This design comes from an exercise in tuning for small area, a short achievable clock period and few clock cycles per item on the open sky130 flow, not from production work.
RTL that was checked went through simulation tests only; none was proved equivalent to the original.
The series may have gaps, and a smaller design here may also do less where the tests do not look.
Only the layout flow was run in runs 2 to 7; the RTL was not checked for function there.
Power is estimated from default activity; no workload was simulated.

**Run 1: close-up of the layout**

The bar under the picture is 20 um long. Window x 151 to 201, y 151 to 201 um. Cells in gray, sequential cells in the stronger gray; small squares are vias.
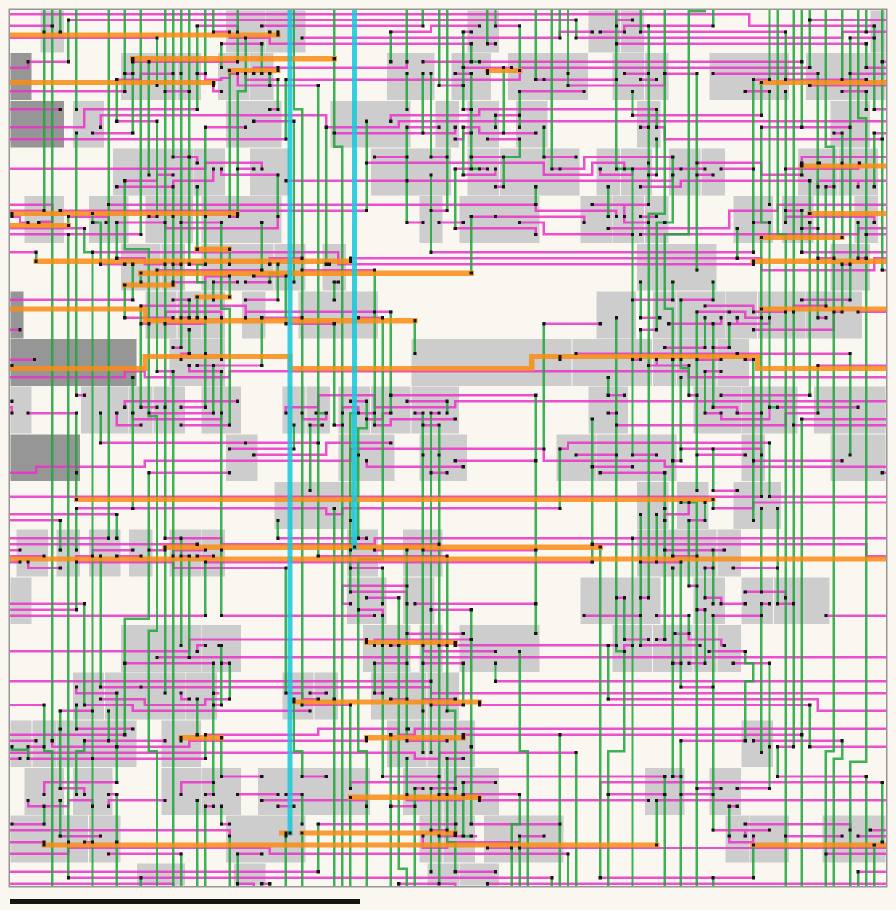
**Run 1: sequential cells colored by netlist name**

Other sequential cells in the stronger gray, the rest of the logic in the fainter gray.
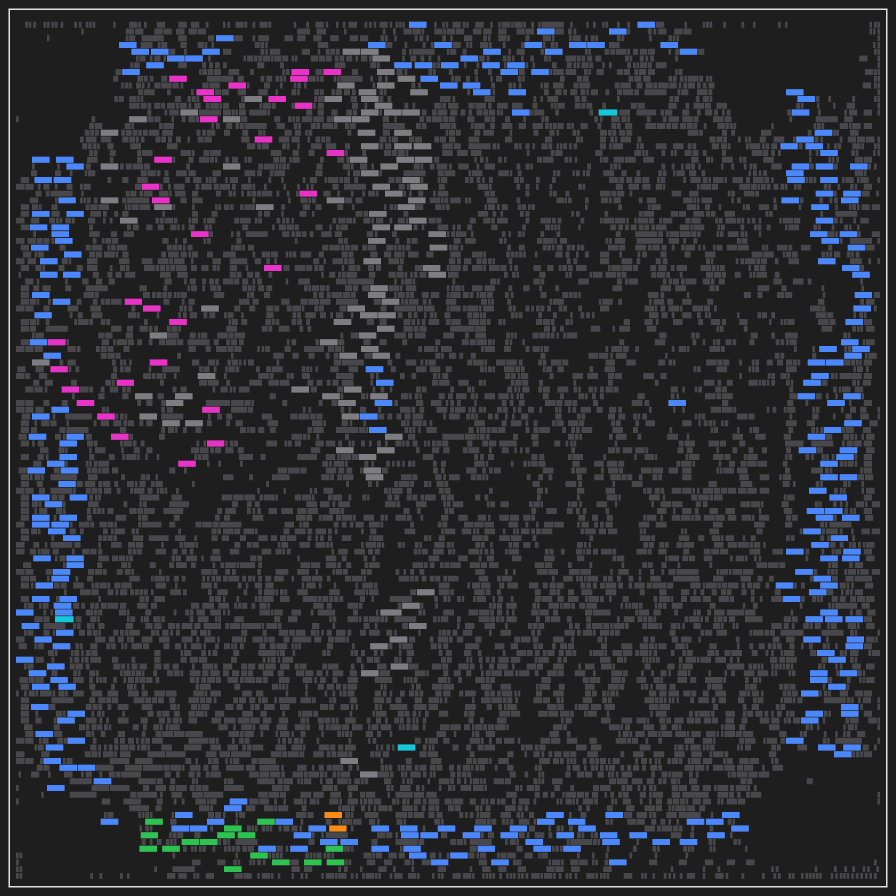
**Run 1: routed clock nets over the placement**

The bar under the picture is 100 um long.
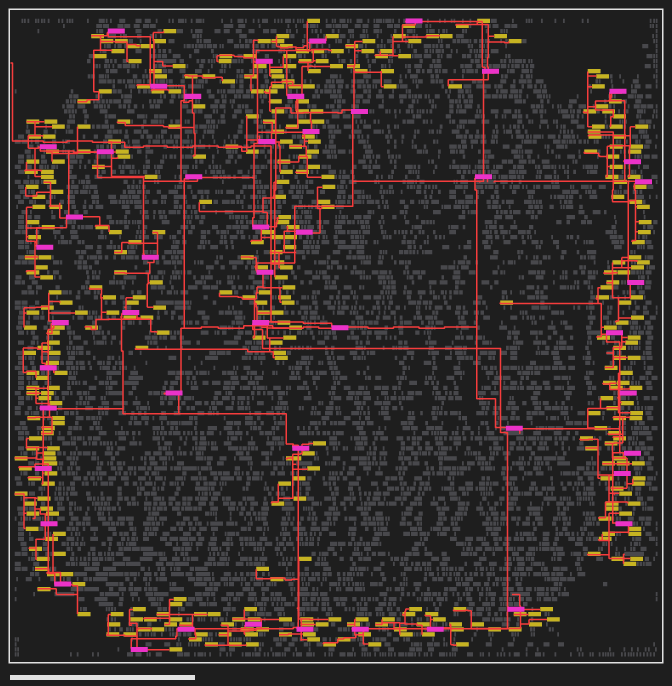
[flow/design.v]
`timescale 1ns / 1ps
module udp_parser_top(
    input clock,
    input reset,
    input out_tready,
    output in_tready,
    input [255:0] in_tdata,
    input in_tvalid,
    input in_tlast,
    output reg out_tvalid,
    output [255:0] out_tdata
    );
    parameter   IDLE = 0,                     
                FIRST_FRAME_RECEIVED = 1,     
                SECOND_FRAME_RECEIVED = 2;    
    reg [1:0] state;
    reg [15:0] opCode;           
    reg [255:0] data_under_operation;
    reg [7:0]   lane_valid;      
    reg         frame_valid;     
    reg         frame_first;     
    reg         frame_last;      
    reg [31:0] sum;
    reg [31:0] max;
    reg [31:0] min;
    reg [31:0] output_buffer;
    integer i;
    wire advance = ~out_tvalid | out_tready;
    assign in_tready = advance;
    wire in_fire = in_tvalid & advance;
    assign out_tdata = {224'd0, output_buffer};
    always @ (posedge clock) begin
        if (reset) begin
            state <= IDLE;
            opCode <= 0;
            data_under_operation <= 0;
            lane_valid <= 0;
            frame_valid <= 0;
            frame_first <= 0;
            frame_last <= 0;
        end
        else if (advance) begin
            frame_valid <= 0;
            frame_first <= 0;
            frame_last <= 0;
            case (state)
                IDLE: begin
                    if (in_fire) state <= FIRST_FRAME_RECEIVED;    
                end
                FIRST_FRAME_RECEIVED: begin
                    if (in_fire) begin
                        opCode <= in_tdata[160 +: 16];
                        data_under_operation <= {96'd0, in_tdata[0 +: 160]};
                        lane_valid <= 8'b0001_1111;
                        frame_valid <= 1;
                        frame_first <= 1;
                        state <= SECOND_FRAME_RECEIVED;
                    end
                end
                SECOND_FRAME_RECEIVED: begin
                    if (in_fire) begin
                        frame_valid <= 1;
                        if (in_tlast) begin
                            data_under_operation <= {128'd0, in_tdata[0 +: 128]};
                            lane_valid <= 8'b0000_1111;
                            frame_last <= 1;
                            state <= IDLE;
                        end
                        else begin
                            data_under_operation <= in_tdata;
                            lane_valid <= 8'b1111_1111;
                        end
                    end
                end
                default: state <= IDLE;
            endcase
        end
    end
    reg [31:0] sum_next, max_next, min_next;
    always @ (*) begin
        sum_next = frame_first ? 32'd0 : sum;
        max_next = frame_first ? 32'd0 : max;
        min_next = frame_first ? 32'hFFFF_FFFF : min;
        for (i = 0; i < 8; i = i + 1) begin
            if (lane_valid[i]) begin
                sum_next = sum_next + data_under_operation[i*32 +: 32];
                if (data_under_operation[i*32 +: 32] > max_next) max_next = data_under_operation[i*32 +: 32];
                if (data_under_operation[i*32 +: 32] < min_next) min_next = data_under_operation[i*32 +: 32];
            end
        end
    end
    always @ (posedge clock) begin
        if (reset) begin
            sum <= 0;
            max <= 0;
            min <= 32'hFFFF_FFFF;
            output_buffer <= 0;
            out_tvalid <= 0;
        end
        else if (advance) begin
            if (frame_valid) begin
                sum <= sum_next;
                max <= max_next;
                min <= min_next;
            end
            out_tvalid <= frame_valid & frame_last;
            if (frame_valid & frame_last) begin
                case (opCode)
                    0: output_buffer <= sum_next;
                    1: output_buffer <= max_next;
                    2: output_buffer <= min_next;
                    default: output_buffer <= 0;
                endcase
            end
        end
    end
endmodule
[flow/run.sh]
#!/bin/bash
# synth_recipe.tcl (not shown) runs the flow's synth.tcl, then flattens the netlist and writes it again
# the make line also repeats each setting of config.mk as NAME=value (left out here)
make -C /OpenROAD-flow-scripts/flow DESIGN_CONFIG=/design/flow/config.mk WORK_HOME=/design/flow/orfs CLKGATE_MAP_FILE= SYNTH_SCRIPT=/design/flow/synth_recipe.tcl finish
[flow/config.mk]
export PLATFORM = sky130hd
export DESIGN_NAME = udp_parser_top
export DESIGN_NICKNAME = udp_parser_top
export VERILOG_FILES = /design/flow/design.v
export SDC_FILE = /design/flow/constraint.sdc
export NUM_CORES = 4
export LEC_CHECK = 0
export CAP_MARGIN = 40
export CORE_MARGIN = 2
export CORE_UTILIZATION = 40
export SLEW_MARGIN = 40
[flow/constraint.sdc]
create_clock -name core_clock -period 28.0 [get_ports {clock}]
set_input_delay 5.6000 -clock core_clock [delete_from_list [all_inputs] [get_ports {clock}]]
set_output_delay 5.6000 -clock core_clock [all_outputs]
set_load 0.01 [all_outputs]
==> summary.txt, run 1 <==
Clock network
TritonCTS built the clock tree. The clock passes through at most 3 buffers. The root buffer cell chosen for the clock tree is clkbuf_16. The later pin in the worst-skew pair is clocked with a latency of 0.69 ns. Buffers inserted during clock tree synthesis total 49. The buffer count from post-CTS setup fixing is 0. The level count of the clock H-tree is 2.

Once the clock tree was built, the resizer swapped 0 gates to a different size. The number of hold-repair buffers added at the cts stage is 0. Clock-pin slew was measured on the worst setup and hold paths at 0.06 ns. The clock net in this run drives a total of 409 sinks.

Layout
The most common library cell in the layout ignoring fill and taps is ha_1. In the final layout, the share of cells above drive strength 1 is 0.0937. For this run, the post-layout net count is 7,800. The post-layout utilization of the core is 0.463. The top cell types in the final layout, fill and taps aside, are ha_1, nand2_1, nor2_1, a21oi_1, inv_1. The growth of design area from synthesis to finish is 14.6%. The layout has 12,300 filler cells.

Logic synthesis
In this run, synthesis produced a sequential element count of 409. Of all cell types, the one taking the most synthesized area is ha_1. The share of the Yosys chip area taken by registers is 0.168.

The distinct cell type count of the synthesized netlist is 106. For this run, the number of Yosys warnings is 1. The most used flip-flop cell after synthesis is dfxtp_1. The synthesized area is 48,600 um^2. The share of synthesized registers carrying an async set or reset is 0. The number of enable flip-flop cells after synthesis is 0. The cell count after synthesis is 6,489.

By area the synthesized netlist is led by ha_1, dfxtp_1, a21oi_1. The area share of the largest cell type after synthesis is 0.191. Dividing the synthesized area by the synthesized cell count gives 7.50 um^2.

Timing
Measured against its own limit, the worst slew margin works out to 0.333. The portion of the clock cycle consumed by the worst path in the final layout is 0.964. The final hold violation count is 0. Across all hold checks on the routed design, the worst slack comes to 0.455 ns. The count of final max-slew check failures is 0. Subtracting the final worst setup slack from the clock period gives 26.99 ns.

Setup violations remaining at the end of the flow were counted as 0. The worst-margin pin slew is 1.00 ns. The total negative slack is 0 ns. Setup repair after global routing left no endpoint under its margin. For this run, the top clock speed supported by timing is 0.0370 GHz. Clock skew on the completed layout was measured at 0.0316 ns.

Floorplanning
The initial utilization of the core area, before any placement, comes to 0.404. In this run the vertical extent of the chip is 353 um. The top-level I/O count is 519. The die covers 124,000 um^2. Row generation in the floorplan step produced 127 rows. The die span in x is 353 um. The area of the core is 120,000 um^2.

Detailed routing
For this run, design rule violations remaining after detail routing come to 0. In the routed layout, each cell is associated on average with a via count of 5.96. The number of optimization iterations in the first detailed-route pass is 8.

Across all layers, the routed design uses 50,300 vias. After detailed routing, the average wire length per cell comes to 28.2 um. The final antenna-violating net count is 0.

The DRC marker count from the first detailed-route iteration is 5,420. The total wirelength of the detailed-routed design is 238 mm.

Setup path
The buffer and inverter count on the worst path is 14. The most numerous cell type found on the critical path is a21oi_1. Data on the critical path arrives at its endpoint at 27.54 ns.

The kind of critical path is register to register. The endpoint class of the critical path is a register. The cell family contributing the most delay on the critical path is compound AO/OA/AOI/OAI gates. At the worst endpoint, the required time is 28.55 ns. The largest single stage delay on the critical path is 0.73 ns. The worst setup path is launched from a register. In this run the worst path has a maximum fanout of 64.

The slowest library cell on the worst path is o21ai_0.

Global route
Entering global routing, the biggest net connects 87 pins. The total congestion overflow is 0. Across every metal layer, demand over resource in global routing totals 0.366. The via count of the first global-routing pass is 46,600.

The initial antenna violation count came to 7. The first global-routing pass estimated 333 mm of wire.

Run status
The run finished with no timing, DRC or antenna violations.

Placement
The detailed-placement wirelength estimate is 195 mm. The routability congestion estimate is 1.06. Buffers placed on the I/O ports in this run total 294.

Power and ir drop
The highest ir drop seen on vdd is 0.0515 mV. In this run the power density over the cells is 75.0 nW/um^2. The leakage power figure is 0.0260 uW.

Hold path
The classification of the worst-slack hold path is register to register.

Flow run
The max-cap violation count is 0.
Testbench counts for the RTL of run 1, summed over its fixed seeds: cycles 6,465, packets 512.
About 'close-up of the layout':
- cyan: metal 4
- orange: metal 3
- green: metal 2
- magenta: metal 1
- most frequent: ha_1 (24), nand2_1 (18), o21ai_0 (17)
- cells with their middle in the window: 158
- netlist names of flops here include: `sum` (2)
- sequential cells in the window: 2

About 'sequential cells colored by netlist name':
- green: `opCode` (flops 16; where lower left)
- orange: `state` (flops 2)
- cyan: `lane_valid` (flops 3)
- magenta: `output_buffer` (flops 32)
- blue: `data_under_operation` (flops 256; where all over the die)
- not colored: 100
sequential-cell power consumption: 734 uW
FF+latch area: 8190 um^2

About 'routed clock nets over the placement':
- magenta: clock drivers (count 49)
- yellow: flip-flops (count 409)
- red: clock wires (length 7,380 um)
- flops lie: all over the die

## run 1: cells by family (layout without fill, tap and decap cells)
logic type | after synthesis | count (layout) | share of synthesized area
AND/OR/NAND/NOR | 2021 | 2021 | 0.194
AO/OA/AOI/OAI | 1827 | 1827 | 0.242
buffers and inverters | 999 | 1114 | 0.0954
adder cells (fa/ha/maj) | 752 | 752 | 0.195
flip-flops | 409 | 409 | 0.168
multiplexers | 306 | 306 | 0.0739
XOR/XNOR | 174 | 174 | 0.0316
other | 1 | 226 | 0.0000771
## run 1: tightest hold or removal path: cells and delay by family, from the launching register on
family / cells / cell delay [ns]
flops: 1 / 0.31
compound gates: 1 / 0.05
simple gates: 1 / 0.05
## run 1: state kept, by name (all words and copies together) (netlist names), 2 cells and up
register,cells
opCode,16
output_buffer,32
sum,32
max,32
state,2
min,32
lane_valid,3
data_under_operation,256
## run 1: power breakdown
group,leakage (uW),internal (uW),switching (uW)
sequential,0.00332,626,109
combinational,0.0218,1010,1720
clock,0.000854,416,306
total,0.0260,2050,2130
## run 1: cell usage after synthesis, types with 86 or more instances
cell / number
a22oi_1: 170
nor2b_1: 119
nor2_1: 529
nand4_1: 107
a21o_1: 186
a21oi_1: 525
inv_1: 499
dfxtp_1: 409
buf_4: 227
clkbuf_1: 232
nand3_1: 86
mux2_2: 212
nor3_1: 186
o21ai_0: 386
ha_1: 744
nand2b_1: 99
nand2_1: 663
xnor2_1: 113
## run 1: layout make-up
type	instances	area, um^2	area share
clock inverter	25	375	0.00674
multi-input combinational	5304	36900	0.662
antenna	2	5.00	0.0000898
sequential	409	8190	0.147
inverter	502	1880	0.0338
timing repair buffer	521	4960	0.0889
tap	1612	2020	0.0362
clock buffer	66	1390	0.0250
## run 1: worst paths after layout
check | start | endpoint | slack [ns] | cells after the start
worst max-delay path | frame_first | output_buffer[23] | 1.01 | 115
worst min-delay path | opCode[7] | opCode[7] | 0.45 | 2
worst max register to register | frame_first | output_buffer[23] | 1.01 | 115
worst min register to register | opCode[7] | opCode[7] | 0.45 | 2
## run 1: routing by layer
layer  vias up  share of wire  global-route usage  wire (um)
met3       579          0.079              0.0580      18700
met1     23800           0.42               0.479     100000
met2      2467           0.42               0.551     100000
met4         4          0.081               0.253      19200
li1      23400              -                   -          -
met5         -       0.000084                   0         20
## run 1: metrics by stage
step | std cells | setup WS, ns | cell area [um^2] | power (uW)
2_1_floorplan | 6712 | 5.10 | 49500 | 2270
3_3_place_gp | 8342 | 0.571 | 53700 | 3350
3_5_place_dp | 8345 | 0.791 | 53800 | 3360
4_1_cts | 8436 | 0.701 | 55600 | 4090
5_1_grt | 8439 | 0.00909 | 55700 | 4380
6_report | 8441 | 1.01 | 55700 | 4180
==> inputs of run 2 (changes only) <==
==> flow/design.v (replaced) <==
`timescale 1ns / 1ps
module udp_parser_top(
    input clock,
    input reset,
    input out_tready,
    output in_tready,
    input [255:0] in_tdata,
    input in_tvalid,
    input in_tlast,
    output reg out_tvalid,
    output [255:0] out_tdata
    );
    localparam HDR = 2'd0, OPC = 2'd1, DAT = 2'd2;
    reg [1:0] state;
    reg       rdy;
    assign in_tready = rdy;
    wire fire = in_tvalid & rdy;
    reg [255:0] d1;
    reg v1, f1, l1;
    always @(posedge clock) begin
        d1 <= in_tdata;
        if (reset) begin
            state <= HDR;
            v1 <= 0; f1 <= 0; l1 <= 0;
        end else begin
            v1 <= fire & (state != HDR);
            f1 <= fire & (state == OPC);
            l1 <= fire & (state == DAT) & in_tlast;
            if (fire) begin
                case (state)
                    HDR: state <= OPC;
                    OPC: state <= DAT;
                    default: if (in_tlast) state <= HDR;
                endcase
            end
        end
    end
    reg m_sum, m_max, m_min;         
    wire [15:0] opc = d1[175:160];
    wire s_sum = f1 ? (opc == 16'd0) : m_sum;
    wire s_max = f1 ? (opc == 16'd1) : m_max;
    wire s_min = f1 ? (opc == 16'd2) : m_min;
    always @(posedge clock)
        if (f1) begin
            m_sum <= (opc == 16'd0);
            m_max <= (opc == 16'd1);
            m_min <= (opc == 16'd2);
        end
    wire mid = ~f1 & ~l1;
    wire [31:0] x0 = d1[0 +: 32], x1 = d1[32 +: 32], x2 = d1[64 +: 32], x3 = d1[96 +: 32];
    wire [31:0] x4 = d1[128 +: 32], x5 = d1[160 +: 32], x6 = d1[192 +: 32], x7 = d1[224 +: 32];
    wire [31:0] bsum = x0 + x1 + x2 + x3 + (x4 & {32{~l1}})
                     + ((x5 & {32{mid}}) + (x6 & {32{mid}}) + (x7 & {32{mid}}));
    function [31:0] pick;
        input [31:0] a, b;
        input use_b_ok, is_min;
        begin
            pick = (use_b_ok & ((b > a) ^ is_min)) ? b : a;
        end
    endfunction
    wire [31:0] p0 = pick(x0, x4, ~l1, s_min);
    wire [31:0] p1 = pick(x1, x5, mid, s_min);
    wire [31:0] p2 = pick(x2, x6, mid, s_min);
    wire [31:0] p3 = pick(x3, x7, mid, s_min);
    wire [31:0] q0 = pick(p0, p2, 1'b1, s_min);
    wire [31:0] q1 = pick(p1, p3, 1'b1, s_min);
    wire [31:0] bm = pick(q0, q1, 1'b1, s_min);
    reg  [31:0] acc;
    reg         done;                
    wire [31:0] acc_sum = (f1 ? 32'd0 : acc) + bsum;
    wire [31:0] acc_mm  = f1 ? bm : pick(acc, bm, 1'b1, s_min);
    wire [31:0] acc_nxt = s_sum ? acc_sum : (s_max | s_min) ? acc_mm : 32'd0;
    always @(posedge clock)
        if (v1) acc <= acc_nxt;
    reg  [31:0] obuf;
    reg  [1:0]  owed;                
    wire slot = ~out_tvalid | out_tready;
    wire xfer = done & slot;
    wire take = out_tvalid & out_tready;
    wire last_in = fire & (state == DAT) & in_tlast;
    wire [1:0] owed_nxt = owed + {1'b0, last_in} - {1'b0, take};
    assign out_tdata = {224'd0, obuf};
    always @(posedge clock) begin
        if (slot) obuf <= acc;
        if (reset) begin
            done <= 0;
            out_tvalid <= 0;
            owed <= 0;
            rdy <= 1;
        end else begin
            done <= (v1 & l1) | (done & ~xfer);
            if (slot) out_tvalid <= done;
            owed <= owed_nxt;
            rdy <= ~owed_nxt[1];
        end
    end
endmodule
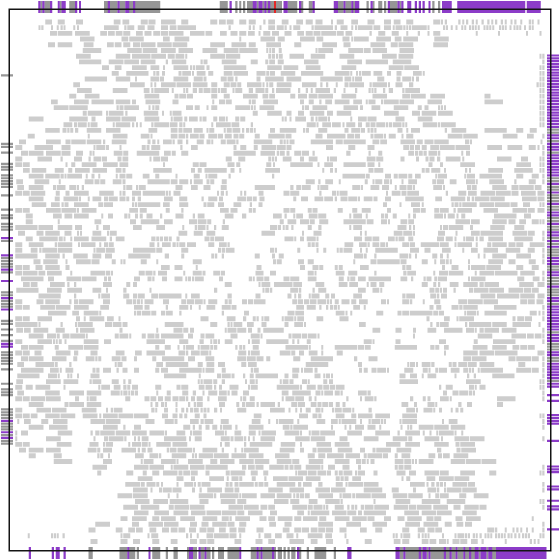
**Above:** run 2 (pin map).
Pins as bars across the die edge, other pins in gray.
- purple: `out_tdata` (pins 256; direction output; edge 95 right, 87 top, 63 bottom, 11 left)
- red: `in_tlast` (pins 1; direction input; edge top)
- all pins by edge: 165 top, 155 bottom, 133 right, 66 left
Port-buffer cells: 294
die span in x: 257 um
Vert. Die Dim: 257 um

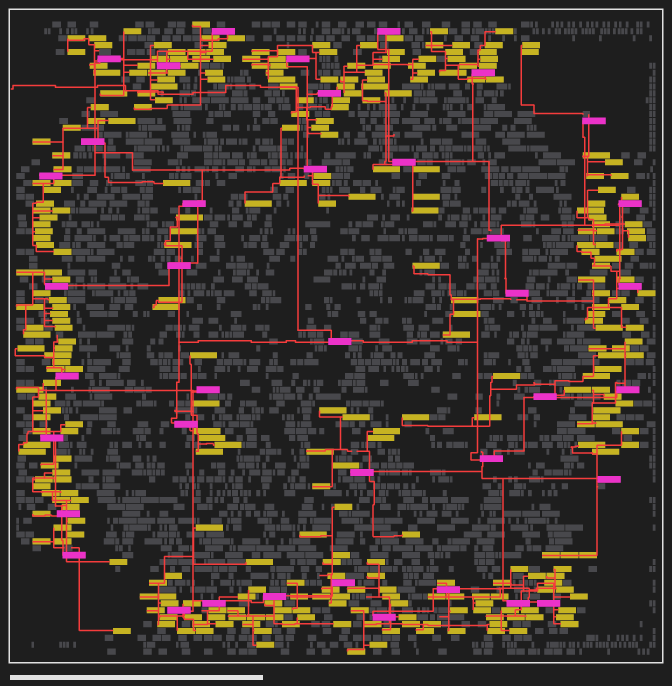
**Above:** run 2 (routed clock nets over the placement).
The bar under the picture is 100 um long.
- yellow: flip-flops (count 333)
- red: clock wires (length 4,940 um)
- magenta: clock drivers (count 39)
- routed clock nets: 40
- flops lie: all over the die

==> run 2 against run 1 <==
  * Global-route usage down 11 points
  * Area after synthesis down 47%
  * Flip-flop and latch count down 76
  * First-iteration DRC count down 79%
  * Critical path depth down 72
  * Clock skew down 0.012 ns
  * Final cell count down 56%
  * Largest power group unchanged
  * Power down 24%
  * Sequential share of layout area up 9.5 points
==> summary.txt, run 2 <==
Layout
Commonest non-fill, non-tap cells in the layout: inv_1, clkdlybuf4s50_1, ha_1, dfxtp_1, conb_1 (was ha_1, nand2_1, nor2_1, a21oi_1, inv_1). The most common library cell in the layout ignoring fill and taps is inv_1 (was ha_1). The fraction of final layout cells sized beyond drive strength 1 is 0.0583 (was 0.0937).

The number of standard cells in the layout, taps in and fillers out is 3,711 (was 8,441). The number of diodes is 0 (was 2). The growth of design area from synthesis to finish was 17.7% (was 14.6%). The net count of the finished layout was 3,599 (was 7,800).

Global route
The global-route usage over all layers was 0.254 (was 0.366). The maximum number of pins on one net before global-route repair is 58 (was 87). The wire length of the first global-routing pass came to 126 mm (was 333 mm).

The initial antenna violation count is 1 (was 7). The total congestion overflow came to 0 (unchanged).

Logic synthesis
The number of synthesis warnings is 1 (unchanged). The part of the Yosys area used for sequential elements came to 0.285 (was 0.168). The most frequently used cell type in the post-synthesis netlist is inv_1 (was ha_1). The distinct cell type count of the synthesized netlist is 69 (was 106). Most frequent cells after synthesis: inv_1, ha_1, dfxtp_1 (was ha_1, nand2_1, nor2_1).

The most common flop cell mapped by yosys is dfxtp_1 (unchanged). The synthesized-area fraction occupied by adder cells was 0.308 (was 0.195). The number of synthesized register bits was 333 (was 409).

The mean area per synthesized cell is 10.1 um^2 (was 7.50 um^2). The cell count after synthesis is 2,529 (was 6,489). Synth top area cells: dfxtp_1, fa_1, ha_1 (was ha_1, dfxtp_1, a21oi_1). The share of synthesized registers carrying an async set or reset is 0 (unchanged). The synthesized area came to 25,700 um^2 (was 48,600 um^2). The cell type with the highest aggregate area in the netlist is dfxtp_1 (was ha_1). The area share of the largest cell type after synthesis came to 0.210 (was 0.191). The number of enable flip-flop cells after synthesis came to 64 (was 0). The compound-cell area share of the yosys netlist is 0.0969 (was 0.242).

Detailed routing
The number of optimization iterations in the first detailed-route pass is 5 (was 8). The mean routed wirelength per cell was 22.9 um (was 28.2 um). The final antenna-violating net count was 0 (unchanged). The residual DRC count is 0 (unchanged). The total wirelength of the detailed-routed design is 85.1 mm (was 238 mm). The via count came to 18,900 (was 50,300).

The DRC marker count from the first detailed-route iteration was 1,142 (was 5,420). The via count normalized by instance count was 5.11 (was 5.96).

Timing
The worst-case clock skew was 0.0201 ns (was 0.0316 ns). The tightest slew margin relative to the limit is 0.394 (was 0.333). Setup repair after global routing missed its margin: no (unchanged).

The worst-margin pin slew is 0.902 ns (was 1.00 ns). The time the worst path needs with I/O delays and setup is 13.69 ns (was 26.99 ns). The count of final max-slew check failures is 0 (unchanged). The final hold violation count is 0 (unchanged). The achievable clock frequency is 0.0731 GHz (was 0.0370 GHz). The final setup violation count is 0 (unchanged).

Placement
The number of placed instances with taps included is 3,640 (was 8,345). The detailed-placement wirelength estimate is 70.5 mm (was 195 mm).

Setup path
The stage delay of the slowest cell on the critical path came to 0.71 ns (was 0.73 ns). The reg-to-reg setup timing slack is 14.31 ns (was 1.01 ns). The slowest library cell on the worst path is nor3_1 (was o21ai_0). The depth of the most critical reg-to-reg path is 43 (was 115). The critical register-to-register path endpoint is acc[23] (was output_buffer[23]).

The kind of critical path is register to register (unchanged). The category of the worst setup path launch point is a register (unchanged). The biggest fanout along the worst timing path was 33 (was 64). The endpoint class of the critical path was a register (unchanged).

The required time of the critical path was 28.24 ns (was 28.55 ns).

Clock network
The CTS tree is yes (unchanged). The buffer count from post-CTS setup fixing is 0 (unchanged). The quantity of gates resized following cts is 0 (unchanged). The maximum buffer depth of the clock tree came to 3 (unchanged). The level count of the clock H-tree is 2 (unchanged).

The clock transition at the registers of the reported paths is 0.06 ns (about the same). The number of hold-repair buffers added at the cts stage is 0 (unchanged). The total clock buffers created by CTS came to 39 (was 49). The number of sinks on the clock net is 333 (was 409).

Floorplanning
The top-level I/O count is 519 (unchanged). The area of the die came to 66,200 um^2 (was 124,000 um^2). The number of core rows is 92 (was 127). The initial core utilization is 0.406 (was 0.404).

Hold path
The number of instances on the worst hold path came to 2 (unchanged). The sink of the worst hold path is out_tvalid (was opCode[7]). The worst hold path startpoint is done (was opCode[7]). The classification of the worst-slack hold path was register to register (unchanged).

Power and ir drop
The total power of the final layout is 3190 uW (was 4180 uW). The total power divided by cell area is 106 nW/um^2 (was 75.0 nW/um^2).

Run status
Result of the run: finished clean (unchanged).

Flow run
The max-cap violation count was 0 (unchanged).
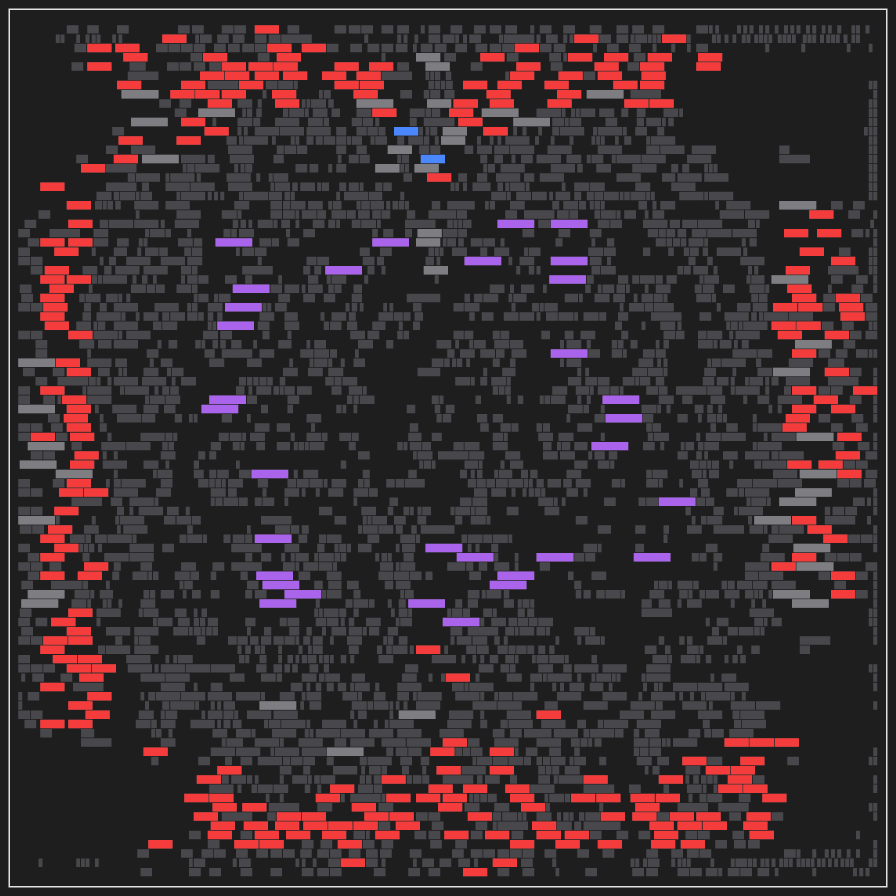
**Above:** run 2 (sequential cells colored by netlist name).
Other sequential cells in the stronger gray, the rest of the logic in the fainter gray.
- purple: `acc` (flops 32; where center)
- blue: `owed` (flops 2)
- red: `d1` (flops 256; where all over the die)

## run 2: cell count changes after synthesis, sizes merged, moves of 141 or more
cell and delta:
a21o -141, a21oi -425, a22oi -165, clkbuf -197, fa +205, ha -454
inv -179, mux2 -160, nand2 -490, nor2 -465, nor3 -167, o21ai -375
## run 2: logic make-up (layout without fill, tap and decap cells)
| logic type | count (synthesis) | count (layout) |
|---|---|---|
| buf+inv | 599 | 712 |
| mux | 206 | 206 |
| simple gates | 475 | 475 |
| fa+ha+maj | 503 | 503 |
| xor+xnor | 46 | 46 |
| other cells | 1 | 224 |
| compound gates | 366 | 366 |
| flops | 333 | 333 |
## run 2: how the worst max path moves through the flow
stage               startpoint  endpoint  slack, ns  cells past startpoint
detailed placement      d1[78]    acc[9]      14.36                     43
global route            d1[78]   acc[23]      13.63                     43
global placement        d1[76]   acc[23]      14.06                     42
CTS                     d1[78]   acc[23]      14.34                     43
floorplan               d1[77]    acc[0]      15.71                     39
finish                  d1[43]   acc[23]      14.31                     43
## run 2: routing by layer
metal | routed length [um] | vias up | track usage
li1 | - | 8801 | -
met1 | 35400 | 9392 | 0.316
met2 | 43200 | 630 | 0.459
met3 | 3950 | 122 | 0.0303
met4 | 2510 | 0 | 0.0774
met5 | 0 | - | 0
## run 2: cell type report
type / instances / area [um^2]
Tap cell: 846 / 1060
Clock inverter: 19 / 181
Fill cell: 5932 / 33000
Clock buffer: 52 / 1100
Multi-Input combinational cell: 1820 / 16200
Timing Repair Buffer: 318 / 3150
Inverter: 323 / 1210
Sequential cell: 333 / 7310
## run 2: power breakdown
part | internal [uW] | switching [uW] | leakage, uW
clock network | 291 | 222 | 0.000624
registers | 522 | 33.1 | 0.00291
logic | 889 | 1230 | 0.0109
## run 2: worst max-delay path, delay by kind of cell (launching register included)
family	cells	cell delay, ns
AND/OR/NAND/NOR	11	3.36
AO/OA/AOI/OAI	16	4.02
adder cells (fa/ha/maj)	4	1.34
multiplexers	4	1.08
XOR/XNOR	2	0.83
flip-flops	1	0.40
buffers and inverters	6	2.23
## run 2: through the flow
stage	utilization	area (um^2)	setup slack (ns)	hold slack [ns]
floorplan	-	26500	15.71	0.426
global placement	0.457	28900	14.06	0.459
detailed placement	0.458	28900	14.36	0.462
CTS	0.478	30200	14.34	0.480
global route	0.478	30200	13.63	0.505
finish	0.478	30200	14.31	0.474
==> inputs of run 3 (changes only) <==
--- a/flow/config.mk
+++ b/flow/config.mk
@@ -8,4 +8,4 @@
 export CAP_MARGIN = 40
 export CORE_MARGIN = 2
 export CORE_UTILIZATION = 40
-export SLEW_MARGIN = 40
+export SLEW_MARGIN = 80
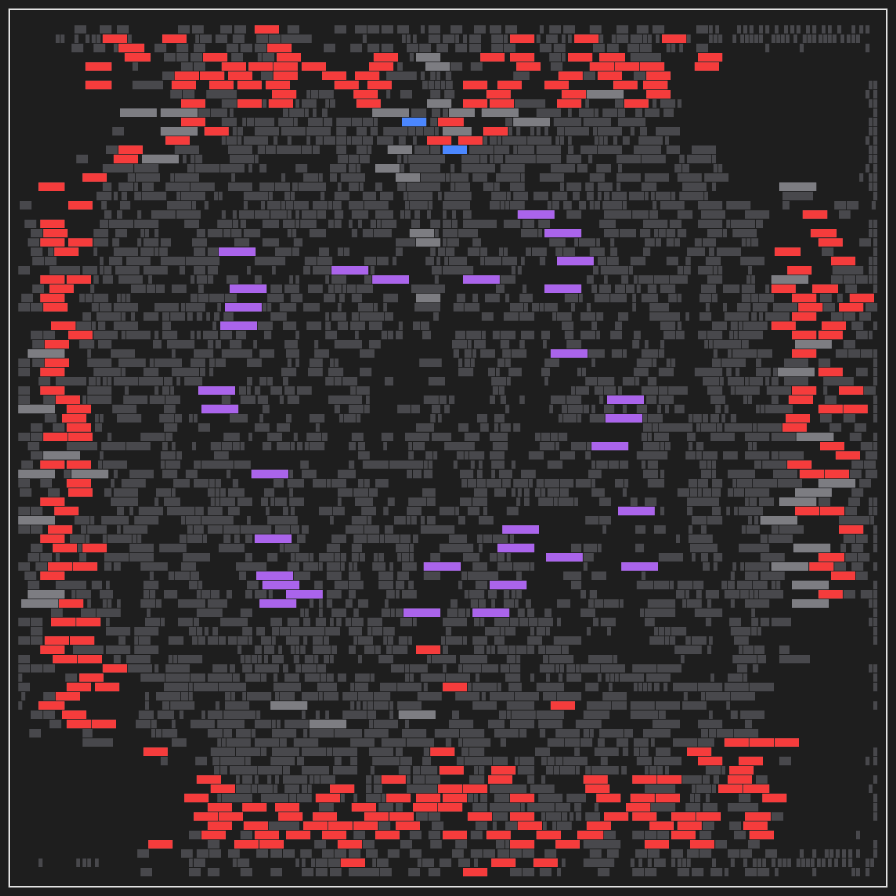
**Above:** run 3 (sequential cells colored by netlist name).
Other sequential cells in the stronger gray, the rest of the logic in the fainter gray.
post-route core utilization: 0.520
FF+latch area: 7330 um^2
sequential-cell power consumption: 560 uW

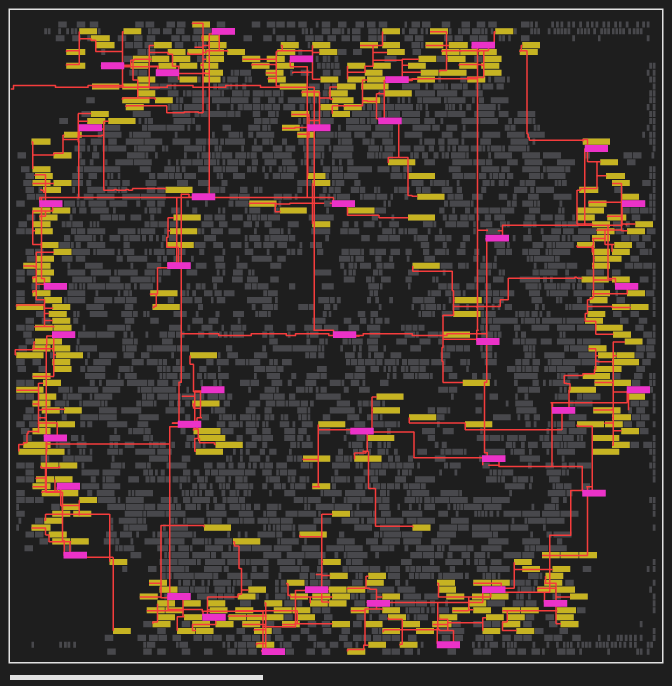
**Above:** run 3 (routed clock nets over the placement).
The bar under the picture is 100 um long.
- red: clock wires (length 5,060 um)
- yellow: flip-flops (count 333)
- magenta: clock drivers (count 39)
- routed clock nets: 40
- flops lie: all over the die

==> run 3 against run 2 <==
  * Critical path depth increased by 15
  * Worst hold slack improved by 0.0073 ns
  * Still clean on timing, DRC and antenna
  * Clock-buffer cell count is 5 lower
  * Critical endpoint is now acc[1]
  * Critical path type unchanged
  * First-iteration DRC count up 8.0%
  * Non-clock buffer count grew 128
==> summary.txt, run 3 <==
Run status
Result of the run: finished clean (unchanged).

Setup path
The required time of the critical path is 28.27 ns (was 28.24 ns). The category of the worst setup path launch point is a register (unchanged). The buffer and inverter count on the worst path came to 24 (was 6). The stage delay of the slowest cell on the critical path is 0.55 ns (was 0.71 ns). The gate family responsible for the most delay along the worst path is buffers and inverters (was compound AO/OA/AOI/OAI gates).

Counting stages on the worst path, the most repeated cell is buf_2. The slowest library cell on the worst path was clkdlybuf4s50_1 (was nor3_1). The data arrival time of the worst path is 13.63 ns (was 13.92 ns).

Clock network
The clock transition at the registers of the reported paths is 0.06 ns (about the same). The number of sinks on the clock net came to 333 (unchanged). The source-to-sink clock delay at the later pin of the worst-skew pair is 0.58 ns (about the same). The level count of the clock H-tree is 2 (unchanged).

The total clock buffers created by CTS is 39 (unchanged). The maximum buffer depth of the clock tree is 3 (unchanged). The number of hold-repair buffers added at the cts stage is 0 (unchanged). The clock root buffer is clkbuf_16 (unchanged). The CTS tree is yes (unchanged). The buffer count from post-CTS setup fixing is 0 (unchanged).

Layout
The flip-flop count of the largest register, all copies and words added came to 256 (unchanged). Commonest non-fill, non-tap cells in the layout: inv_1, clkdlybuf4s50_1, ha_1, dfxtp_1, conb_1 (unchanged). The growth of design area from synthesis to finish is 28.0% (was 17.7%).

The total area of multi-input combinational cells is 17,900 um^2 (was 16,200 um^2). The filler cell count in the final layout is 5,650 (was 5,932). The fraction of final layout cells sized beyond drive strength 1 is 0.160 (was 0.0583).

Timing
The portion of the clock cycle consumed by the worst path in the final layout is 0.477 (was 0.489). The final setup violation count is 0 (unchanged). The worst hold-check slack is 0.482 ns (was 0.474 ns). The worst-case clock skew came to 0.0191 ns (was 0.0201 ns). The count of final max-slew check failures was 0 (unchanged). Setup repair after global routing missed its margin: no (unchanged). The achievable clock frequency came to 0.0748 GHz (was 0.0731 GHz).

The final hold violation count is 0 (unchanged).

Detailed routing
The number of optimization iterations in the first detailed-route pass is 5 (unchanged). The mean routed wirelength per cell is 22.6 um (was 22.9 um). The via count is 19,500 (was 18,900).

The residual DRC count was 0 (unchanged). The via count normalized by instance count is 5.09 (was 5.11). The DRC marker count from the first detailed-route iteration was 1,233 (was 1,142). The total wirelength of the detailed-routed design was 86.9 mm (was 85.1 mm).

Logic synthesis
The mean area per synthesized cell was 10.1 um^2 (unchanged). The cell count after synthesis is 2,529 (unchanged). The most frequently used cell type in the post-synthesis netlist was inv_1 (unchanged).

The part of the Yosys area used for sequential elements was 0.285 (unchanged). The distinct cell type count of the synthesized netlist was 69 (unchanged). Most frequent cells after synthesis: inv_1, ha_1, dfxtp_1 (unchanged). The number of synthesis warnings is 1 (unchanged).

Synth top area cells: dfxtp_1, fa_1, ha_1 (unchanged). The number of enable flip-flop cells after synthesis is 64 (unchanged). The number of synthesized register bits is 333 (unchanged). The share of synthesized registers carrying an async set or reset is 0 (unchanged).

The cell type with the highest aggregate area in the netlist is dfxtp_1 (unchanged).

Power and ir drop
The highest ir drop seen on vdd is 0.0949 mV (was 0.0770 mV). The leakage power figure is 0.0149 uW (was 0.0144 uW). The total power divided by cell area is 110 nW/um^2 (was 106 nW/um^2). The total power of the final layout is 3620 uW (was 3190 uW).

Placement
The detailed-placement wirelength estimate was 73.9 mm (was 70.5 mm). The number of placed instances with taps included came to 3,763 (was 3,640). The routability congestion estimate is 0.926 (unchanged). The number of port buffers is 294 (unchanged).

Floorplanning
The area of the core is 63,200 um^2 (unchanged). The initial core utilization came to 0.406 (unchanged). The die span in x is 257 um (unchanged). The top-level I/O count came to 519 (unchanged). The area of the die came to 66,200 um^2 (unchanged).

Global route
The initial antenna violation count was 0 (was 1). The via count of the first global-routing pass is 21,200 (was 20,200). The global-route usage over all layers is 0.260 (was 0.254). The maximum number of pins on one net before global-route repair is 38 (was 58). The wire length of the first global-routing pass is 130 mm (was 126 mm).

Hold path
The classification of the worst-slack hold path is register to register (unchanged).
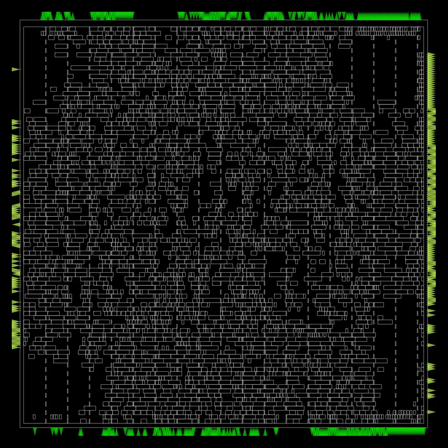
**Above:** run 3 (placement view).
share of cell area taken by flip-flops and latches: 0.223
number of sequential cells in the layout: 333
num rows: 92

==> run 3: cell count changes in the layout (fill, tap and decap cells not counted), sizes merged <==
cell           previous run  this run
buf                      24       135
clkdlybuf4s50           294       300
clkdlybuf4s25             0         4
inv                     330       334
bufinv                    1         3
clkbuf                   52        53
clkdlybuf4s18             0         1
clkinv                    9         8
clkinvlp                  2         1
==> run 3: worst paths after layout <==
check	end	slack, ns	cells past startpoint	from
setup / recovery	acc[1]	14.64	58	d1[31]
hold / removal	out_tvalid	0.48	2	done
setup reg to reg	acc[1]	14.64	58	d1[31]
hold reg to reg	out_tvalid	0.48	2	done
==> run 3: per-stage QoR <==
step	utilization	setup slack, ns	area, um^2
floorplan	-	15.71	26500
finish	0.520	14.64	32900
global route	0.520	13.87	32900
detailed placement	0.494	14.76	31200
CTS	0.515	14.71	32500
global placement	0.457	14.06	28900
==> run 3: layout make-up <==
| cell class | count | share of cell area |
|---|---|---|
| clock buffer | 47 | 0.0322 |
| clock inverter | 23 | 0.00720 |
| inverter | 323 | 0.0372 |
| multi-input combinational | 1820 | 0.544 |
| sequential | 333 | 0.223 |
| tap | 846 | 0.0322 |
| timing repair buffer | 446 | 0.124 |
==> run 3: routing by layer <==
layer	GRT usage	wire length, um	share of wire	vias to the layer above
met4	0.0906	3100	0.036	0
met3	0.0256	3850	0.044	133
met2	0.468	44100	0.51	637
met1	0.324	35900	0.41	9706
li1	-	-	-	9070
met5	0	0	0	-
==> run 3: kinds of logic after synthesis <==
logic type,share of synthesized area
flops,0.285
mux,0.0830
simple gates,0.0903
buf+inv,0.122
xor+xnor,0.0157
fa+ha+maj,0.308
compound gates,0.0969
other cells,0.000146
==> run 3: power breakdown <==
group          total, uW  internal, uW  switching [uW]
logic               2540          1120            1420
clock network        524           301             222
registers            560           523            37.9
==> run 3: tightest hold or removal path: stages (launching register included) <==
cell,delay [ns]
dfxtp_1,0.33
nor2_1,0.05
nor2_1,0.07
==> inputs of run 4 (changes only) <==
--- a/flow/design.v
+++ b/flow/design.v
@@ -10,6 +10,13 @@
     output reg out_tvalid,
     output [255:0] out_tdata
     );
+    function [31:0] pick;
+        input [31:0] a, b;
+        input use_b_ok, is_min;
+        begin
+            pick = (use_b_ok & ((b > a) ^ is_min)) ? b : a;
+        end
+    endfunction
     localparam HDR = 2'd0, OPC = 2'd1, DAT = 2'd2;
     reg [1:0] state;
     reg       rdy;
@@ -37,8 +44,6 @@
     end
     reg m_sum, m_max, m_min;         
     wire [15:0] opc = d1[175:160];
-    wire s_sum = f1 ? (opc == 16'd0) : m_sum;
-    wire s_max = f1 ? (opc == 16'd1) : m_max;
     wire s_min = f1 ? (opc == 16'd2) : m_min;
     always @(posedge clock)
         if (f1) begin
@@ -49,29 +54,31 @@
     wire mid = ~f1 & ~l1;
     wire [31:0] x0 = d1[0 +: 32], x1 = d1[32 +: 32], x2 = d1[64 +: 32], x3 = d1[96 +: 32];
     wire [31:0] x4 = d1[128 +: 32], x5 = d1[160 +: 32], x6 = d1[192 +: 32], x7 = d1[224 +: 32];
-    wire [31:0] bsum = x0 + x1 + x2 + x3 + (x4 & {32{~l1}})
-                     + ((x5 & {32{mid}}) + (x6 & {32{mid}}) + (x7 & {32{mid}}));
-    function [31:0] pick;
-        input [31:0] a, b;
-        input use_b_ok, is_min;
-        begin
-            pick = (use_b_ok & ((b > a) ^ is_min)) ? b : a;
-        end
-    endfunction
     wire [31:0] p0 = pick(x0, x4, ~l1, s_min);
     wire [31:0] p1 = pick(x1, x5, mid, s_min);
     wire [31:0] p2 = pick(x2, x6, mid, s_min);
     wire [31:0] p3 = pick(x3, x7, mid, s_min);
-    wire [31:0] q0 = pick(p0, p2, 1'b1, s_min);
-    wire [31:0] q1 = pick(p1, p3, 1'b1, s_min);
-    wire [31:0] bm = pick(q0, q1, 1'b1, s_min);
+    reg [31:0] q0, q1, bsum;
+    reg v2, f2, l2;
+    always @(posedge clock) begin
+        q0 <= pick(p0, p2, 1'b1, s_min);
+        q1 <= pick(p1, p3, 1'b1, s_min);
+        bsum <= x0 + x1 + x2 + x3 + (x4 & {32{~l1}})
+              + ((x5 & {32{mid}}) + (x6 & {32{mid}}) + (x7 & {32{mid}}));
+        if (reset) begin
+            v2 <= 0; f2 <= 0; l2 <= 0;
+        end else begin
+            v2 <= v1; f2 <= f1; l2 <= v1 & l1;
+        end
+    end
+    wire [31:0] bm = pick(q0, q1, 1'b1, m_min);
     reg  [31:0] acc;
     reg         done;                
-    wire [31:0] acc_sum = (f1 ? 32'd0 : acc) + bsum;
-    wire [31:0] acc_mm  = f1 ? bm : pick(acc, bm, 1'b1, s_min);
-    wire [31:0] acc_nxt = s_sum ? acc_sum : (s_max | s_min) ? acc_mm : 32'd0;
+    wire [31:0] acc_sum = (f2 ? 32'd0 : acc) + bsum;
+    wire [31:0] acc_mm  = f2 ? bm : pick(acc, bm, 1'b1, m_min);
+    wire [31:0] acc_nxt = m_sum ? acc_sum : (m_max | m_min) ? acc_mm : 32'd0;
     always @(posedge clock)
-        if (v1) acc <= acc_nxt;
+        if (v2) acc <= acc_nxt;
     reg  [31:0] obuf;
     reg  [1:0]  owed;                
     wire slot = ~out_tvalid | out_tready;
@@ -88,7 +95,7 @@
             owed <= 0;
             rdy <= 1;
         end else begin
-            done <= (v1 & l1) | (done & ~xfer);
+            done <= l2 | (done & ~xfer);
             if (slot) out_tvalid <= done;
             owed <= owed_nxt;
             rdy <= ~owed_nxt[1];
--- a/flow/config.mk
+++ b/flow/config.mk
@@ -8,4 +8,4 @@
 export CAP_MARGIN = 40
 export CORE_MARGIN = 2
 export CORE_UTILIZATION = 40
-export SLEW_MARGIN = 80
+export SLEW_MARGIN = 40
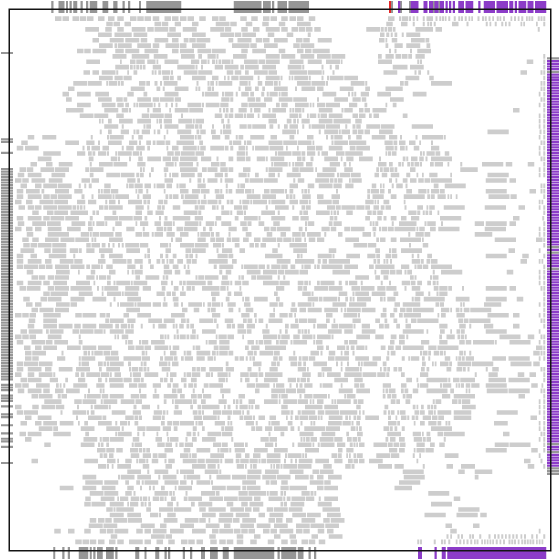
**Above:** run 4 (pin map).
Pins as bars across the die edge, other pins in gray.
die span in x: 272 um
Vert. Die Dim: 272 um

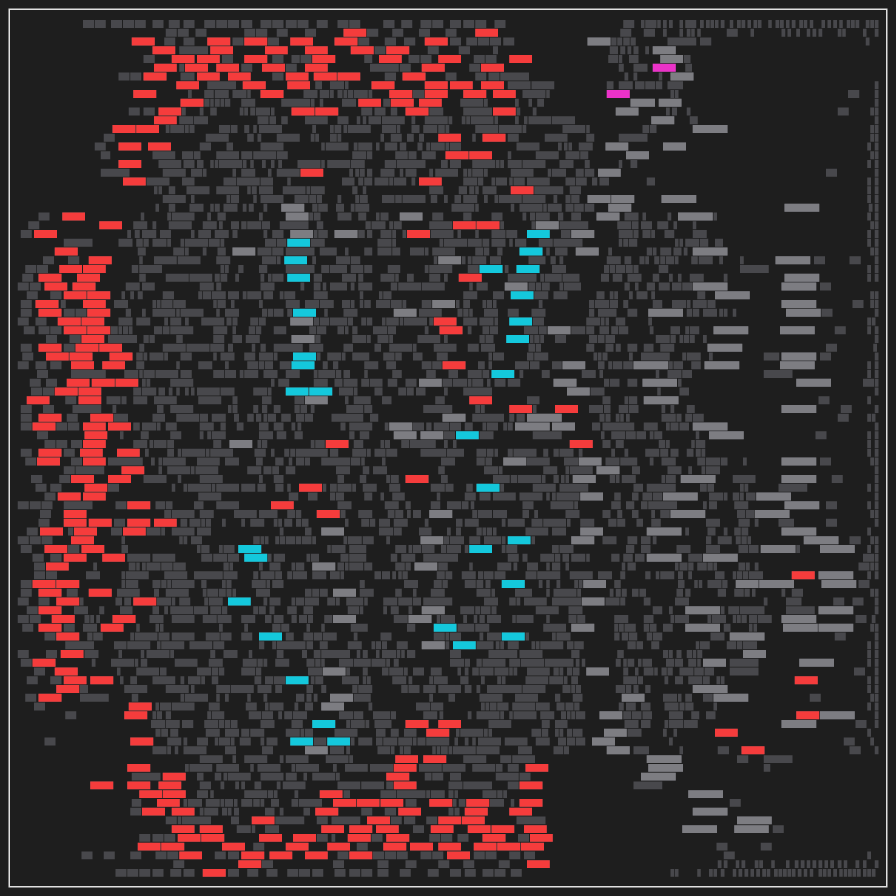
**Above:** run 4 (sequential cells colored by netlist name).
Other sequential cells in the stronger gray, the rest of the logic in the fainter gray.
share of cell area taken by flip-flops and latches: 0.277
sequential-cell power consumption: 799 uW
FF+latch area: 9310 um^2
post-route core utilization: 0.472

==> run 4 against run 3 <==
  * First-iteration DRC count up 9.0%
  * Register-to-register slack better by 6.1 ns
  * Fmax up 84%
  * Critical path depth down 36
  * Final area up 2.5%
  * Clock skew up 0.013 ns
  * Core utilization down 4.8 points
  * Clock power up 32%
  * Sequential power up 43%
  * Critical path type unchanged
==> summary.txt, run 4 <==
Run status
Result of the run: finished clean (unchanged).

Placement
The routability congestion estimate was 0.911 (was 0.926). The number of port buffers is 294 (unchanged). The detailed-placement wirelength estimate is 69.1 mm (was 73.9 mm).

Power and ir drop
The power dissipated by switching net loads is 1340 uW (was 1680 uW). The share of total power consumed by net switching is 0.416 (was 0.464). The leakage power figure was 0.0162 uW (was 0.0149 uW).

The share of power burned in combinational logic is 0.538 (was 0.701). The share of power burned in the clock network is 0.215 (was 0.145). The highest ir drop seen on vdd is 0.0563 mV (was 0.0949 mV). The total power divided by cell area is 95.9 nW/um^2 (was 110 nW/um^2). The total power of the final layout came to 3230 uW (was 3620 uW). The sequential fraction of design power was 0.247 (was 0.155).

Logic synthesis
The number of synthesized register bits came to 432 (was 333). The share of synthesized registers carrying an async set or reset came to 0 (unchanged). The mean area per synthesized cell is 10.2 um^2 (was 10.1 um^2). The number of synthesis warnings is 1 (unchanged).

The synthesized area was 28,800 um^2 (was 25,700 um^2). The part of the Yosys area used for sequential elements came to 0.323 (was 0.285). The distinct cell type count of the synthesized netlist is 80 (was 69). The area share of the largest cell type after synthesis is 0.255 (was 0.210).

The cell count after synthesis was 2,813 (was 2,529). The most frequently used cell type in the post-synthesis netlist is inv_1 (unchanged).

Clock network
The clock root buffer was clkbuf_16 (unchanged). The CTS tree is yes (unchanged). The source-to-sink clock delay at the later pin of the worst-skew pair came to 0.61 ns (was 0.58 ns). The number of sinks on the clock net came to 432 (was 333). The total clock buffers created by CTS is 50 (was 39). The quantity of gates resized following cts came to 0 (unchanged).

The buffer count from post-CTS setup fixing came to 0 (unchanged). The maximum buffer depth of the clock tree is 3 (unchanged). The level count of the clock H-tree was 2 (unchanged).

Setup path
The biggest fanout along the worst timing path is 20 (was 24). The required time of the critical path was 28.26 ns (was 28.27 ns). The data arrival time of the worst path is 7.51 ns (was 13.63 ns).

The category of the worst setup path launch point was a register (unchanged). The kind of critical path is register to register (unchanged). The start point of the critical path is q0[9] (was d1[31]).

The slowest library cell on the worst path was a2111oi_1 (was clkdlybuf4s50_1). The stage delay of the slowest cell on the critical path is 0.79 ns (was 0.55 ns). The start of the worst register-to-register path was q0[9] (was d1[31]).

Timing
The achievable clock frequency is 0.138 GHz (was 0.0748 GHz). Measured against its own limit, the worst slew margin works out to 0.415. The total negative slack was 0 ns (unchanged). The worst-margin pin slew is 0.870 ns.

Setup repair after global routing missed its margin: no (unchanged). The final hold violation count is 0 (unchanged). The worst-case clock skew is 0.0321 ns (was 0.0191 ns). The final setup violation count is 0 (unchanged).

Detailed routing
The residual DRC count is 0 (unchanged). The DRC marker count from the first detailed-route iteration is 1,344 (was 1,233). The mean routed wirelength per cell came to 20.0 um (was 22.6 um). The final antenna-violating net count came to 0 (unchanged).

The via count came to 20,000 (was 19,500).

Layout
The flip-flop count of the largest register, all copies and words added is 256 (unchanged). The net count of the finished layout is 3,880 (was 3,727). The register name with the most flops is d1 (unchanged). The total area of multi-input combinational cells came to 17,000 um^2 (was 17,900 um^2). The fraction of final layout cells sized beyond drive strength 1 is 0.0596 (was 0.160).

The number of standard cells in the layout, taps in and fillers out is 4,106 (was 3,838).

Floorplanning
The number of core rows is 98 (was 92). The area of the die was 74,100 um^2 (was 66,200 um^2). The initial core utilization is 0.403 (was 0.406). The top-level I/O count came to 519 (unchanged).

Hold path
The worst hold path startpoint was l2 (was done). The classification of the worst-slack hold path was register to register (unchanged).

Global route
The global-route usage over all layers is 0.219 (was 0.260). The initial antenna violation count is 6 (was 0).
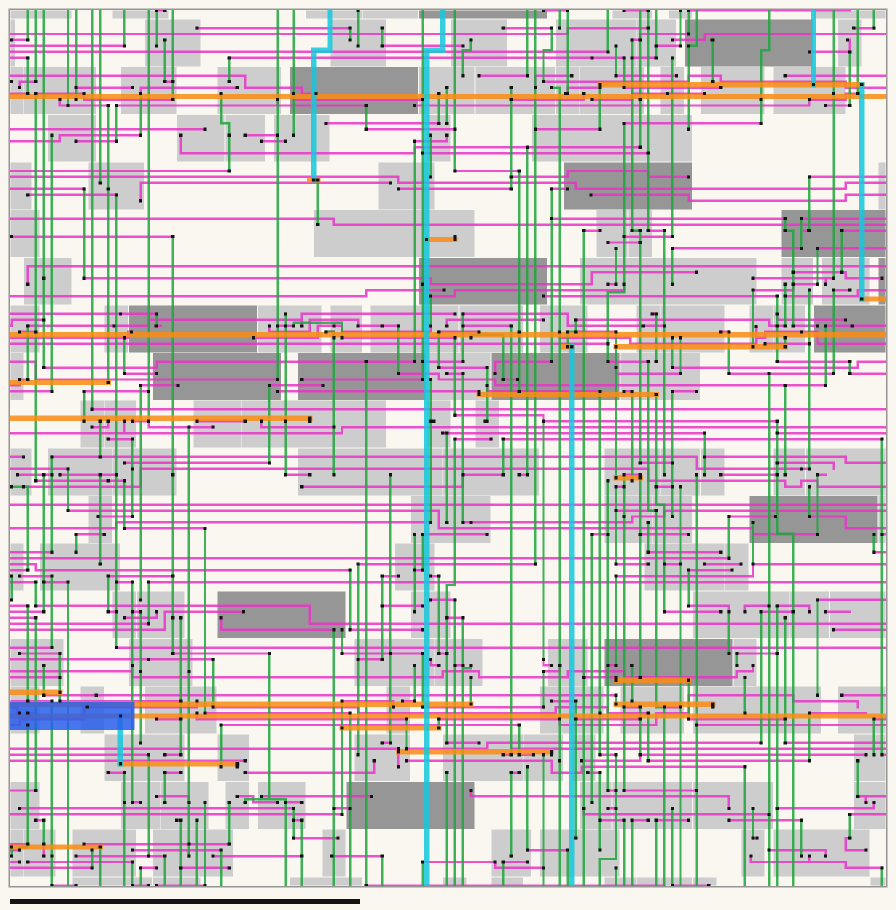
**Above:** run 4 (close-up of the layout).
The bar under the picture is 20 um long. Window x 111 to 161, y 111 to 161 um. Cells in gray, sequential cells in the stronger gray; small squares are vias.
- orange: metal 3
- cyan: metal 4
- magenta: metal 1
- green: metal 2
- blue: metal 5
- sequential cells in the window: 13
- cells with their middle in the window: 121
- most frequent: inv_1 (16), ha_1 (14), dfxtp_1 (13)
- netlist names of flops here include: `q1` (4), `d1` (3), `q0` (3)

[run 4: logic make-up (layout without fill, tap and decap cells)]
kind of cell,after synthesis,in the layout,synth area share
simple gates,528,528,0.0915
compound gates,424,424,0.101
buf+inv,654,773,0.119
fa+ha+maj,505,505,0.267
mux,201,201,0.0765
other cells,1,225,0.000130
xor+xnor,68,68,0.0210
flops,432,432,0.323
[run 4: path summary, 6_finish.rpt]
check	cells after the start	slack [ns]	end
setup reg to reg	22	20.75	acc[19]
setup / recovery	22	20.75	acc[19]
hold reg to reg	2	0.44	done
hold / removal	2	0.44	done
[run 4: worst max-delay path: cells and delay by family (launching register included)]
kind / cells / cell delay (ns)
AOI/OAI and AO/OA: 12 / 3.48
buffers and inverters: 3 / 0.91
DFF: 1 / 0.34
muxes: 2 / 0.62
adders and majority gates: 2 / 0.63
xor gates and xnor gates: 1 / 0.73
and+or+nand+nor: 2 / 0.18
[run 4: power groups by stage]
stage / Clock, uW / Sequential, uW / Combinational (uW)
finish: 693 / 799 / 1740
global route: 735 / 805 / 1920
CTS: 709 / 798 / 1720
global placement: 0 / 810 / 1700
floorplan: 0 / 783 / 1230
detailed placement: 0 / 811 / 1710
[run 4: per-stage QoR]
step | setup WS [ns] | util | hold WS [ns] | area [um^2]
after floorplan | 20.80 | - | 0.413 | 29600
after global placement | 20.18 | 0.447 | 0.425 | 31900
after detailed placement | 20.19 | 0.447 | 0.432 | 31900
after CTS | 20.72 | 0.472 | 0.444 | 33700
after global routing | 20.39 | 0.472 | 0.471 | 33700
final | 20.75 | 0.472 | 0.435 | 33700
[run 4: layout make-up]
type                       count  area share
inverter                     372      0.0415
antenna                        1   0.0000743
clock buffer                  68      0.0441
multi-input combinational   1950       0.504
clock inverter                25     0.00814
sequential                   432       0.277
tap                          950      0.0353
timing repair buffer         308      0.0908
[run 4: metal layers]
| layer | routed length (um) | vias to the layer above | GRT usage |
|---|---|---|---|
| li1 | - | 9705 | - |
| met1 | 37500 | 9490 | 0.298 |
| met2 | 37000 | 650 | 0.355 |
| met3 | 5070 | 122 | 0.0407 |
| met4 | 2450 | 4 | 0.0651 |
| met5 | 31 | - | 0 |
==> inputs of run 5 (changes only) <==
--- a/flow/config.mk
+++ b/flow/config.mk
@@ -8,4 +8,5 @@
 export CAP_MARGIN = 40
 export CORE_MARGIN = 2
 export CORE_UTILIZATION = 40
+export CTS_BUF_LIST = sky130_fd_sc_hd__clkbuf_4
 export SLEW_MARGIN = 40
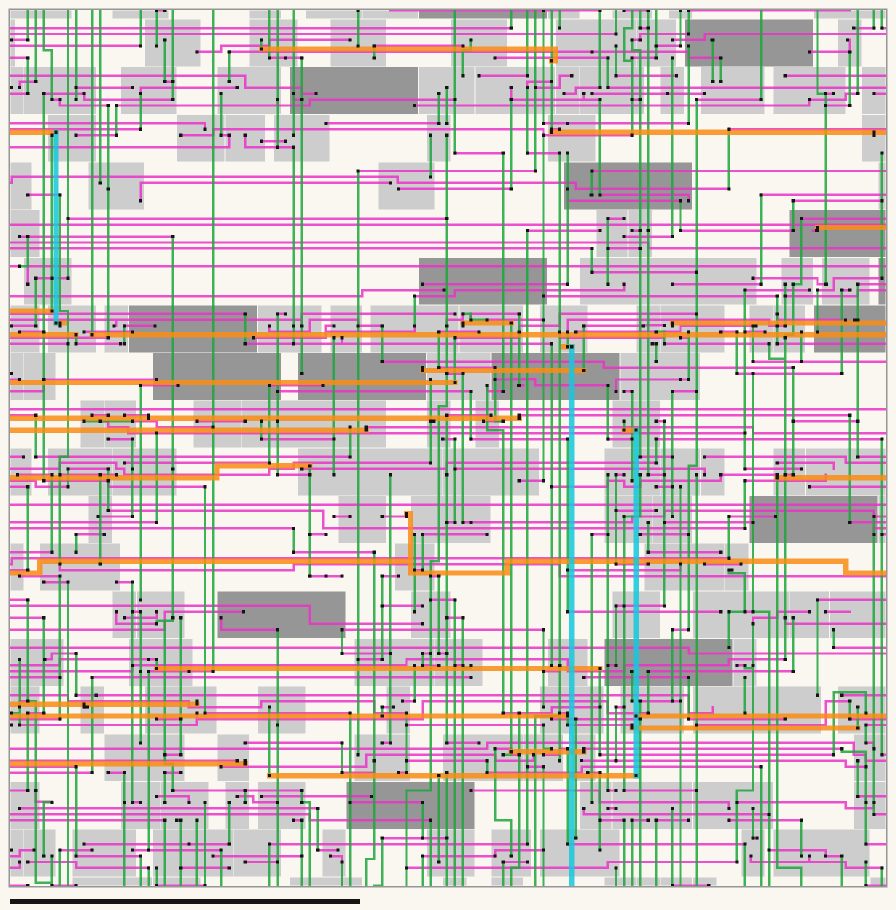
**Above:** run 5 (close-up of the layout).
The bar under the picture is 20 um long. Window x 111 to 161, y 111 to 161 um. Cells in gray, sequential cells in the stronger gray; small squares are vias.

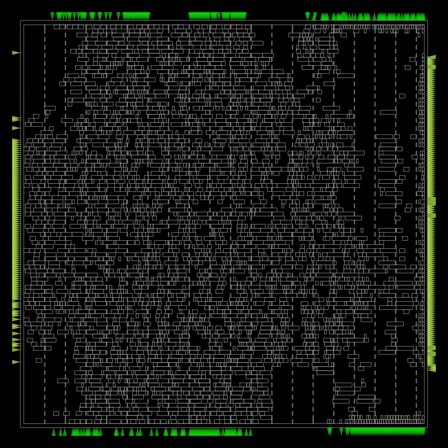
**Above:** run 5 (placement view).
placeable core region: 71,400 um^2
share of cell area taken by flip-flops and latches: 0.279

==> run 5 against run 4 <==
  * Non-clock buffer count unchanged
  * Clock-buffer cell count up 99
  * Worst setup slack worse by 0.16 ns
  * Die area unchanged
  * Critical path depth down 21
  * Critical path type is now register to output port
  * Core utilization down 0.35 points
  * Largest cell class unchanged
  * Combinational power about the same
  * Highest routed layer unchanged
  * Routed wire length up 0.82%
  * Register-to-register slack worse by 0.07 ns
  * First-iteration DRC count up 9.5%
==> summary.txt, run 5 <==
Global route
The global-route usage over all layers is 0.222 (was 0.219). The maximum number of pins on one net before global-route repair is 69 (unchanged). The initial antenna violation count is 6 (unchanged). The total congestion overflow is 0 (unchanged). The wire length of the first global-routing pass is 124 mm (was 122 mm).

The via count of the first global-routing pass was 21,200 (was 20,400).

Timing
The time the worst path needs with I/O delays and setup is 7.41 ns (was 7.25 ns). Setup repair after global routing missed its margin: no (unchanged). The final setup violation count came to 0 (unchanged).

The count of final max-slew check failures was 0 (unchanged). The worst-margin pin slew is 0.843 ns (was 0.870 ns). The tightest slew margin relative to the limit is 0.427 (was 0.415). The final hold violation count is 0 (unchanged).

The total negative slack was 0 ns (unchanged). The portion of the clock cycle consumed by the worst path in the final layout came to 0.265 (was 0.259). The achievable clock frequency is 0.135 GHz (was 0.138 GHz). The worst-case clock skew is 0.0793 ns (was 0.0321 ns).

Clock network
The level count of the clock H-tree is 3 (was 2). The total clock buffers created by CTS was 119 (was 50). The CTS tree is yes (unchanged). The clock transition at the registers of the reported paths was 0.06 ns (about the same). The source-to-sink clock delay at the later pin of the worst-skew pair came to 0.93 ns (was 0.61 ns). The clock root buffer is clkbuf_4 (was clkbuf_16). The quantity of gates resized following cts came to 0 (unchanged). The number of sinks on the clock net is 432 (unchanged). The maximum buffer depth of the clock tree was 3 (unchanged). The buffer count from post-CTS setup fixing is 0 (unchanged). The number of hold-repair buffers added at the cts stage came to 0 (unchanged).

Floorplanning
The die extent in y is 272 um (unchanged). The initial core utilization came to 0.403 (unchanged). The area of the die is 74,100 um^2 (unchanged). The top-level I/O count is 519 (unchanged). The number of core rows is 98 (unchanged). The die span in x was 272 um (unchanged).

Logic synthesis
The cell count after synthesis is 2,813 (unchanged). The cell type with the highest aggregate area in the netlist is dfxtp_1 (unchanged). The distinct cell type count of the synthesized netlist is 80 (unchanged).

The synthesized area is 28,800 um^2 (unchanged). The number of synthesized register bits came to 432 (unchanged). The share of synthesized registers carrying an async set or reset came to 0 (unchanged). The most frequently used cell type in the post-synthesis netlist is inv_1 (unchanged). The most common flop cell mapped by yosys is dfxtp_1 (unchanged). Synth top area cells: dfxtp_1, ha_1, fa_1 (unchanged). The mean area per synthesized cell is 10.2 um^2 (unchanged).

The part of the Yosys area used for sequential elements is 0.323 (unchanged). The number of synthesis warnings was 1 (unchanged). Most frequent cells after synthesis: inv_1, dfxtp_1, ha_1 (unchanged). The number of enable flip-flop cells after synthesis is 66 (unchanged). The area share of the largest cell type after synthesis is 0.255 (unchanged).

Placement
The routability congestion estimate came to 0.911 (unchanged). The detailed-placement wirelength estimate was 69.1 mm (unchanged). The number of placed instances with taps included was 4,012 (unchanged). The number of port buffers came to 294 (unchanged).

Setup path
Sequence of cells on the critical path: clkdlybuf4s50_1 (was inv_1 -> ha_1 -> a21oi_2 -> nor2_1 -> a2111oi_2 -> nor3_1 -> a2111oi_1 -> o21ai_1 -> xnor2_4 -> buf_4 -> mux2_4 -> ha_1 -> a21o_1 -> a21o_1 -> a21oi_1 -> o211ai_1 -> a221oi_1 -> o221ai_1 -> o31ai_1 -> mux2i_1 -> o31a_1 -> buf_4). The category of the worst setup path launch point is a register (unchanged). The stage delay of the slowest cell on the critical path is 0.55 ns (was 0.79 ns).

The slowest library cell on the worst path is clkdlybuf4s50_1 (was a2111oi_1). The biggest fanout along the worst timing path is 4 (was 20). The endpoint class of the critical path is an output port (was register).

The required time of the critical path is 22.40 ns (was 28.26 ns). The data arrival time of the worst path is 1.81 ns (was 7.51 ns). The gate family responsible for the most delay along the worst path is buffers and inverters (was compound AO/OA/AOI/OAI gates). The kind of critical path is register to output port (was register to register). The buffer and inverter count on the worst path is 1 (was 3).

Power and ir drop
The highest ir drop seen on vdd is 0.0524 mV (was 0.0563 mV). The total power divided by cell area was 92.8 nW/um^2 (was 95.9 nW/um^2). The leakage power figure is 0.0162 uW (about the same).

Detailed routing
The via count was 20,500 (was 20,000). The residual DRC count is 0 (unchanged). The via count normalized by instance count came to 4.84 (was 4.86). The number of optimization iterations in the first detailed-route pass was 7 (was 5). The mean routed wirelength per cell is 19.5 um (was 20.0 um).

The DRC marker count from the first detailed-route iteration is 1,472 (was 1,344). The total wirelength of the detailed-routed design is 82.7 mm (was 82.0 mm). The final antenna-violating net count is 0 (unchanged).

Hold path
The classification of the worst-slack hold path is register to register (unchanged).

Layout
The filler cell count in the final layout is 6,791 (was 6,654). The number of standard cells in the layout, taps in and fillers out was 4,231 (was 4,106). The flip-flop count of the largest register, all copies and words added was 256 (unchanged).

The register name with the most flops is d1 (unchanged). Commonest non-fill, non-tap cells in the layout: inv_1, dfxtp_1, ha_1, clkdlybuf4s50_1, conb_1 (unchanged). The net count of the finished layout is 3,949 (was 3,880).

The growth of design area from synthesis to finish is 16.1% (was 17.0%). The fraction of final layout cells sized beyond drive strength 1 came to 0.0879 (was 0.0596). The most common library cell in the layout ignoring fill and taps is inv_1 (unchanged).

Flow run
The max-cap violation count is 0 (unchanged).

Run status
Result of the run: finished clean (unchanged).
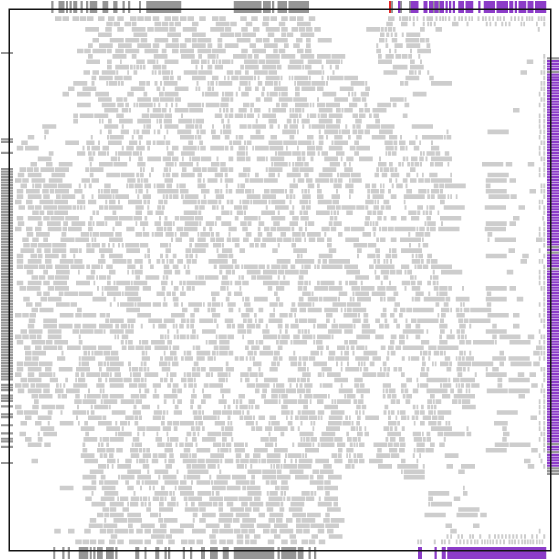
**Above:** run 5 (pin map).
Pins as bars across the die edge, other pins in gray.
- red: `in_tlast` (pins 1; direction input; edge top)
- purple: `out_tdata` (pins 256; direction output; edge 145 right, 59 bottom, 52 top)

run 5: cell counts after synthesis:
No cell type changed its count.
run 5: cell families after synthesis:
logic type	synth area share
AOI/OAI and AO/OA	0.101
xor gates and xnor gates	0.0210
adders and majority gates	0.267
buffers and inverters	0.119
DFF	0.323
muxes	0.0765
other	0.000130
and+or+nand+nor	0.0915
run 5: metrics by stage:
| step | hold WS (ns) | instance area (um^2) | worst slack, ns | util | power, uW |
|---|---|---|---|---|---|
| 3_3_place_gp | 0.425 | 31900 | 20.18 | 0.447 | 2510 |
| 4_1_cts | 0.447 | 33400 | 20.47 | 0.468 | 3110 |
| 3_5_place_dp | 0.432 | 31900 | 20.19 | 0.447 | 2520 |
| 2_1_floorplan | 0.413 | 29600 | 20.80 | - | 2010 |
| 6_report | 0.426 | 33400 | 20.59 | 0.468 | 3100 |
| 5_1_grt | 0.473 | 33400 | 20.39 | 0.468 | 3340 |
run 5: final timing paths:
path | start | to | slack, ns | cells after the start
min | acc[12] | obuf[12] | 0.43 | 0
max reg2reg | d1[89] | q0[28] | 20.68 | 24
min reg2reg | acc[12] | obuf[12] | 0.43 | 0
max | rdy | in_tready | 20.59 | 1
run 5: area by class of cell:
class | count | area (um^2) | area share
diodes | 5 | 12.5 | 0.000374
flip-flops and latches | 432 | 9310 | 0.279
well taps | 950 | 1190 | 0.0356
repair buffers | 308 | 3060 | 0.0914
inverters | 372 | 1400 | 0.0418
clock inverters | 47 | 245 | 0.00734
clock buffers | 167 | 1250 | 0.0375
multi-input cells | 1950 | 17000 | 0.507
run 5: power by group:
part / switching [uW] / internal (uW)
Sequential: 60.1 / 738
Combinational: 1000 / 736
Clock: 275 / 293
Total: 1340 / 1770
run 5: metal layers:
layer  wire length (um)  global-route usage
met1              37800               0.301
met2              38300               0.364
met3               4840              0.0358
met4               1750              0.0668
met5                 13                   0
==> inputs of run 6 (changes only) <==
--- a/flow/config.mk
+++ b/flow/config.mk
@@ -8,5 +8,5 @@
 export CAP_MARGIN = 40
 export CORE_MARGIN = 2
 export CORE_UTILIZATION = 40
-export CTS_BUF_LIST = sky130_fd_sc_hd__clkbuf_4
+export CTS_BUF_LIST = sky130_fd_sc_hd__clkbuf_8
 export SLEW_MARGIN = 40
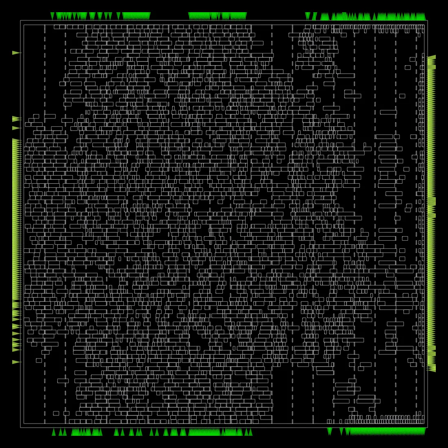
**Above:** run 6 (placement view).
share of cell area taken by flip-flops and latches: 0.277
number of tapcells: 950

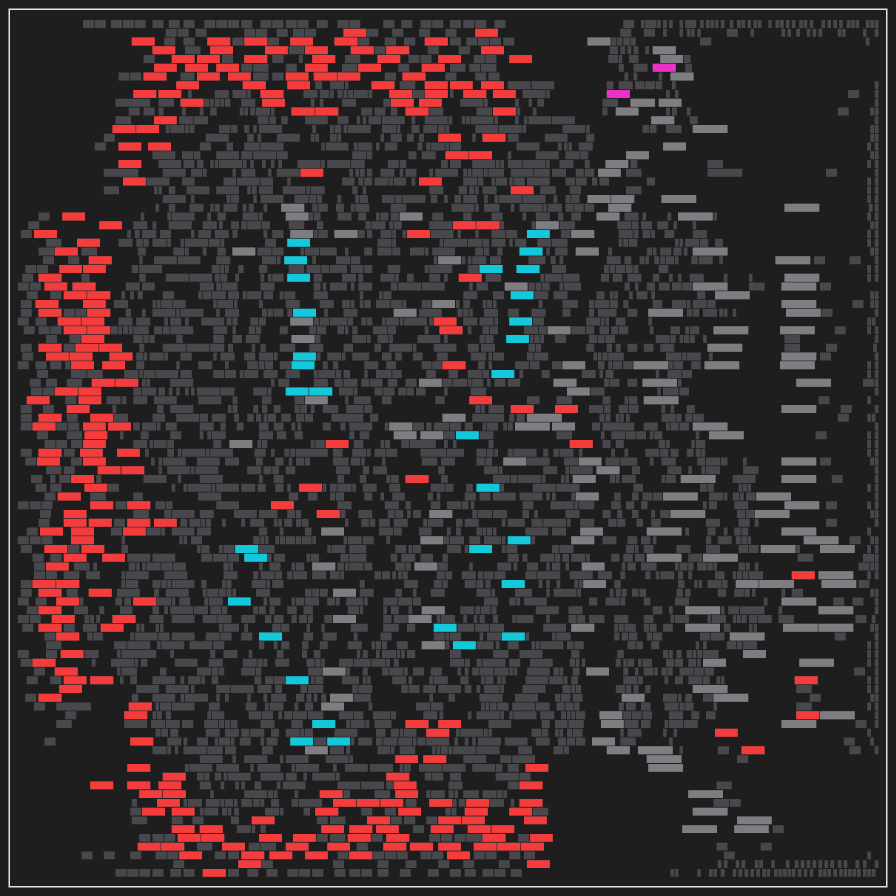
**Above:** run 6 (sequential cells colored by netlist name).
Other sequential cells in the stronger gray, the rest of the logic in the fainter gray.
- magenta: `owed` (flops 2)
- red: `d1` (flops 256)
- cyan: `q0` (flops 32)
- not colored: 142
post-route core utilization: 0.471

==> run 6 against run 5 <==
  * Still clean on timing, DRC and antenna
  * Final area is 0.68% higher
  * Sequential share of layout area fell by 0.19 points
  * Critical path type is now register to register
  * Critical endpoint is now acc[10]
  * Core utilization grew 0.32 points
  * Worst hold slack better by 0.0090 ns
  * Combinational power about the same
==> summary.txt, run 6 <==
Detailed routing
The total wirelength of the detailed-routed design was 82.8 mm (was 82.7 mm). The residual DRC count is 0 (unchanged). The mean routed wirelength per cell is 19.9 um (was 19.5 um). The final antenna-violating net count was 0 (unchanged). The via count is 20,200 (was 20,500). The DRC marker count from the first detailed-route iteration was 1,410 (was 1,472). The via count normalized by instance count came to 4.86 (was 4.84).

The number of optimization iterations in the first detailed-route pass came to 5 (was 7).

Floorplanning
The area of the core is 71,400 um^2 (unchanged). The die extent in y was 272 um (unchanged). The initial core utilization is 0.403 (unchanged). The top-level I/O count was 519 (unchanged). The area of the die is 74,100 um^2 (unchanged).

The die span in x is 272 um (unchanged). The number of core rows was 98 (unchanged).

Layout
The summed area of non-filler cells in the final layout was 33,600 um^2 (was 33,400 um^2). The most common library cell in the layout ignoring fill and taps is inv_1 (unchanged). The growth of design area from synthesis to finish came to 16.9% (was 16.1%). The net count of the finished layout came to 3,907 (was 3,949).

The number of standard cells in the layout, taps in and fillers out came to 4,160 (was 4,231). Commonest non-fill, non-tap cells in the layout: inv_1, dfxtp_1, ha_1, clkdlybuf4s50_1, conb_1 (unchanged). The fraction of final layout cells sized beyond drive strength 1 is 0.0727 (was 0.0879). The flip-flop count of the largest register, all copies and words added is 256 (unchanged). The register name with the most flops is d1 (unchanged).

Logic synthesis
The part of the Yosys area used for sequential elements is 0.323 (unchanged). The synthesized area came to 28,800 um^2 (unchanged). The most common flop cell mapped by yosys is dfxtp_1 (unchanged). The cell type with the highest aggregate area in the netlist is dfxtp_1 (unchanged). The most frequently used cell type in the post-synthesis netlist was inv_1 (unchanged). Most frequent cells after synthesis: inv_1, dfxtp_1, ha_1 (unchanged). Synth top area cells: dfxtp_1, ha_1, fa_1 (unchanged). The number of synthesis warnings is 1 (unchanged). The number of enable flip-flop cells after synthesis is 66 (unchanged). The area share of the largest cell type after synthesis was 0.255 (unchanged).

The number of synthesized register bits is 432 (unchanged). The mean area per synthesized cell is 10.2 um^2 (unchanged). The distinct cell type count of the synthesized netlist is 80 (unchanged).

The cell count after synthesis is 2,813 (unchanged). The share of synthesized registers carrying an async set or reset is 0 (unchanged).

Timing
The final setup violation count was 0 (unchanged). The worst-margin pin slew is 0.824 ns (was 0.843 ns). The count of final max-slew check failures is 0 (unchanged).

The worst path setup slack after routing was 20.77 ns (was 20.59 ns). The total negative slack is 0 ns (unchanged). The time the worst path needs with I/O delays and setup is 7.23 ns (was 7.41 ns). Setup repair after global routing missed its margin: no (unchanged). The portion of the clock cycle consumed by the worst path in the final layout came to 0.258 (was 0.265). The tightest slew margin relative to the limit is 0.440 (was 0.427). The achievable clock frequency was 0.138 GHz (was 0.135 GHz). The worst-case clock skew is 0.0504 ns (was 0.0793 ns). The final hold violation count is 0 (unchanged).

Setup path
The number of stages on the worst setup path is 22 (was 1). The critical register-to-register path endpoint is acc[10] (was q0[28]). The data arrival time of the worst path was 7.57 ns (was 1.81 ns). The slowest library cell on the worst path is a2111oi_1 (was clkdlybuf4s50_1). The kind of critical path is register to register (was register to output port). The start point of the critical path is q0[9] (was rdy).

The stage delay of the slowest cell on the critical path is 0.75 ns (was 0.55 ns). The biggest fanout along the worst timing path came to 20 (was 4). The start of the worst register-to-register path is q0[9] (was d1[89]). The reg-to-reg setup timing slack was 20.77 ns (was 20.68 ns). The required time of the critical path is 28.34 ns (was 22.40 ns). The buffer and inverter count on the worst path was 3 (was 1). The depth of the most critical reg-to-reg path was 22 (was 24). The category of the worst setup path launch point was a register (unchanged). The gate family responsible for the most delay along the worst path is compound AO/OA/AOI/OAI gates (was buffers and inverters). The endpoint class of the critical path is a register (was output port). Sequence of cells on the critical path: inv_1 -> ha_1 -> a21oi_2 -> nor2_1 -> a2111oi_2 -> nor3_1 -> a2111oi_1 -> o21ai_1 -> xnor2_4 -> buf_4 -> mux2_4 -> ha_1 -> a21o_1 -> a21o_1 -> a21oi_1 -> o211ai_1 -> a221oi_1 -> o221ai_1 -> o31ai_1 -> mux2i_1 -> o31a_1 -> buf_4 (was clkdlybuf4s50_1). The critical path capture point is acc[10] (was in_tready).

Power and ir drop
The total power divided by cell area is 94.9 nW/um^2 (was 92.8 nW/um^2). The highest ir drop seen on vdd is 0.0596 mV (was 0.0524 mV). The share of power burned in the clock network is 0.206 (was 0.183).

The design internal power came to 1840 uW (was 1770 uW). The sequential fraction of design power came to 0.250 (was 0.257). The power dissipated by switching net loads is 1350 uW (was 1340 uW). The share of total power consumed by net switching is 0.424 (was 0.430).

The share of power burned in combinational logic is 0.544 (was 0.559). The leakage power figure is 0.0162 uW (about the same).

Flow run
The max-cap violation count is 0 (unchanged).

Global route
The total congestion overflow is 0 (unchanged). The global-route usage over all layers is 0.222 (about the same). The maximum number of pins on one net before global-route repair is 69 (unchanged).

The initial antenna violation count is 7 (was 6). The wire length of the first global-routing pass was 123 mm (was 124 mm). The via count of the first global-routing pass came to 20,800 (was 21,200).

Placement
The number of port buffers is 294 (unchanged). The routability congestion estimate is 0.911 (unchanged). The detailed-placement wirelength estimate is 69.1 mm (unchanged). The placed instance area is 31,900 um^2 (unchanged). The number of placed instances with taps included was 4,012 (unchanged). The worst setup slack after placement came to 20.19 ns (unchanged).

Clock network
The level count of the clock H-tree is 3 (unchanged). The source-to-sink clock delay at the later pin of the worst-skew pair is 0.70 ns (was 0.93 ns). The number of hold-repair buffers added at the cts stage was 0 (unchanged). The CTS tree was yes (unchanged). The clock transition at the registers of the reported paths is 0.07 ns (was 0.06 ns). The total clock buffers created by CTS was 77 (was 119). The buffer count from post-CTS setup fixing is 0 (unchanged).

The number of sinks on the clock net is 432 (unchanged). The quantity of gates resized following cts was 0 (unchanged). The clock root buffer is clkbuf_8 (was clkbuf_4). The maximum buffer depth of the clock tree is 3 (unchanged).

Run status
Result of the run: finished clean (unchanged).

Hold path
The classification of the worst-slack hold path is register to register (unchanged).
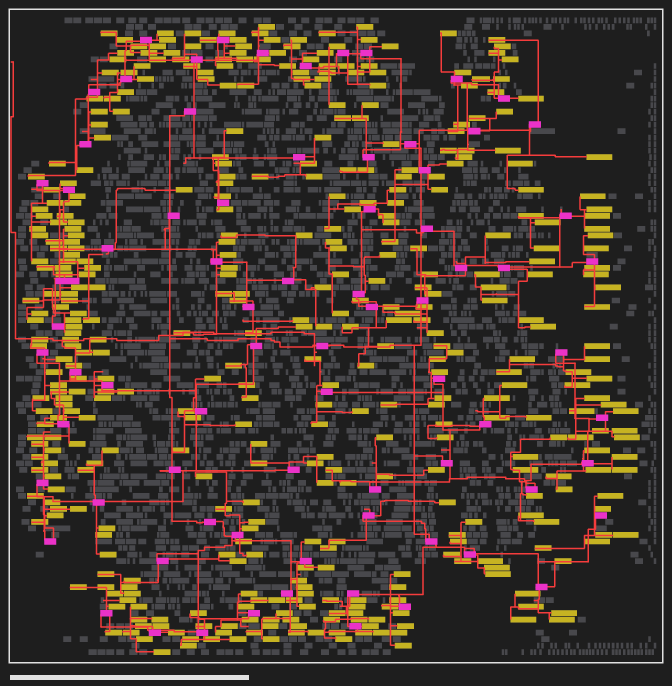
**Above:** run 6 (routed clock nets over the placement).
The bar under the picture is 100 um long.
- red: clock wires (length 6,950 um)
- yellow: flip-flops (count 432)
- magenta: clock drivers (count 77)
- flops lie: all over the die
- routed clock nets: 78

## run 6: cell counts after synthesis
No cell type changed its count.
## run 6: worst min path at each step
stage	start	to	slack, ns	cells after the start
2_1_floorplan	l2	done	0.41	2
3_3_place_gp	l2	done	0.43	2
3_5_place_dp	l2	done	0.43	2
4_1_cts	l2	done	0.44	2
5_1_grt	acc[3]	obuf[3]	0.47	0
6_report	l2	done	0.44	2
## run 6: power groups by stage
stage	clock network [uW]	registers (uW)	logic (uW)
after floorplan	0	783	1230
after global placement	0	810	1700
after detailed placement	0	811	1710
after CTS	677	798	1720
after global routing	704	805	1920
final	657	799	1740
## run 6: area by class of cell
class	count	area (um^2)
flip-flops and latches	432	9310
multi-input cells	1950	17000
diodes	6	15.0
inverters	372	1400
clock inverters	44	375
fillers	6712	37700
well taps	950	1190
clock buffers	98	1350
repair buffers	308	3060
## run 6: worst min-delay path: stages (launching register included)
cell	delay, ns
dfxtp_1	0.30
a21oi_1	0.03
nor2_1	0.06
## run 6: metal layers
layer  up-vias  wire, um  track usage
met1      9621     37200        0.299
met2       680     37800        0.359
met5         -        31            0
met3       130      5570       0.0423
met4         4      2240       0.0729
li1       9766         -            -
## run 6: logic make-up (layout without fill, tap and decap cells)
family / after synthesis / in the layout / synth area share
compound gates: 424 / 424 / 0.101
xor+xnor: 68 / 68 / 0.0210
fa+ha+maj: 505 / 505 / 0.267
buf+inv: 654 / 822 / 0.119
flops: 432 / 432 / 0.323
mux: 201 / 201 / 0.0765
other cells: 1 / 230 / 0.000130
simple gates: 528 / 528 / 0.0915
## run 6: per-stage QoR
step / utilization / hold slack [ns] / power, uW
final: 0.471 / 0.435 / 3190
after global routing: 0.471 / 0.472 / 3430
after floorplan: - / 0.413 / 2010
after CTS: 0.471 / 0.445 / 3190
after detailed placement: 0.447 / 0.432 / 2520
after global placement: 0.447 / 0.425 / 2510
==> inputs of run 7 (changes only) <==
--- a/flow/design.v
+++ b/flow/design.v
@@ -24,7 +24,11 @@
     wire fire = in_tvalid & rdy;
     reg [255:0] d1;
     reg v1, f1, l1;
+    reg op0, op1, op2;               
     always @(posedge clock) begin
+        op0 <= (in_tdata[175:160] == 16'd0);
+        op1 <= (in_tdata[175:160] == 16'd1);
+        op2 <= (in_tdata[175:160] == 16'd2);
         d1 <= in_tdata;
         if (reset) begin
             state <= HDR;
@@ -43,13 +47,12 @@
         end
     end
     reg m_sum, m_max, m_min;         
-    wire [15:0] opc = d1[175:160];
-    wire s_min = f1 ? (opc == 16'd2) : m_min;
+    wire s_min = f1 ? op2 : m_min;
     always @(posedge clock)
         if (f1) begin
-            m_sum <= (opc == 16'd0);
-            m_max <= (opc == 16'd1);
-            m_min <= (opc == 16'd2);
+            m_sum <= op0;
+            m_max <= op1;
+            m_min <= op2;
         end
     wire mid = ~f1 & ~l1;
     wire [31:0] x0 = d1[0 +: 32], x1 = d1[32 +: 32], x2 = d1[64 +: 32], x3 = d1[96 +: 32];
@@ -58,13 +61,16 @@
     wire [31:0] p1 = pick(x1, x5, mid, s_min);
     wire [31:0] p2 = pick(x2, x6, mid, s_min);
     wire [31:0] p3 = pick(x3, x7, mid, s_min);
+    wire [31:0] t0 = x5 ^ x6 ^ x7;
+    wire [31:0] t1 = {x5[30:0] & x6[30:0] | x5[30:0] & x7[30:0] | x6[30:0] & x7[30:0], 1'b0};
+    wire [31:0] bsum_nxt = x0 + x1 + x2 + x3 + (x4 & {32{~l1}})
+                         + (t0 & {32{mid}}) + (t1 & {32{mid}});
     reg [31:0] q0, q1, bsum;
     reg v2, f2, l2;
     always @(posedge clock) begin
         q0 <= pick(p0, p2, 1'b1, s_min);
         q1 <= pick(p1, p3, 1'b1, s_min);
-        bsum <= x0 + x1 + x2 + x3 + (x4 & {32{~l1}})
-              + ((x5 & {32{mid}}) + (x6 & {32{mid}}) + (x7 & {32{mid}}));
+        bsum <= bsum_nxt;
         if (reset) begin
             v2 <= 0; f2 <= 0; l2 <= 0;
         end else begin
==> flow/flow/run.sh (new file) <==
#!/bin/bash
# The standard layout (standard.sh), with plain buffers (buf_2) on the
# ports in place of the delay-cell buffers that port buffering picks itself.
# The whole make output goes to standard.log; each ORFS step keeps its own
# log under orfs/logs/.
set -o pipefail
export BUFFER_PORTS_ARGS="-buffer_cell sky130_fd_sc_hd__buf_2"
bash standard.sh > standard.log 2>&1
==> flow/standard.sh (new file) <==
#!/bin/bash
# synth_recipe.tcl (not shown) runs the flow's synth.tcl, then flattens the netlist and writes it again
# the make line also repeats each setting of config.mk as NAME=value (left out here)
make -C /OpenROAD-flow-scripts/flow DESIGN_CONFIG=/design/flow/config.mk WORK_HOME=/design/flow/orfs CLKGATE_MAP_FILE= SYNTH_SCRIPT=/design/flow/synth_recipe.tcl "${@:-finish}"
--- a/flow/config.mk
+++ b/flow/config.mk
@@ -8,5 +8,4 @@
 export CAP_MARGIN = 40
 export CORE_MARGIN = 2
 export CORE_UTILIZATION = 40
-export CTS_BUF_LIST = sky130_fd_sc_hd__clkbuf_8
 export SLEW_MARGIN = 40
removed: flow/run.sh
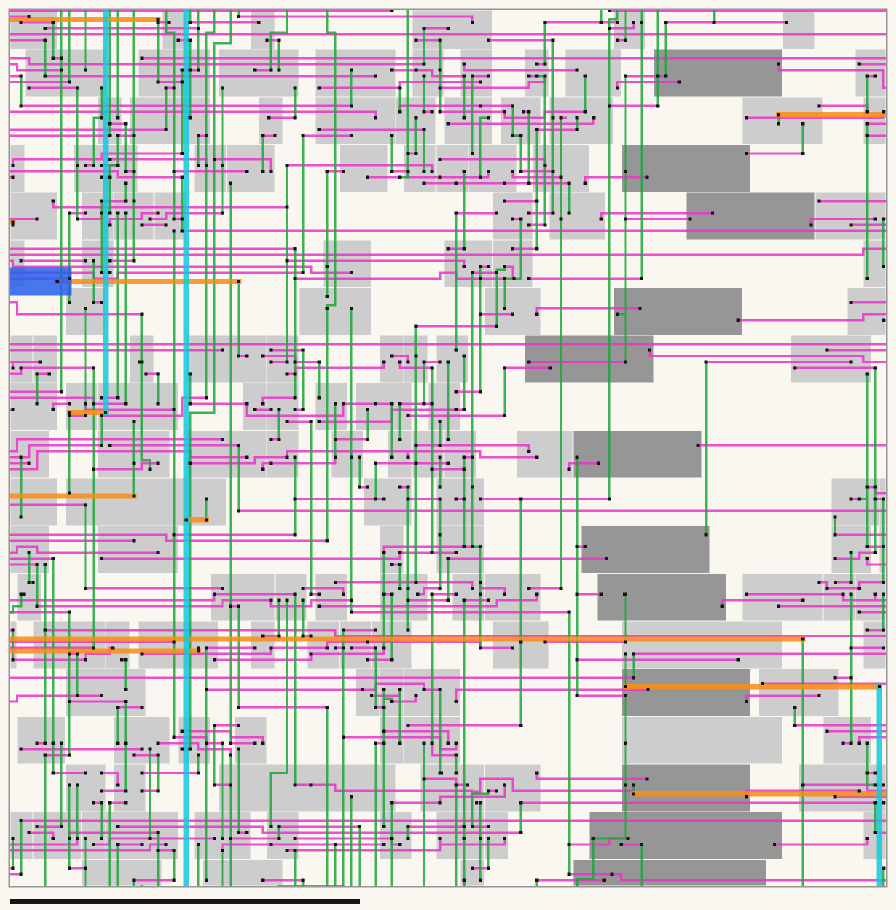
**Above:** run 7 (close-up of the layout).
The bar under the picture is 20 um long. Window x 110 to 160, y 110 to 160 um. Cells in gray, sequential cells in the stronger gray; small squares are vias.

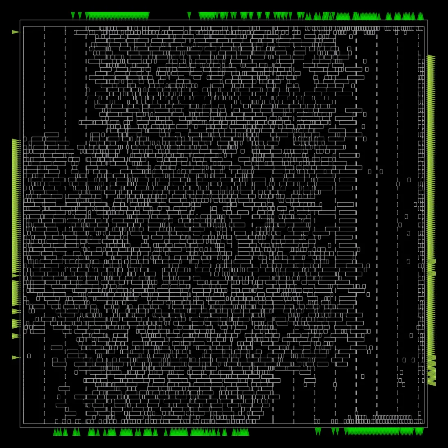
**Above:** run 7 (placement view).
number of standard cells in the final layout excluding fillers: 4,063
placeable core region: 70,300 um^2

==> run 7 against run 6 <==
  * Clock-buffer cell count decreased by 44
  * Non-clock buffer count increased by 2
  * Routed wire length decreased by 5.0%
  * Power decreased by 3.4%
  * Flip-flop and latch count increased by 3
  * Critical endpoint is now q0[7]
  * Largest power group unchanged
==> summary.txt, run 7 <==
Clock network
The quantity of gates resized following cts was 0 (unchanged). The buffer count from post-CTS setup fixing is 0 (unchanged). The number of sinks on the clock net is 435 (was 432). The number of hold-repair buffers added at the cts stage is 0 (unchanged). The maximum buffer depth of the clock tree is 3 (unchanged).

The total clock buffers created by CTS is 45 (was 77). The level count of the clock H-tree was 2 (was 3). The clock transition at the registers of the reported paths was 0.07 ns (about the same). The clock root buffer is clkbuf_16 (was clkbuf_8). The source-to-sink clock delay at the later pin of the worst-skew pair is 0.58 ns (was 0.70 ns). The CTS tree is yes (unchanged).

Logic synthesis
Most frequent cells after synthesis: inv_1, dfxtp_1, ha_1 (unchanged). The most common flop cell mapped by yosys is dfxtp_1 (unchanged). The mean area per synthesized cell is 10.3 um^2 (was 10.2 um^2). The share of cell area taken by muxes after synthesis is 0.0820 (was 0.0765). The distinct cell type count of the synthesized netlist was 74 (was 80). The number of enable flip-flop cells after synthesis was 66 (unchanged). The area share of and/or/nand/nor cells after synthesis is 0.0777 (was 0.0915). The synthesized-area fraction occupied by adder cells is 0.270 (was 0.267). The number of synthesis warnings was 1 (unchanged). Synth top area cells: dfxtp_1, ha_1, fa_1 (unchanged).

The compound-cell area share of the yosys netlist is 0.0963 (was 0.101). The part of the Yosys area used for sequential elements is 0.329 (was 0.323). The area share of the largest cell type after synthesis is 0.259 (was 0.255).

The share of synthesized registers carrying an async set or reset was 0 (unchanged). The number of synthesized register bits is 435 (was 432). The cell count after synthesis is 2,776 (was 2,813). The most frequently used cell type in the post-synthesis netlist is inv_1 (unchanged).

The largest family of logic cells by synthesized area was adder cells (unchanged). The cell type with the highest aggregate area in the netlist is dfxtp_1 (unchanged). The synthesized area is 28,500 um^2 (was 28,800 um^2). The xor-xnor portion of the synthesized cell area is 0.0212 (was 0.0210).

Power and ir drop
The total power divided by cell area is 96.8 nW/um^2 (was 94.9 nW/um^2). The leakage power figure is 0.0165 uW (was 0.0162 uW). The highest ir drop seen on vdd is 0.0606 mV (was 0.0596 mV).

Placement
The placed instance area was 30,300 um^2 (was 31,900 um^2). The detailed-placement wirelength estimate is 66.3 mm (was 69.1 mm). The worst setup slack after placement is 20.57 ns (was 20.19 ns). The routability congestion estimate was 0.905 (was 0.911).

The number of port buffers is 294 (unchanged). The number of placed instances with taps included is 3,982 (was 4,012).

Timing
The worst-case clock skew is 0.0201 ns (was 0.0504 ns). The worst path setup slack after routing is 20.63 ns (was 20.77 ns). The portion of the clock cycle consumed by the worst path in the final layout is 0.263 (was 0.258).

The total negative slack is 0 ns (unchanged). The time the worst path needs with I/O delays and setup came to 7.37 ns (was 7.23 ns). The final hold violation count was 0 (unchanged). The worst-margin pin slew is 0.799 ns (was 0.824 ns).

The count of final max-slew check failures was 0 (unchanged). The achievable clock frequency is 0.136 GHz (was 0.138 GHz). Setup repair after global routing missed its margin: no (unchanged). The final setup violation count is 0 (unchanged). The tightest slew margin relative to the limit is 0.456 (was 0.440).

Global route
The global-route usage over all layers was 0.212 (was 0.222). The wire length of the first global-routing pass is 118 mm (was 123 mm). The initial antenna violation count was 2 (was 7). The total congestion overflow is 0 (unchanged). The via count of the first global-routing pass is 19,600 (was 20,800).

The maximum number of pins on one net before global-route repair is 39 (was 69).

Layout
The flip-flop count of the largest register, all copies and words added came to 256 (unchanged). Commonest non-fill, non-tap cells in the layout: inv_1, dfxtp_1, ha_1, buf_2, conb_1 (was inv_1, dfxtp_1, ha_1, clkdlybuf4s50_1, conb_1). The growth of design area from synthesis to finish is 11.9% (was 16.9%).

The fraction of final layout cells sized beyond drive strength 1 is 0.142 (was 0.0727). The register name with the most flops is d1 (unchanged). The post-layout utilization of the core was 0.454 (was 0.471). The most common library cell in the layout ignoring fill and taps was inv_1 (unchanged). The number of diodes is 0 (was 6). The net count of the finished layout is 3,854 (was 3,907). The summed area of non-filler cells in the final layout is 31,900 um^2 (was 33,600 um^2).

Hold path
The sink of the worst hold path is done (unchanged). The number of instances on the worst hold path came to 2 (unchanged). The worst hold path startpoint was l2 (unchanged). The classification of the worst-slack hold path is register to register (unchanged).

Floorplanning
The initial core utilization is 0.405 (was 0.403). The top-level I/O count is 519 (unchanged). The number of core rows came to 97 (was 98).

The area of the die is 73,300 um^2 (was 74,100 um^2).

Detailed routing
The via count is 19,600 (was 20,200). The number of optimization iterations in the first detailed-route pass is 5 (unchanged). The residual DRC count is 0 (unchanged).

The total wirelength of the detailed-routed design was 78.7 mm (was 82.8 mm). The via count normalized by instance count was 4.81 (was 4.86). The mean routed wirelength per cell is 19.4 um (was 19.9 um). The DRC marker count from the first detailed-route iteration is 1,296 (was 1,410). The final antenna-violating net count is 0 (unchanged).

Setup path
The data arrival time of the worst path came to 7.88 ns (was 7.57 ns). The depth of the most critical reg-to-reg path is 24 (was 22). The biggest fanout along the worst timing path is 20 (unchanged). The kind of critical path was register to register (unchanged).

The endpoint class of the critical path was a register (unchanged). The required time of the critical path came to 28.51 ns (was 28.34 ns). The critical register-to-register path endpoint is q0[7] (was acc[10]).

The reg-to-reg setup timing slack is 20.63 ns (was 20.77 ns). The category of the worst setup path launch point is a register (unchanged). The start of the worst register-to-register path is d1[25] (was q0[9]).

Flow run
The max-cap violation count came to 0 (unchanged).

Run status
Result of the run: finished clean (unchanged).
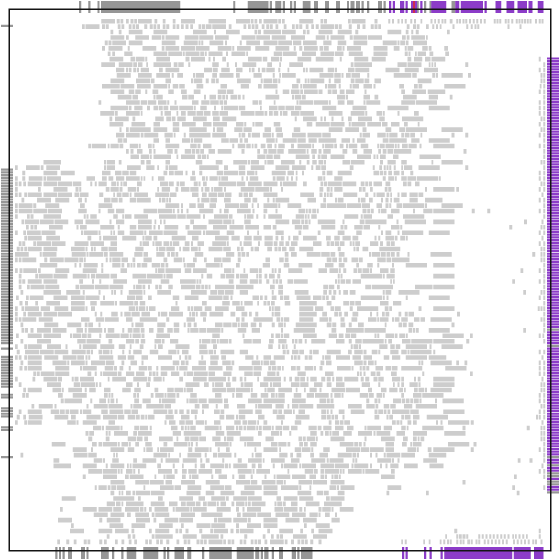
**Above:** run 7 (pin map).
Pins as bars across the die edge, other pins in gray.
die span in x: 271 um
Vert. Die Dim: 271 um

==> run 7: cell types whose count changed in the layout (fill, tap and decap cells not counted), moves of 16 or more <==
| cell | before | now |
|---|---|---|
| mux2_4 | 27 | 0 |
| mux2i_1 | 138 | 194 |
| nand2b_1 | 11 | 45 |
| a21o_1 | 58 | 94 |
| inv_1 | 380 | 434 |
| nand3_1 | 40 | 24 |
| o21a_1 | 46 | 16 |
| clkdlybuf4s50_1 | 294 | 0 |
| clkbuf_8 | 98 | 6 |
| clkbuf_16 | 0 | 47 |
| buf_2 | 0 | 294 |
| nor2b_1 | 52 | 32 |
| nand2_1 | 149 | 70 |
==> run 7: report_power, final <==
group,switching (uW),internal (uW)
sequential,55.4,740
clock,265,371
combinational,923,731
==> run 7: worst max path at each step <==
stage             to  slack, ns  cells after the start       from
5_1_grt        q0[3]      20.35                     23     d1[25]
2_1_floorplan    rdy      20.80                      9   in_tlast
4_1_cts        q0[7]      20.65                     24     d1[25]
6_report       q0[7]      20.63                     24     d1[25]
3_3_place_gp   q0[1]      20.63                     21     d1[25]
3_5_place_dp     rdy      20.57                     10  in_tvalid
==> run 7: critical path: stages (launching register included) <==
cell	delay, ns
dfxtp_1	0.40
inv_1	0.07
ha_1	0.31
a21o_1	0.18
a21o_1	0.17
a21oi_1	0.35
o211ai_1	0.15
a221oi_1	0.58
a41oi_1	0.11
a21oi_2	0.24
mux2i_4	0.73
buf_4	0.52
mux2i_1	0.35
ha_1	0.30
a21oi_1	0.15
nor2b_1	0.06
o21ai_0	0.15
a21oi_1	0.10
o21a_1	0.18
o21ai_0	0.42
a2111oi_0	0.19
o21ai_0	0.47
xnor2_4	0.33
buf_4	0.50
mux2i_1	0.24
==> run 7: area by class of cell <==
class                           count  area [um^2]
Clock buffer                       54         1260
Fill cell                        6723        38400
Multi-Input combinational cell   1863        16500
Inverter                          434         1630
Tap cell                          940         1180
Sequential cell                   435         9370
Clock inverter                     27          295
Timing Repair Buffer              310         1600
==> run 7: kinds of logic after synthesis <==
family | count (synthesis)
simple gates | 428
xor+xnor | 68
other cells | 1
mux | 229
compound gates | 410
fa+ha+maj | 504
buf+inv | 701
flops | 435
==> run 7: per-layer routing <==
metal | global-route usage | vias to the layer above | wire length [um]
met5 | 0 | - | 12
met2 | 0.343 | 631 | 35600
li1 | - | 9513 | -
met4 | 0.0535 | 2 | 1820
met3 | 0.0312 | 90 | 4210
met1 | 0.297 | 9316 | 37000
==> run 7: metrics by stage <==
step	hold WS, ns	total power [uW]
floorplan	0.386	2030
global placement	0.425	2440
detailed placement	0.434	2440
global route	0.466	3320
CTS	0.449	3090
finish	0.440	3090
==> inputs of run 8 (changes only) <==
--- a/flow/design.v
+++ b/flow/design.v
@@ -25,11 +25,13 @@
     reg [255:0] d1;
     reg v1, f1, l1;
     reg op0, op1, op2;               
+    wire ok4 = ~((state == DAT) & in_tlast);
+    wire ok5 = (state == DAT) & ~in_tlast;
     always @(posedge clock) begin
         op0 <= (in_tdata[175:160] == 16'd0);
         op1 <= (in_tdata[175:160] == 16'd1);
         op2 <= (in_tdata[175:160] == 16'd2);
-        d1 <= in_tdata;
+        d1 <= {in_tdata[255:160] & {96{ok5}}, in_tdata[159:128] & {32{ok4}}, in_tdata[127:0]};
         if (reset) begin
             state <= HDR;
             v1 <= 0; f1 <= 0; l1 <= 0;
@@ -61,16 +63,12 @@
     wire [31:0] p1 = pick(x1, x5, mid, s_min);
     wire [31:0] p2 = pick(x2, x6, mid, s_min);
     wire [31:0] p3 = pick(x3, x7, mid, s_min);
-    wire [31:0] t0 = x5 ^ x6 ^ x7;
-    wire [31:0] t1 = {x5[30:0] & x6[30:0] | x5[30:0] & x7[30:0] | x6[30:0] & x7[30:0], 1'b0};
-    wire [31:0] bsum_nxt = x0 + x1 + x2 + x3 + (x4 & {32{~l1}})
-                         + (t0 & {32{mid}}) + (t1 & {32{mid}});
     reg [31:0] q0, q1, bsum;
     reg v2, f2, l2;
     always @(posedge clock) begin
         q0 <= pick(p0, p2, 1'b1, s_min);
         q1 <= pick(p1, p3, 1'b1, s_min);
-        bsum <= bsum_nxt;
+        bsum <= ((x0 + x1) + (x2 + x3)) + ((x4 + x5) + (x6 + x7));
         if (reset) begin
             v2 <= 0; f2 <= 0; l2 <= 0;
         end else begin
--- a/flow/config.mk
+++ b/flow/config.mk
@@ -8,4 +8,6 @@
 export CAP_MARGIN = 40
 export CORE_MARGIN = 2
 export CORE_UTILIZATION = 40
+export CTS_CLUSTER_DIAMETER = 100
+export CTS_CLUSTER_SIZE = 24
 export SLEW_MARGIN = 40
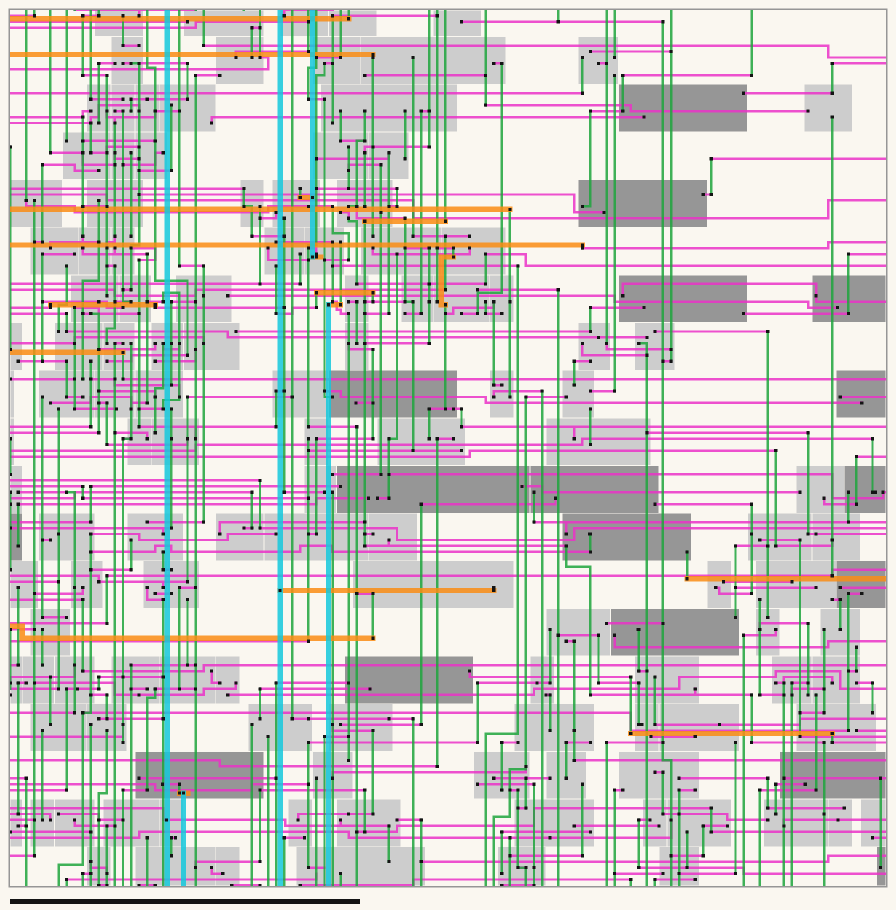
**Above:** run 8 (close-up of the layout).
The bar under the picture is 20 um long. Window x 112 to 162, y 112 to 162 um. Cells in gray, sequential cells in the stronger gray; small squares are vias.
- orange: metal 3
- green: metal 2
- cyan: metal 4
- magenta: metal 1
- sequential cells in the window: 12
- netlist names of flops here include: `bsum` (5), `q0` (2), `q1` (2)
- most frequent: nand2_1 (11), dfxtp_1 (11), buf_4 (9)
- cells with their middle in the window: 127

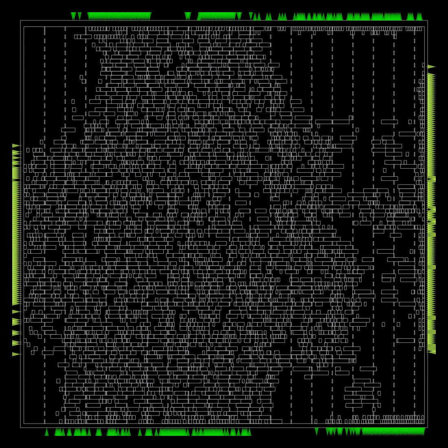
**Above:** run 8 (placement view).
number of sequential cells in the layout: 435
post-route core utilization: 0.442
share of cell area taken by flip-flops and latches: 0.295
num rows: 98

==> run 8 against run 7 <==
  * Routed wire length is 1.9% higher
  * Still clean on timing, DRC and antenna
  * Register-to-register slack better by 0.55 ns
  * Non-clock buffer count up 1
  * Flip-flop and latch count unchanged
==> summary.txt, run 8 <==
Setup path
The critical path capture point is rdy (was q0[7]). The critical register-to-register path endpoint was q0[24] (was q0[7]). The biggest fanout along the worst timing path is 34 (was 20). The start point of the critical path was in_tlast (was d1[25]).

The start of the worst register-to-register path is d1[87] (was d1[25]). The endpoint class of the critical path was a register (unchanged). The category of the worst setup path launch point is an input pin (was register). The reg-to-reg setup timing slack is 21.18 ns (was 20.63 ns).

The kind of critical path is input pin to register (was register to register). The required time of the critical path is 28.49 ns (was 28.51 ns). The depth of the most critical reg-to-reg path is 22 (was 24). The data arrival time of the worst path is 7.44 ns (was 7.88 ns).

Detailed routing
The via count normalized by instance count is 4.83 (was 4.81). The total wirelength of the detailed-routed design is 80.1 mm (was 78.7 mm). The mean routed wirelength per cell is 19.4 um (about the same). The DRC marker count from the first detailed-route iteration is 1,178 (was 1,296). The residual DRC count is 0 (unchanged). The final antenna-violating net count came to 0 (unchanged). The via count was 20,000 (was 19,600). The number of optimization iterations in the first detailed-route pass is 5 (unchanged).

Logic synthesis
The area share of the largest cell type after synthesis came to 0.254 (was 0.259). The most frequently used cell type in the post-synthesis netlist is inv_1 (unchanged). The distinct cell type count of the synthesized netlist was 77 (was 74). The synthesized area is 29,100 um^2 (was 28,500 um^2).

The share of synthesized registers carrying an async set or reset is 0 (unchanged). The cell count after synthesis is 2,881 (was 2,776). Synth top area cells: dfxtp_1, ha_1, fa_1 (unchanged). The number of synthesized register bits was 435 (unchanged).

The cell type with the highest aggregate area in the netlist is dfxtp_1 (unchanged). The most common flop cell mapped by yosys is dfxtp_1 (unchanged). The part of the Yosys area used for sequential elements came to 0.322 (was 0.329). The mean area per synthesized cell is 10.1 um^2 (was 10.3 um^2). Most frequent cells after synthesis: inv_1, dfxtp_1, ha_1 (unchanged). The number of enable flip-flop cells after synthesis is 66 (unchanged).

The number of synthesis warnings is 1 (unchanged).

Floorplanning
The top-level I/O count came to 519 (unchanged). The area of the die was 74,800 um^2 (was 73,300 um^2). The die extent in y is 274 um (was 271 um).

The initial core utilization is 0.405 (about the same). The area of the core was 71,700 um^2 (was 70,300 um^2). The die span in x was 274 um (was 271 um).

Clock network
The maximum buffer depth of the clock tree came to 3 (unchanged). The level count of the clock H-tree is 1 (was 2). The number of sinks on the clock net was 435 (unchanged). The total clock buffers created by CTS is 26 (was 45).

The quantity of gates resized following cts is 0 (unchanged). The clock root buffer is clkbuf_16 (unchanged). The buffer count from post-CTS setup fixing came to 0 (unchanged). The CTS tree is yes (unchanged). The clock transition at the registers of the reported paths is 0.09 ns (was 0.07 ns). The number of hold-repair buffers added at the cts stage was 0 (unchanged). The source-to-sink clock delay at the later pin of the worst-skew pair is 0.63 ns (was 0.58 ns).

Global route
The initial antenna violation count came to 5 (was 2). The global-route usage over all layers came to 0.212 (about the same). The via count of the first global-routing pass is 20,100 (was 19,600). The maximum number of pins on one net before global-route repair came to 97 (was 39).

The total congestion overflow is 0 (unchanged). The wire length of the first global-routing pass is 119 mm (was 118 mm).

Placement
The number of port buffers was 294 (unchanged). The routability congestion estimate is 0.903 (was 0.905). The detailed-placement wirelength estimate was 67.8 mm (was 66.3 mm).

Layout
The net count of the finished layout is 3,937 (was 3,854). The fraction of final layout cells sized beyond drive strength 1 is 0.128 (was 0.142). Commonest non-fill, non-tap cells in the layout: inv_1, dfxtp_1, ha_1, buf_2, conb_1 (unchanged). The total area of multi-input combinational cells was 17,000 um^2 (was 16,500 um^2).

The growth of design area from synthesis to finish is 9.14% (was 11.9%). The most common library cell in the layout ignoring fill and taps is inv_1 (unchanged). The flip-flop count of the largest register, all copies and words added is 256 (unchanged). The filler cell count in the final layout is 6,927 (was 6,723). The register name with the most flops is d1 (unchanged). The register cell area after layout is 9370 um^2 (unchanged).

Power and ir drop
The power dissipated by switching net loads is 885 uW (was 1240 uW). The share of total power consumed by net switching was 0.400 (was 0.403). The share of power burned in combinational logic was 0.475 (was 0.536). The highest ir drop seen on vdd is 0.0490 mV (was 0.0606 mV). The total power divided by cell area is 69.9 nW/um^2 (was 96.8 nW/um^2). The sequential fraction of design power is 0.337 (was 0.258). The leakage power figure came to 0.0164 uW (was 0.0165 uW). The share of power burned in the clock network is 0.189 (was 0.206). The design internal power is 1330 uW (was 1840 uW).

Timing
Setup repair after global routing missed its margin: no (unchanged). The worst hold-check slack is 0.446 ns (was 0.440 ns). The portion of the clock cycle consumed by the worst path in the final layout is 0.248 (was 0.263).

The total negative slack was 0 ns (unchanged). The achievable clock frequency was 0.144 GHz (was 0.136 GHz). The tightest slew margin relative to the limit is 0.428 (was 0.456). The final setup violation count is 0 (unchanged). The time the worst path needs with I/O delays and setup is 6.95 ns (was 7.37 ns).

The count of final max-slew check failures is 0 (unchanged). The worst-case clock skew is 0.0571 ns (was 0.0201 ns). The worst-margin pin slew came to 0.837 ns (was 0.799 ns).

The final hold violation count is 0 (unchanged).

Hold path
The classification of the worst-slack hold path is register to register (unchanged).

Flow run
The max-cap violation count is 0 (unchanged).

Run status
Result of the run: finished clean (unchanged).
Testbench counts for the RTL of run 8, summed over its fixed seeds: cycles 6,503, packets 512.
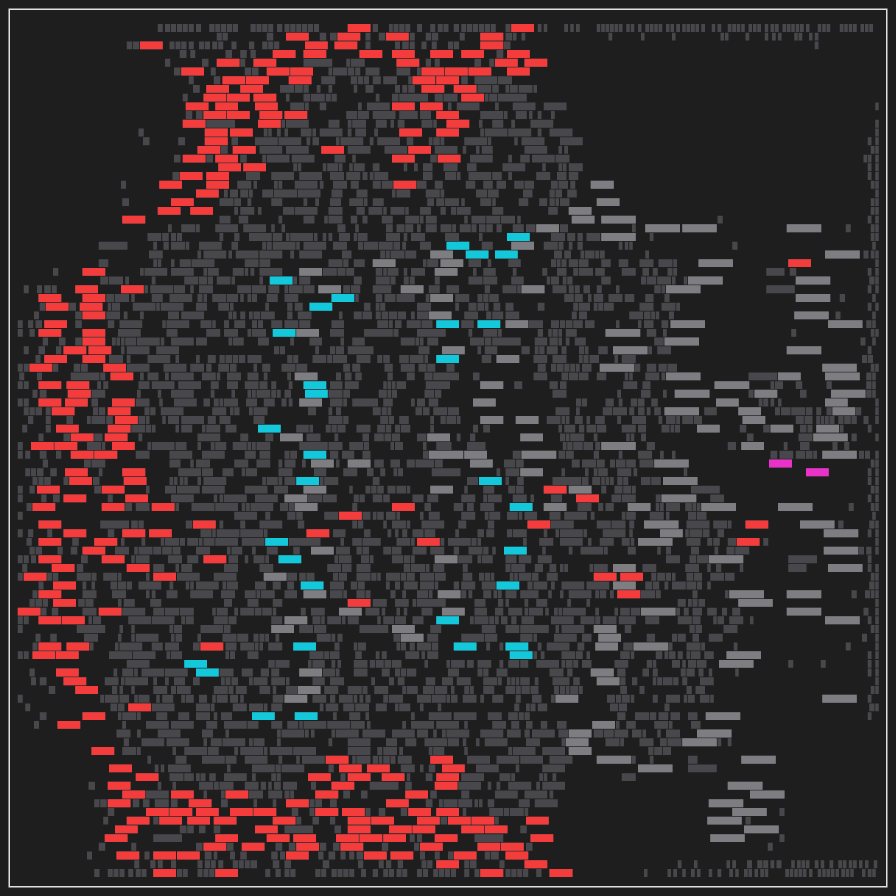
**Above:** run 8 (sequential cells colored by netlist name).
Other sequential cells in the stronger gray, the rest of the logic in the fainter gray.
- cyan: `q0` (flops 32)
- magenta: `owed` (flops 2)
- red: `d1` (flops 256)
- not colored: 145

## run 8: layout make-up
class,instances,share of cell area
clock inverters,14,0.00533
flip-flops and latches,435,0.295
repair buffers,311,0.0505
well taps,950,0.0375
multi-input cells,1935,0.536
inverters,462,0.0547
diodes,1,0.0000789
clock buffers,29,0.0209
## run 8: worst max-delay path: stages
cell and delay, ns:
buf_2 0.13, nand3b_1 0.08, buf_4 0.29, or2_2 0.36, ha_1 0.28, inv_1 0.04
ha_1 0.17, xnor2_1 0.16, xnor2_1 0.13, nor2b_1 0.17, inv_1 0.05
## run 8: through the flow
step                      area, um^2  total power [uW]  worst slack [ns]  cells
final                          31700              2220             21.05   4137
after CTS                      31700              2220             21.04   4136
after global routing           31700              2380             20.76   4136
after global placement         30800              1790             20.39   4093
after floorplan                29900              1520             20.90   3104
after detailed placement       30900              1800             20.40   4093
## run 8: routing by layer
layer | vias to the layer above | GRT usage | part of all wire
li1 | 9752 | - | -
met1 | 9532 | 0.298 | 0.47
met2 | 609 | 0.337 | 0.45
met3 | 98 | 0.0328 | 0.058
met4 | 4 | 0.0594 | 0.028
met5 | - | 0 | 0.00030
## run 8: power by group through the flow
stage	clock, uW	sequential, uW	combinational (uW)
floorplan	0	741	778
global placement	0	759	1030
detailed placement	0	760	1040
CTS	432	746	1050
global route	454	752	1180
finish	418	746	1050
## run 8: cell families (layout without fill, tap and decap cells)
logic type,after synthesis,count (layout),synth area share
buffers and inverters,734,816,0.126
adders and majority gates,505,505,0.265
and+or+nand+nor,492,492,0.0920
DFF,435,435,0.322
AOI/OAI and AO/OA,417,417,0.0940
muxes,230,230,0.0806
xor gates and xnor gates,67,67,0.0202
other,1,225,0.000129
## run 8: worst min-delay path by stage
stage	start	to	slack (ns)	cells past startpoint
after global routing	op0	m_sum	0.47	0
after detailed placement	op0	m_sum	0.42	0
after global placement	l2	done	0.42	2
final	l2	done	0.45	2
after CTS	op0	m_sum	0.44	0
after floorplan	op1	m_max	0.39	0
==> inputs of run 9 (changes only) <==
--- a/flow/config.mk
+++ b/flow/config.mk
@@ -8,6 +8,4 @@
 export CAP_MARGIN = 40
 export CORE_MARGIN = 2
 export CORE_UTILIZATION = 40
-export CTS_CLUSTER_DIAMETER = 100
-export CTS_CLUSTER_SIZE = 24
 export SLEW_MARGIN = 40
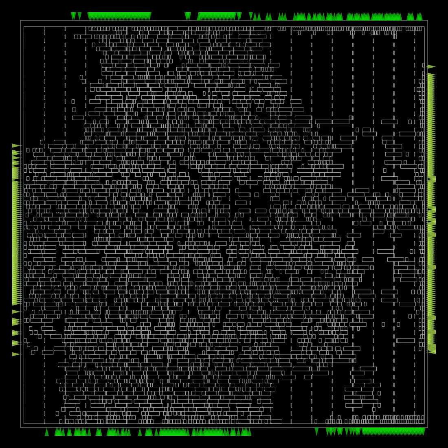
**Above:** run 9 (placement view).
number of standard cells in the final layout excluding fillers: 4,186
post-route core utilization: 0.455

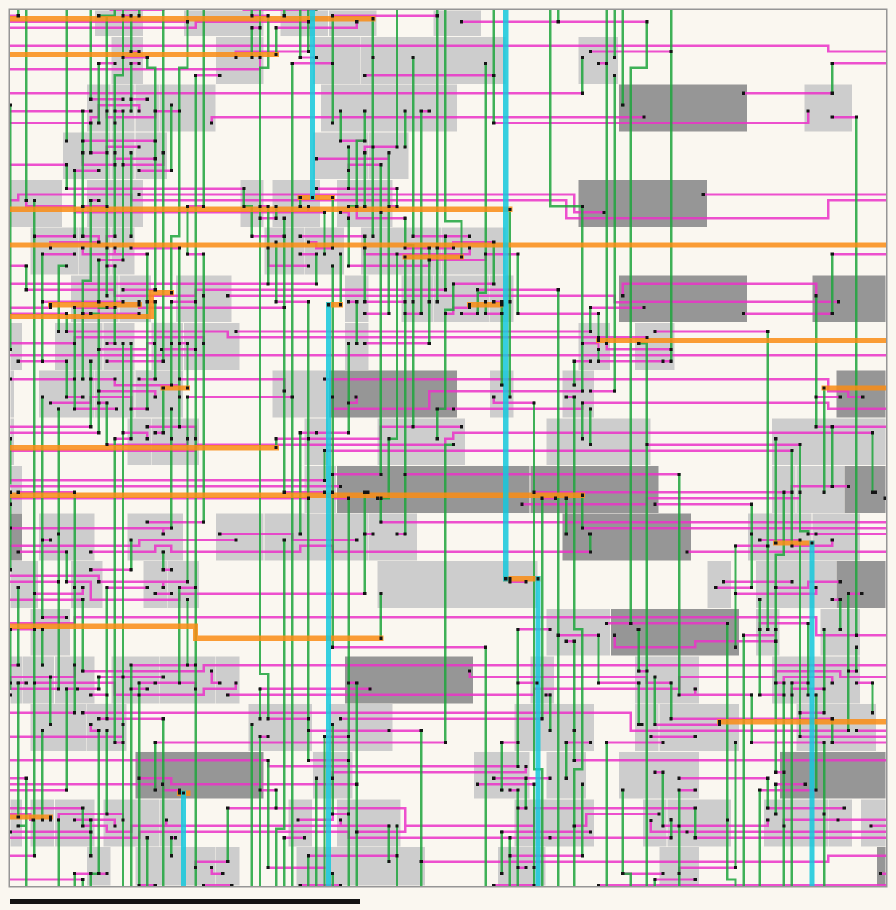
**Above:** run 9 (close-up of the layout).
The bar under the picture is 20 um long. Window x 112 to 162, y 112 to 162 um. Cells in gray, sequential cells in the stronger gray; small squares are vias.
- magenta: metal 1
- cyan: metal 4
- orange: metal 3
- green: metal 2
- cells with their middle in the window: 129
- most frequent: nand2_1 (11), dfxtp_1 (11), buf_4 (9)
- sequential cells in the window: 12
- netlist names of flops here include: `bsum` (5), `q0` (2), `q1` (2)

==> run 9 against run 8 <==
  * Still clean
  * Flip-flop and latch count stayed put
  * Non-clock buffer count stayed put
  * Sequential power about the same
  * Worst hold slack got worse by 0.0067 ns
==> summary.txt, run 9 <==
Run status
Result of the run: finished clean (unchanged).

Detailed routing
The DRC marker count from the first detailed-route iteration is 1,218 (was 1,178). The final antenna-violating net count was 0 (unchanged). The via count is 20,200 (was 20,000).

The total wirelength of the detailed-routed design is 80.9 mm (was 80.1 mm). The wire length on met1 came to 37.2 mm (was 37.3 mm). The via count normalized by instance count was 4.82 (was 4.83).

Timing
The tightest slew margin relative to the limit came to 0.389 (was 0.428). The final setup violation count is 0 (unchanged).

Setup path
The start point of the critical path is in_tlast (unchanged). The depth of the most critical reg-to-reg path was 22 (unchanged). The category of the worst setup path launch point is an input pin (unchanged). The critical register-to-register path endpoint is q1[0] (was q0[24]).

The reg-to-reg setup timing slack is 21.18 ns (about the same).

Clock network
The total clock buffers created by CTS is 50 (was 26). The buffer count from post-CTS setup fixing is 0 (unchanged). The clock transition at the registers of the reported paths is 0.06 ns (was 0.09 ns). The level count of the clock H-tree was 2 (was 1). The CTS tree is yes (unchanged).

The maximum buffer depth of the clock tree came to 3 (unchanged).

Power and ir drop
The share of power burned in the clock network is 0.276 (was 0.189). The share of power burned in combinational logic was 0.424 (was 0.475). The sequential fraction of design power is 0.300 (was 0.337). The design internal power is 1570 uW (was 1330 uW).

Hold path
The number of instances on the worst hold path is 2 (unchanged).

Layout
The fraction of final layout cells sized beyond drive strength 1 is 0.140 (was 0.128). The register name with the most flops is d1 (unchanged). The total area of multi-input combinational cells was 17,000 um^2 (unchanged).

Logic synthesis
The cell count after synthesis is 2,881 (unchanged). Synth top area cells: dfxtp_1, ha_1, fa_1 (unchanged). The number of synthesized register bits came to 435 (unchanged).

The most frequently used cell type in the post-synthesis netlist is inv_1 (unchanged). The part of the Yosys area used for sequential elements came to 0.322 (unchanged).

Floorplanning
The area of the core is 71,700 um^2 (unchanged). The area of the die is 74,800 um^2 (unchanged).

Placement
The number of port buffers is 294 (unchanged).

Global route
The initial antenna violation count is 5 (unchanged).
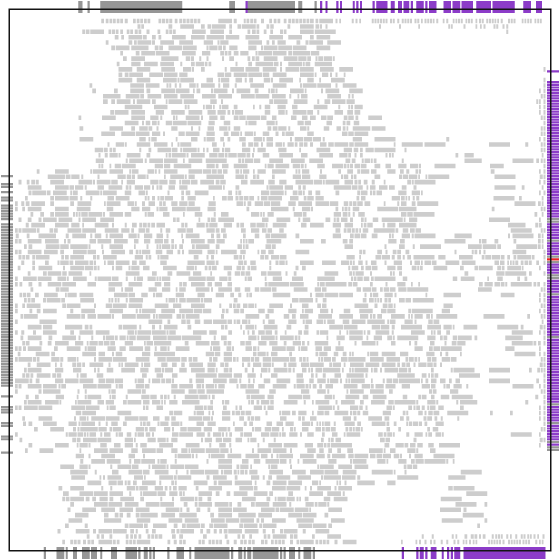
**Above:** run 9 (pin map).
Pins as bars across the die edge, other pins in gray.
- red: `in_tlast` (pins 1; direction input; edge right)
- purple: `out_tdata` (pins 256; direction output; edge 124 right, 73 top, 59 bottom)

-- run 9: cell counts after synthesis --
Identical to the previous run, type by type.
-- run 9: power by group through the flow --
stage / registers, uW / logic (uW) / clock network, uW
after floorplan: 741 / 778 / 0
after global placement: 759 / 1030 / 0
after detailed placement: 760 / 1040 / 0
after CTS: 747 / 1050 / 705
after global routing: 753 / 1180 / 728
final: 747 / 1050 / 688
-- run 9: logic make-up (layout without fill, tap and decap cells) --
| logic type | count (synthesis) | in the layout | share of synthesized area |
|---|---|---|---|
| muxes | 230 | 230 | 0.0806 |
| buffers and inverters | 734 | 865 | 0.126 |
| DFF | 435 | 435 | 0.322 |
| other | 1 | 225 | 0.000129 |
| and+or+nand+nor | 492 | 492 | 0.0920 |
| xor gates and xnor gates | 67 | 67 | 0.0202 |
| adders and majority gates | 505 | 505 | 0.265 |
| AOI/OAI and AO/OA | 417 | 417 | 0.0940 |
-- run 9: cell type report --
class                   count  area share
flip-flops and latches    435       0.287
diodes                      1   0.0000767
well taps                 950      0.0364
clock inverters            21     0.00828
clock buffers              71      0.0453
inverters                 462      0.0532
repair buffers            311      0.0491
multi-input cells        1935       0.521
-- run 9: worst max-delay path: stages --
cell and delay (ns):
buf_2 0.12, nand3b_1 0.08, buf_4 0.29, or2_2 0.36, ha_1 0.28, inv_1 0.04, ha_1 0.17, xnor2_1 0.16
xnor2_1 0.13, nor2b_1 0.16, inv_1 0.05
-- run 9: worst max path at each step --
stage              to  slack (ns)  depth (start not counted)
2_1_floorplan     rdy       20.90                          9
3_3_place_gp      rdy       20.39                         11
3_5_place_dp      rdy       20.40                         11
4_1_cts           rdy       21.03                         11
5_1_grt        q0[24]       20.76                         22
6_report          rdy       21.03                         11
-- run 9: through the flow --
step	hold slack, ns	setup WS, ns	area (um^2)	std cells	utilization
floorplan	0.386	20.90	29900	3104	-
global placement	0.424	20.39	30800	4093	0.430
detailed placement	0.421	20.40	30900	4093	0.430
CTS	0.448	21.03	32600	4185	0.455
global route	0.456	20.76	32600	4185	0.455
finish	0.439	21.03	32600	4186	0.455
-- run 9: per-layer routing --
layer	up-vias	track usage
met1	9614	0.297
met3	131	0.0418
met4	4	0.0719
met2	612	0.337
met5	-	0
li1	9834	-

==> notes/layouts.md <==
Pictures saved along the way, in no particular order.

Pin map.
Pins as bars across the die edge, other pins in gray.
picture 1
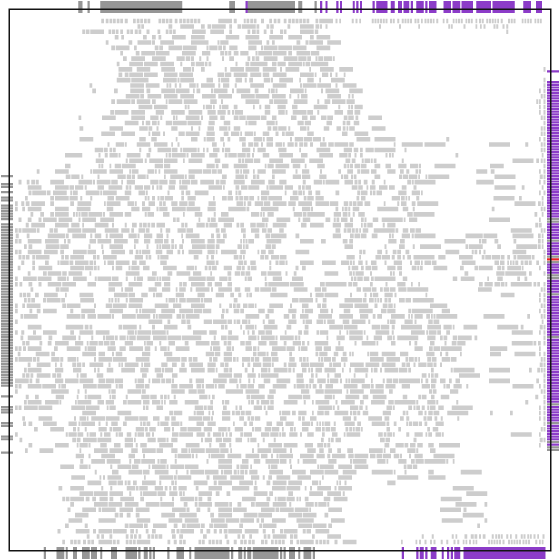
picture 2
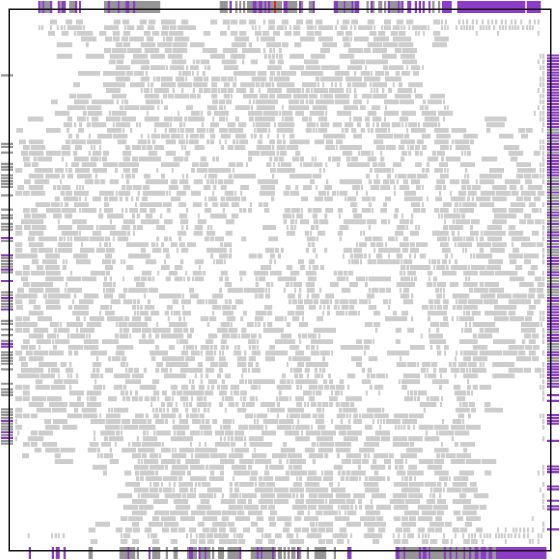
picture 3
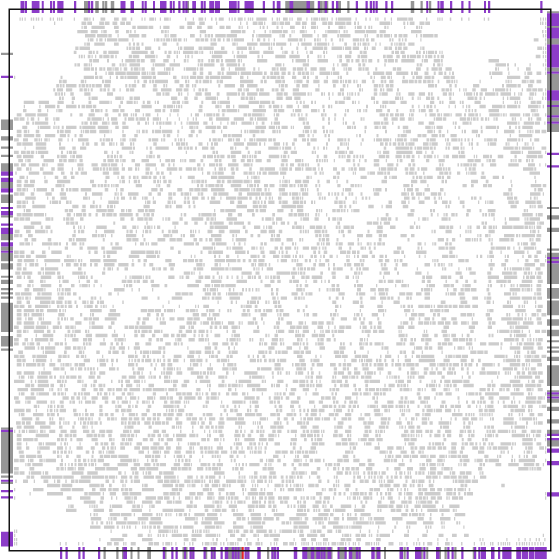
Run 8 is picture 1.
Run 1 is picture 3.
Run 3 is picture 2.

Key to picture 1:
- red: `in_tlast` (pins 1; direction input; edge right)
- purple: `out_tdata` (pins 256; direction output; edge 124 right, 73 top, 59 bottom)


==> gallery <==
Routed clock nets over the placement.
The bar under the picture is 100 um long.
panel A
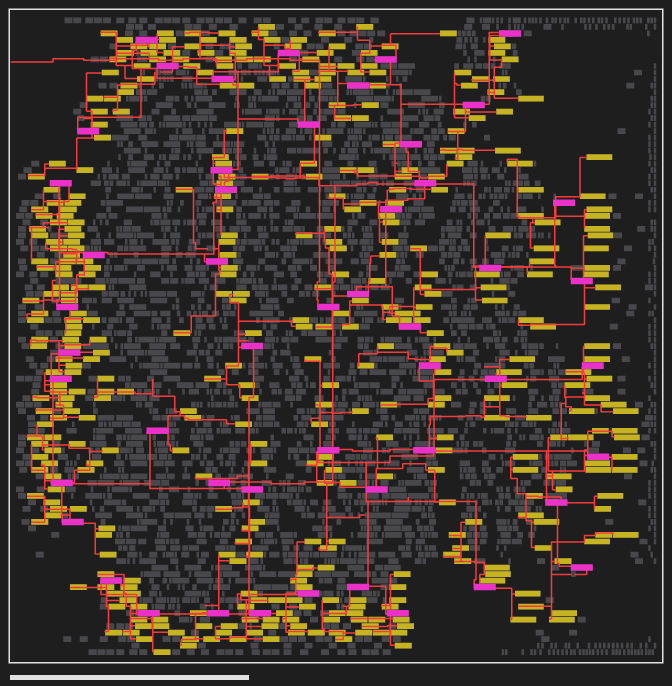
panel B
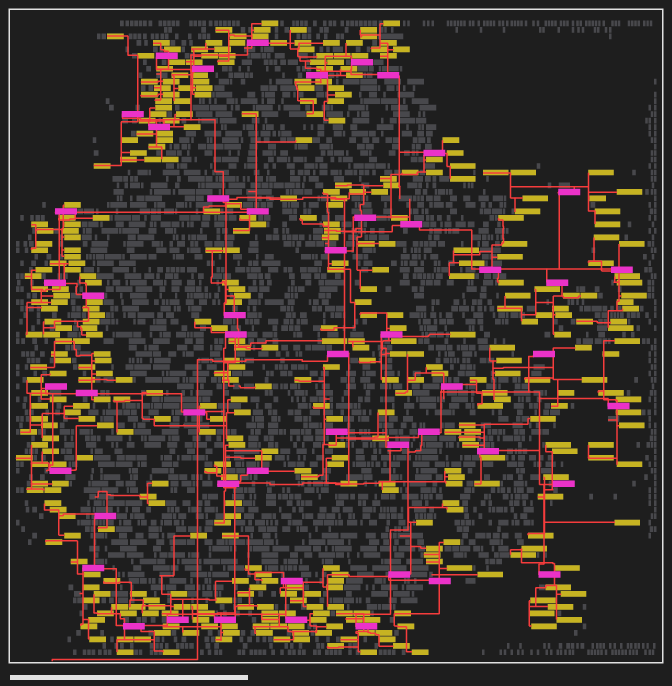
panel C
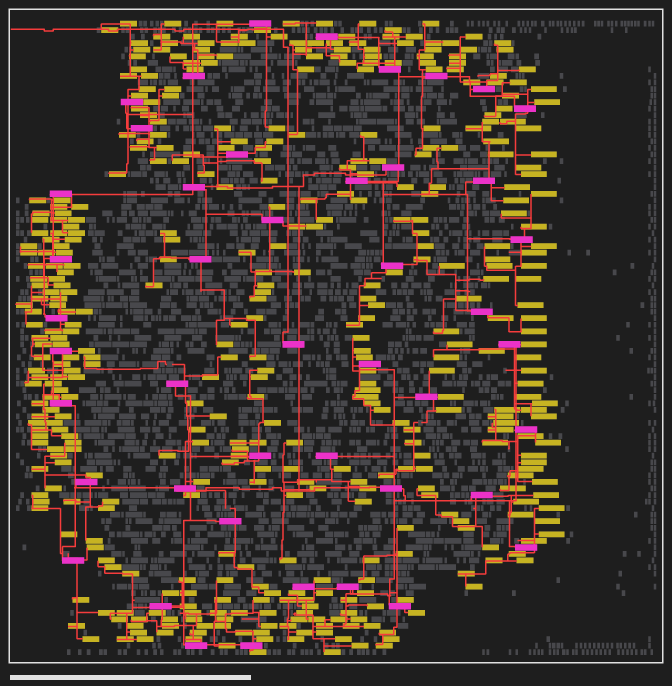
- panel A = run 4
- panel C = run 7
- panel B = run 9

Key to panel B:
- magenta: clock drivers (count 50)
- red: clock wires (length 6,200 um)
- yellow: flip-flops (count 435)
- flops lie: all over the die

port drivers added, routing unchanged:
Ports are ideal in the flow. The routed layouts listed here were re-timed in OpenROAD.
Step 1, drivers: a clkbuf_16 drives clock and a buf_2 each remaining input, both assumed.
Step 2 adds t to the input delays and takes it off the output delays; t is the mean of the earliest and latest rising clock arrival at the registers after step 1. Input paths then give back, and output paths get back, about the clock's delay inside the block.
Three values: no drivers, after step 1, after step 2; two values: the first two.
run	t, ns	setup WS [ns]	hold slack, ns	slew at the worst register clock pin (ns)	cell pins on the clock port's net
run 1	0.756	1.009 / 1.009 / 1.009	0.455 / 0.455 / 0.455	0.08 / 0.08	1
run 2	0.633	14.314 / 14.314 / 14.314	0.474 / 0.474 / 0.474	0.07 / 0.07	1
run 3	0.631	14.638 / 14.638 / 14.638	0.482 / 0.482 / 0.482	0.07 / 0.07	1
run 4	0.659	20.750 / 20.750 / 20.200	0.435 / 0.435 / 0.435	0.07 / 0.07	1
run 5	0.957	20.591 / 20.529 / 20.197	0.426 / 0.426 / 0.426	0.08 / 0.08	1
run 6	0.742	20.770 / 20.747 / 20.189	0.435 / 0.435 / 0.435	0.08 / 0.08	1
run 7	0.641	20.631 / 20.631 / 20.576	0.440 / 0.440 / 0.440	0.07 / 0.07	1
run 8	0.662	21.046 / 21.082 / 20.419	0.446 / 0.446 / 0.446	0.11 / 0.11	1
run 9	0.655	21.029 / 21.066 / 20.411	0.439 / 0.439 / 0.439	0.07 / 0.07	1
After both steps every run listed still meets setup and hold. For run 8, which loses most, drivers alone change the setup slack by +0.036 ns; drivers and shift together by -0.627 ns.
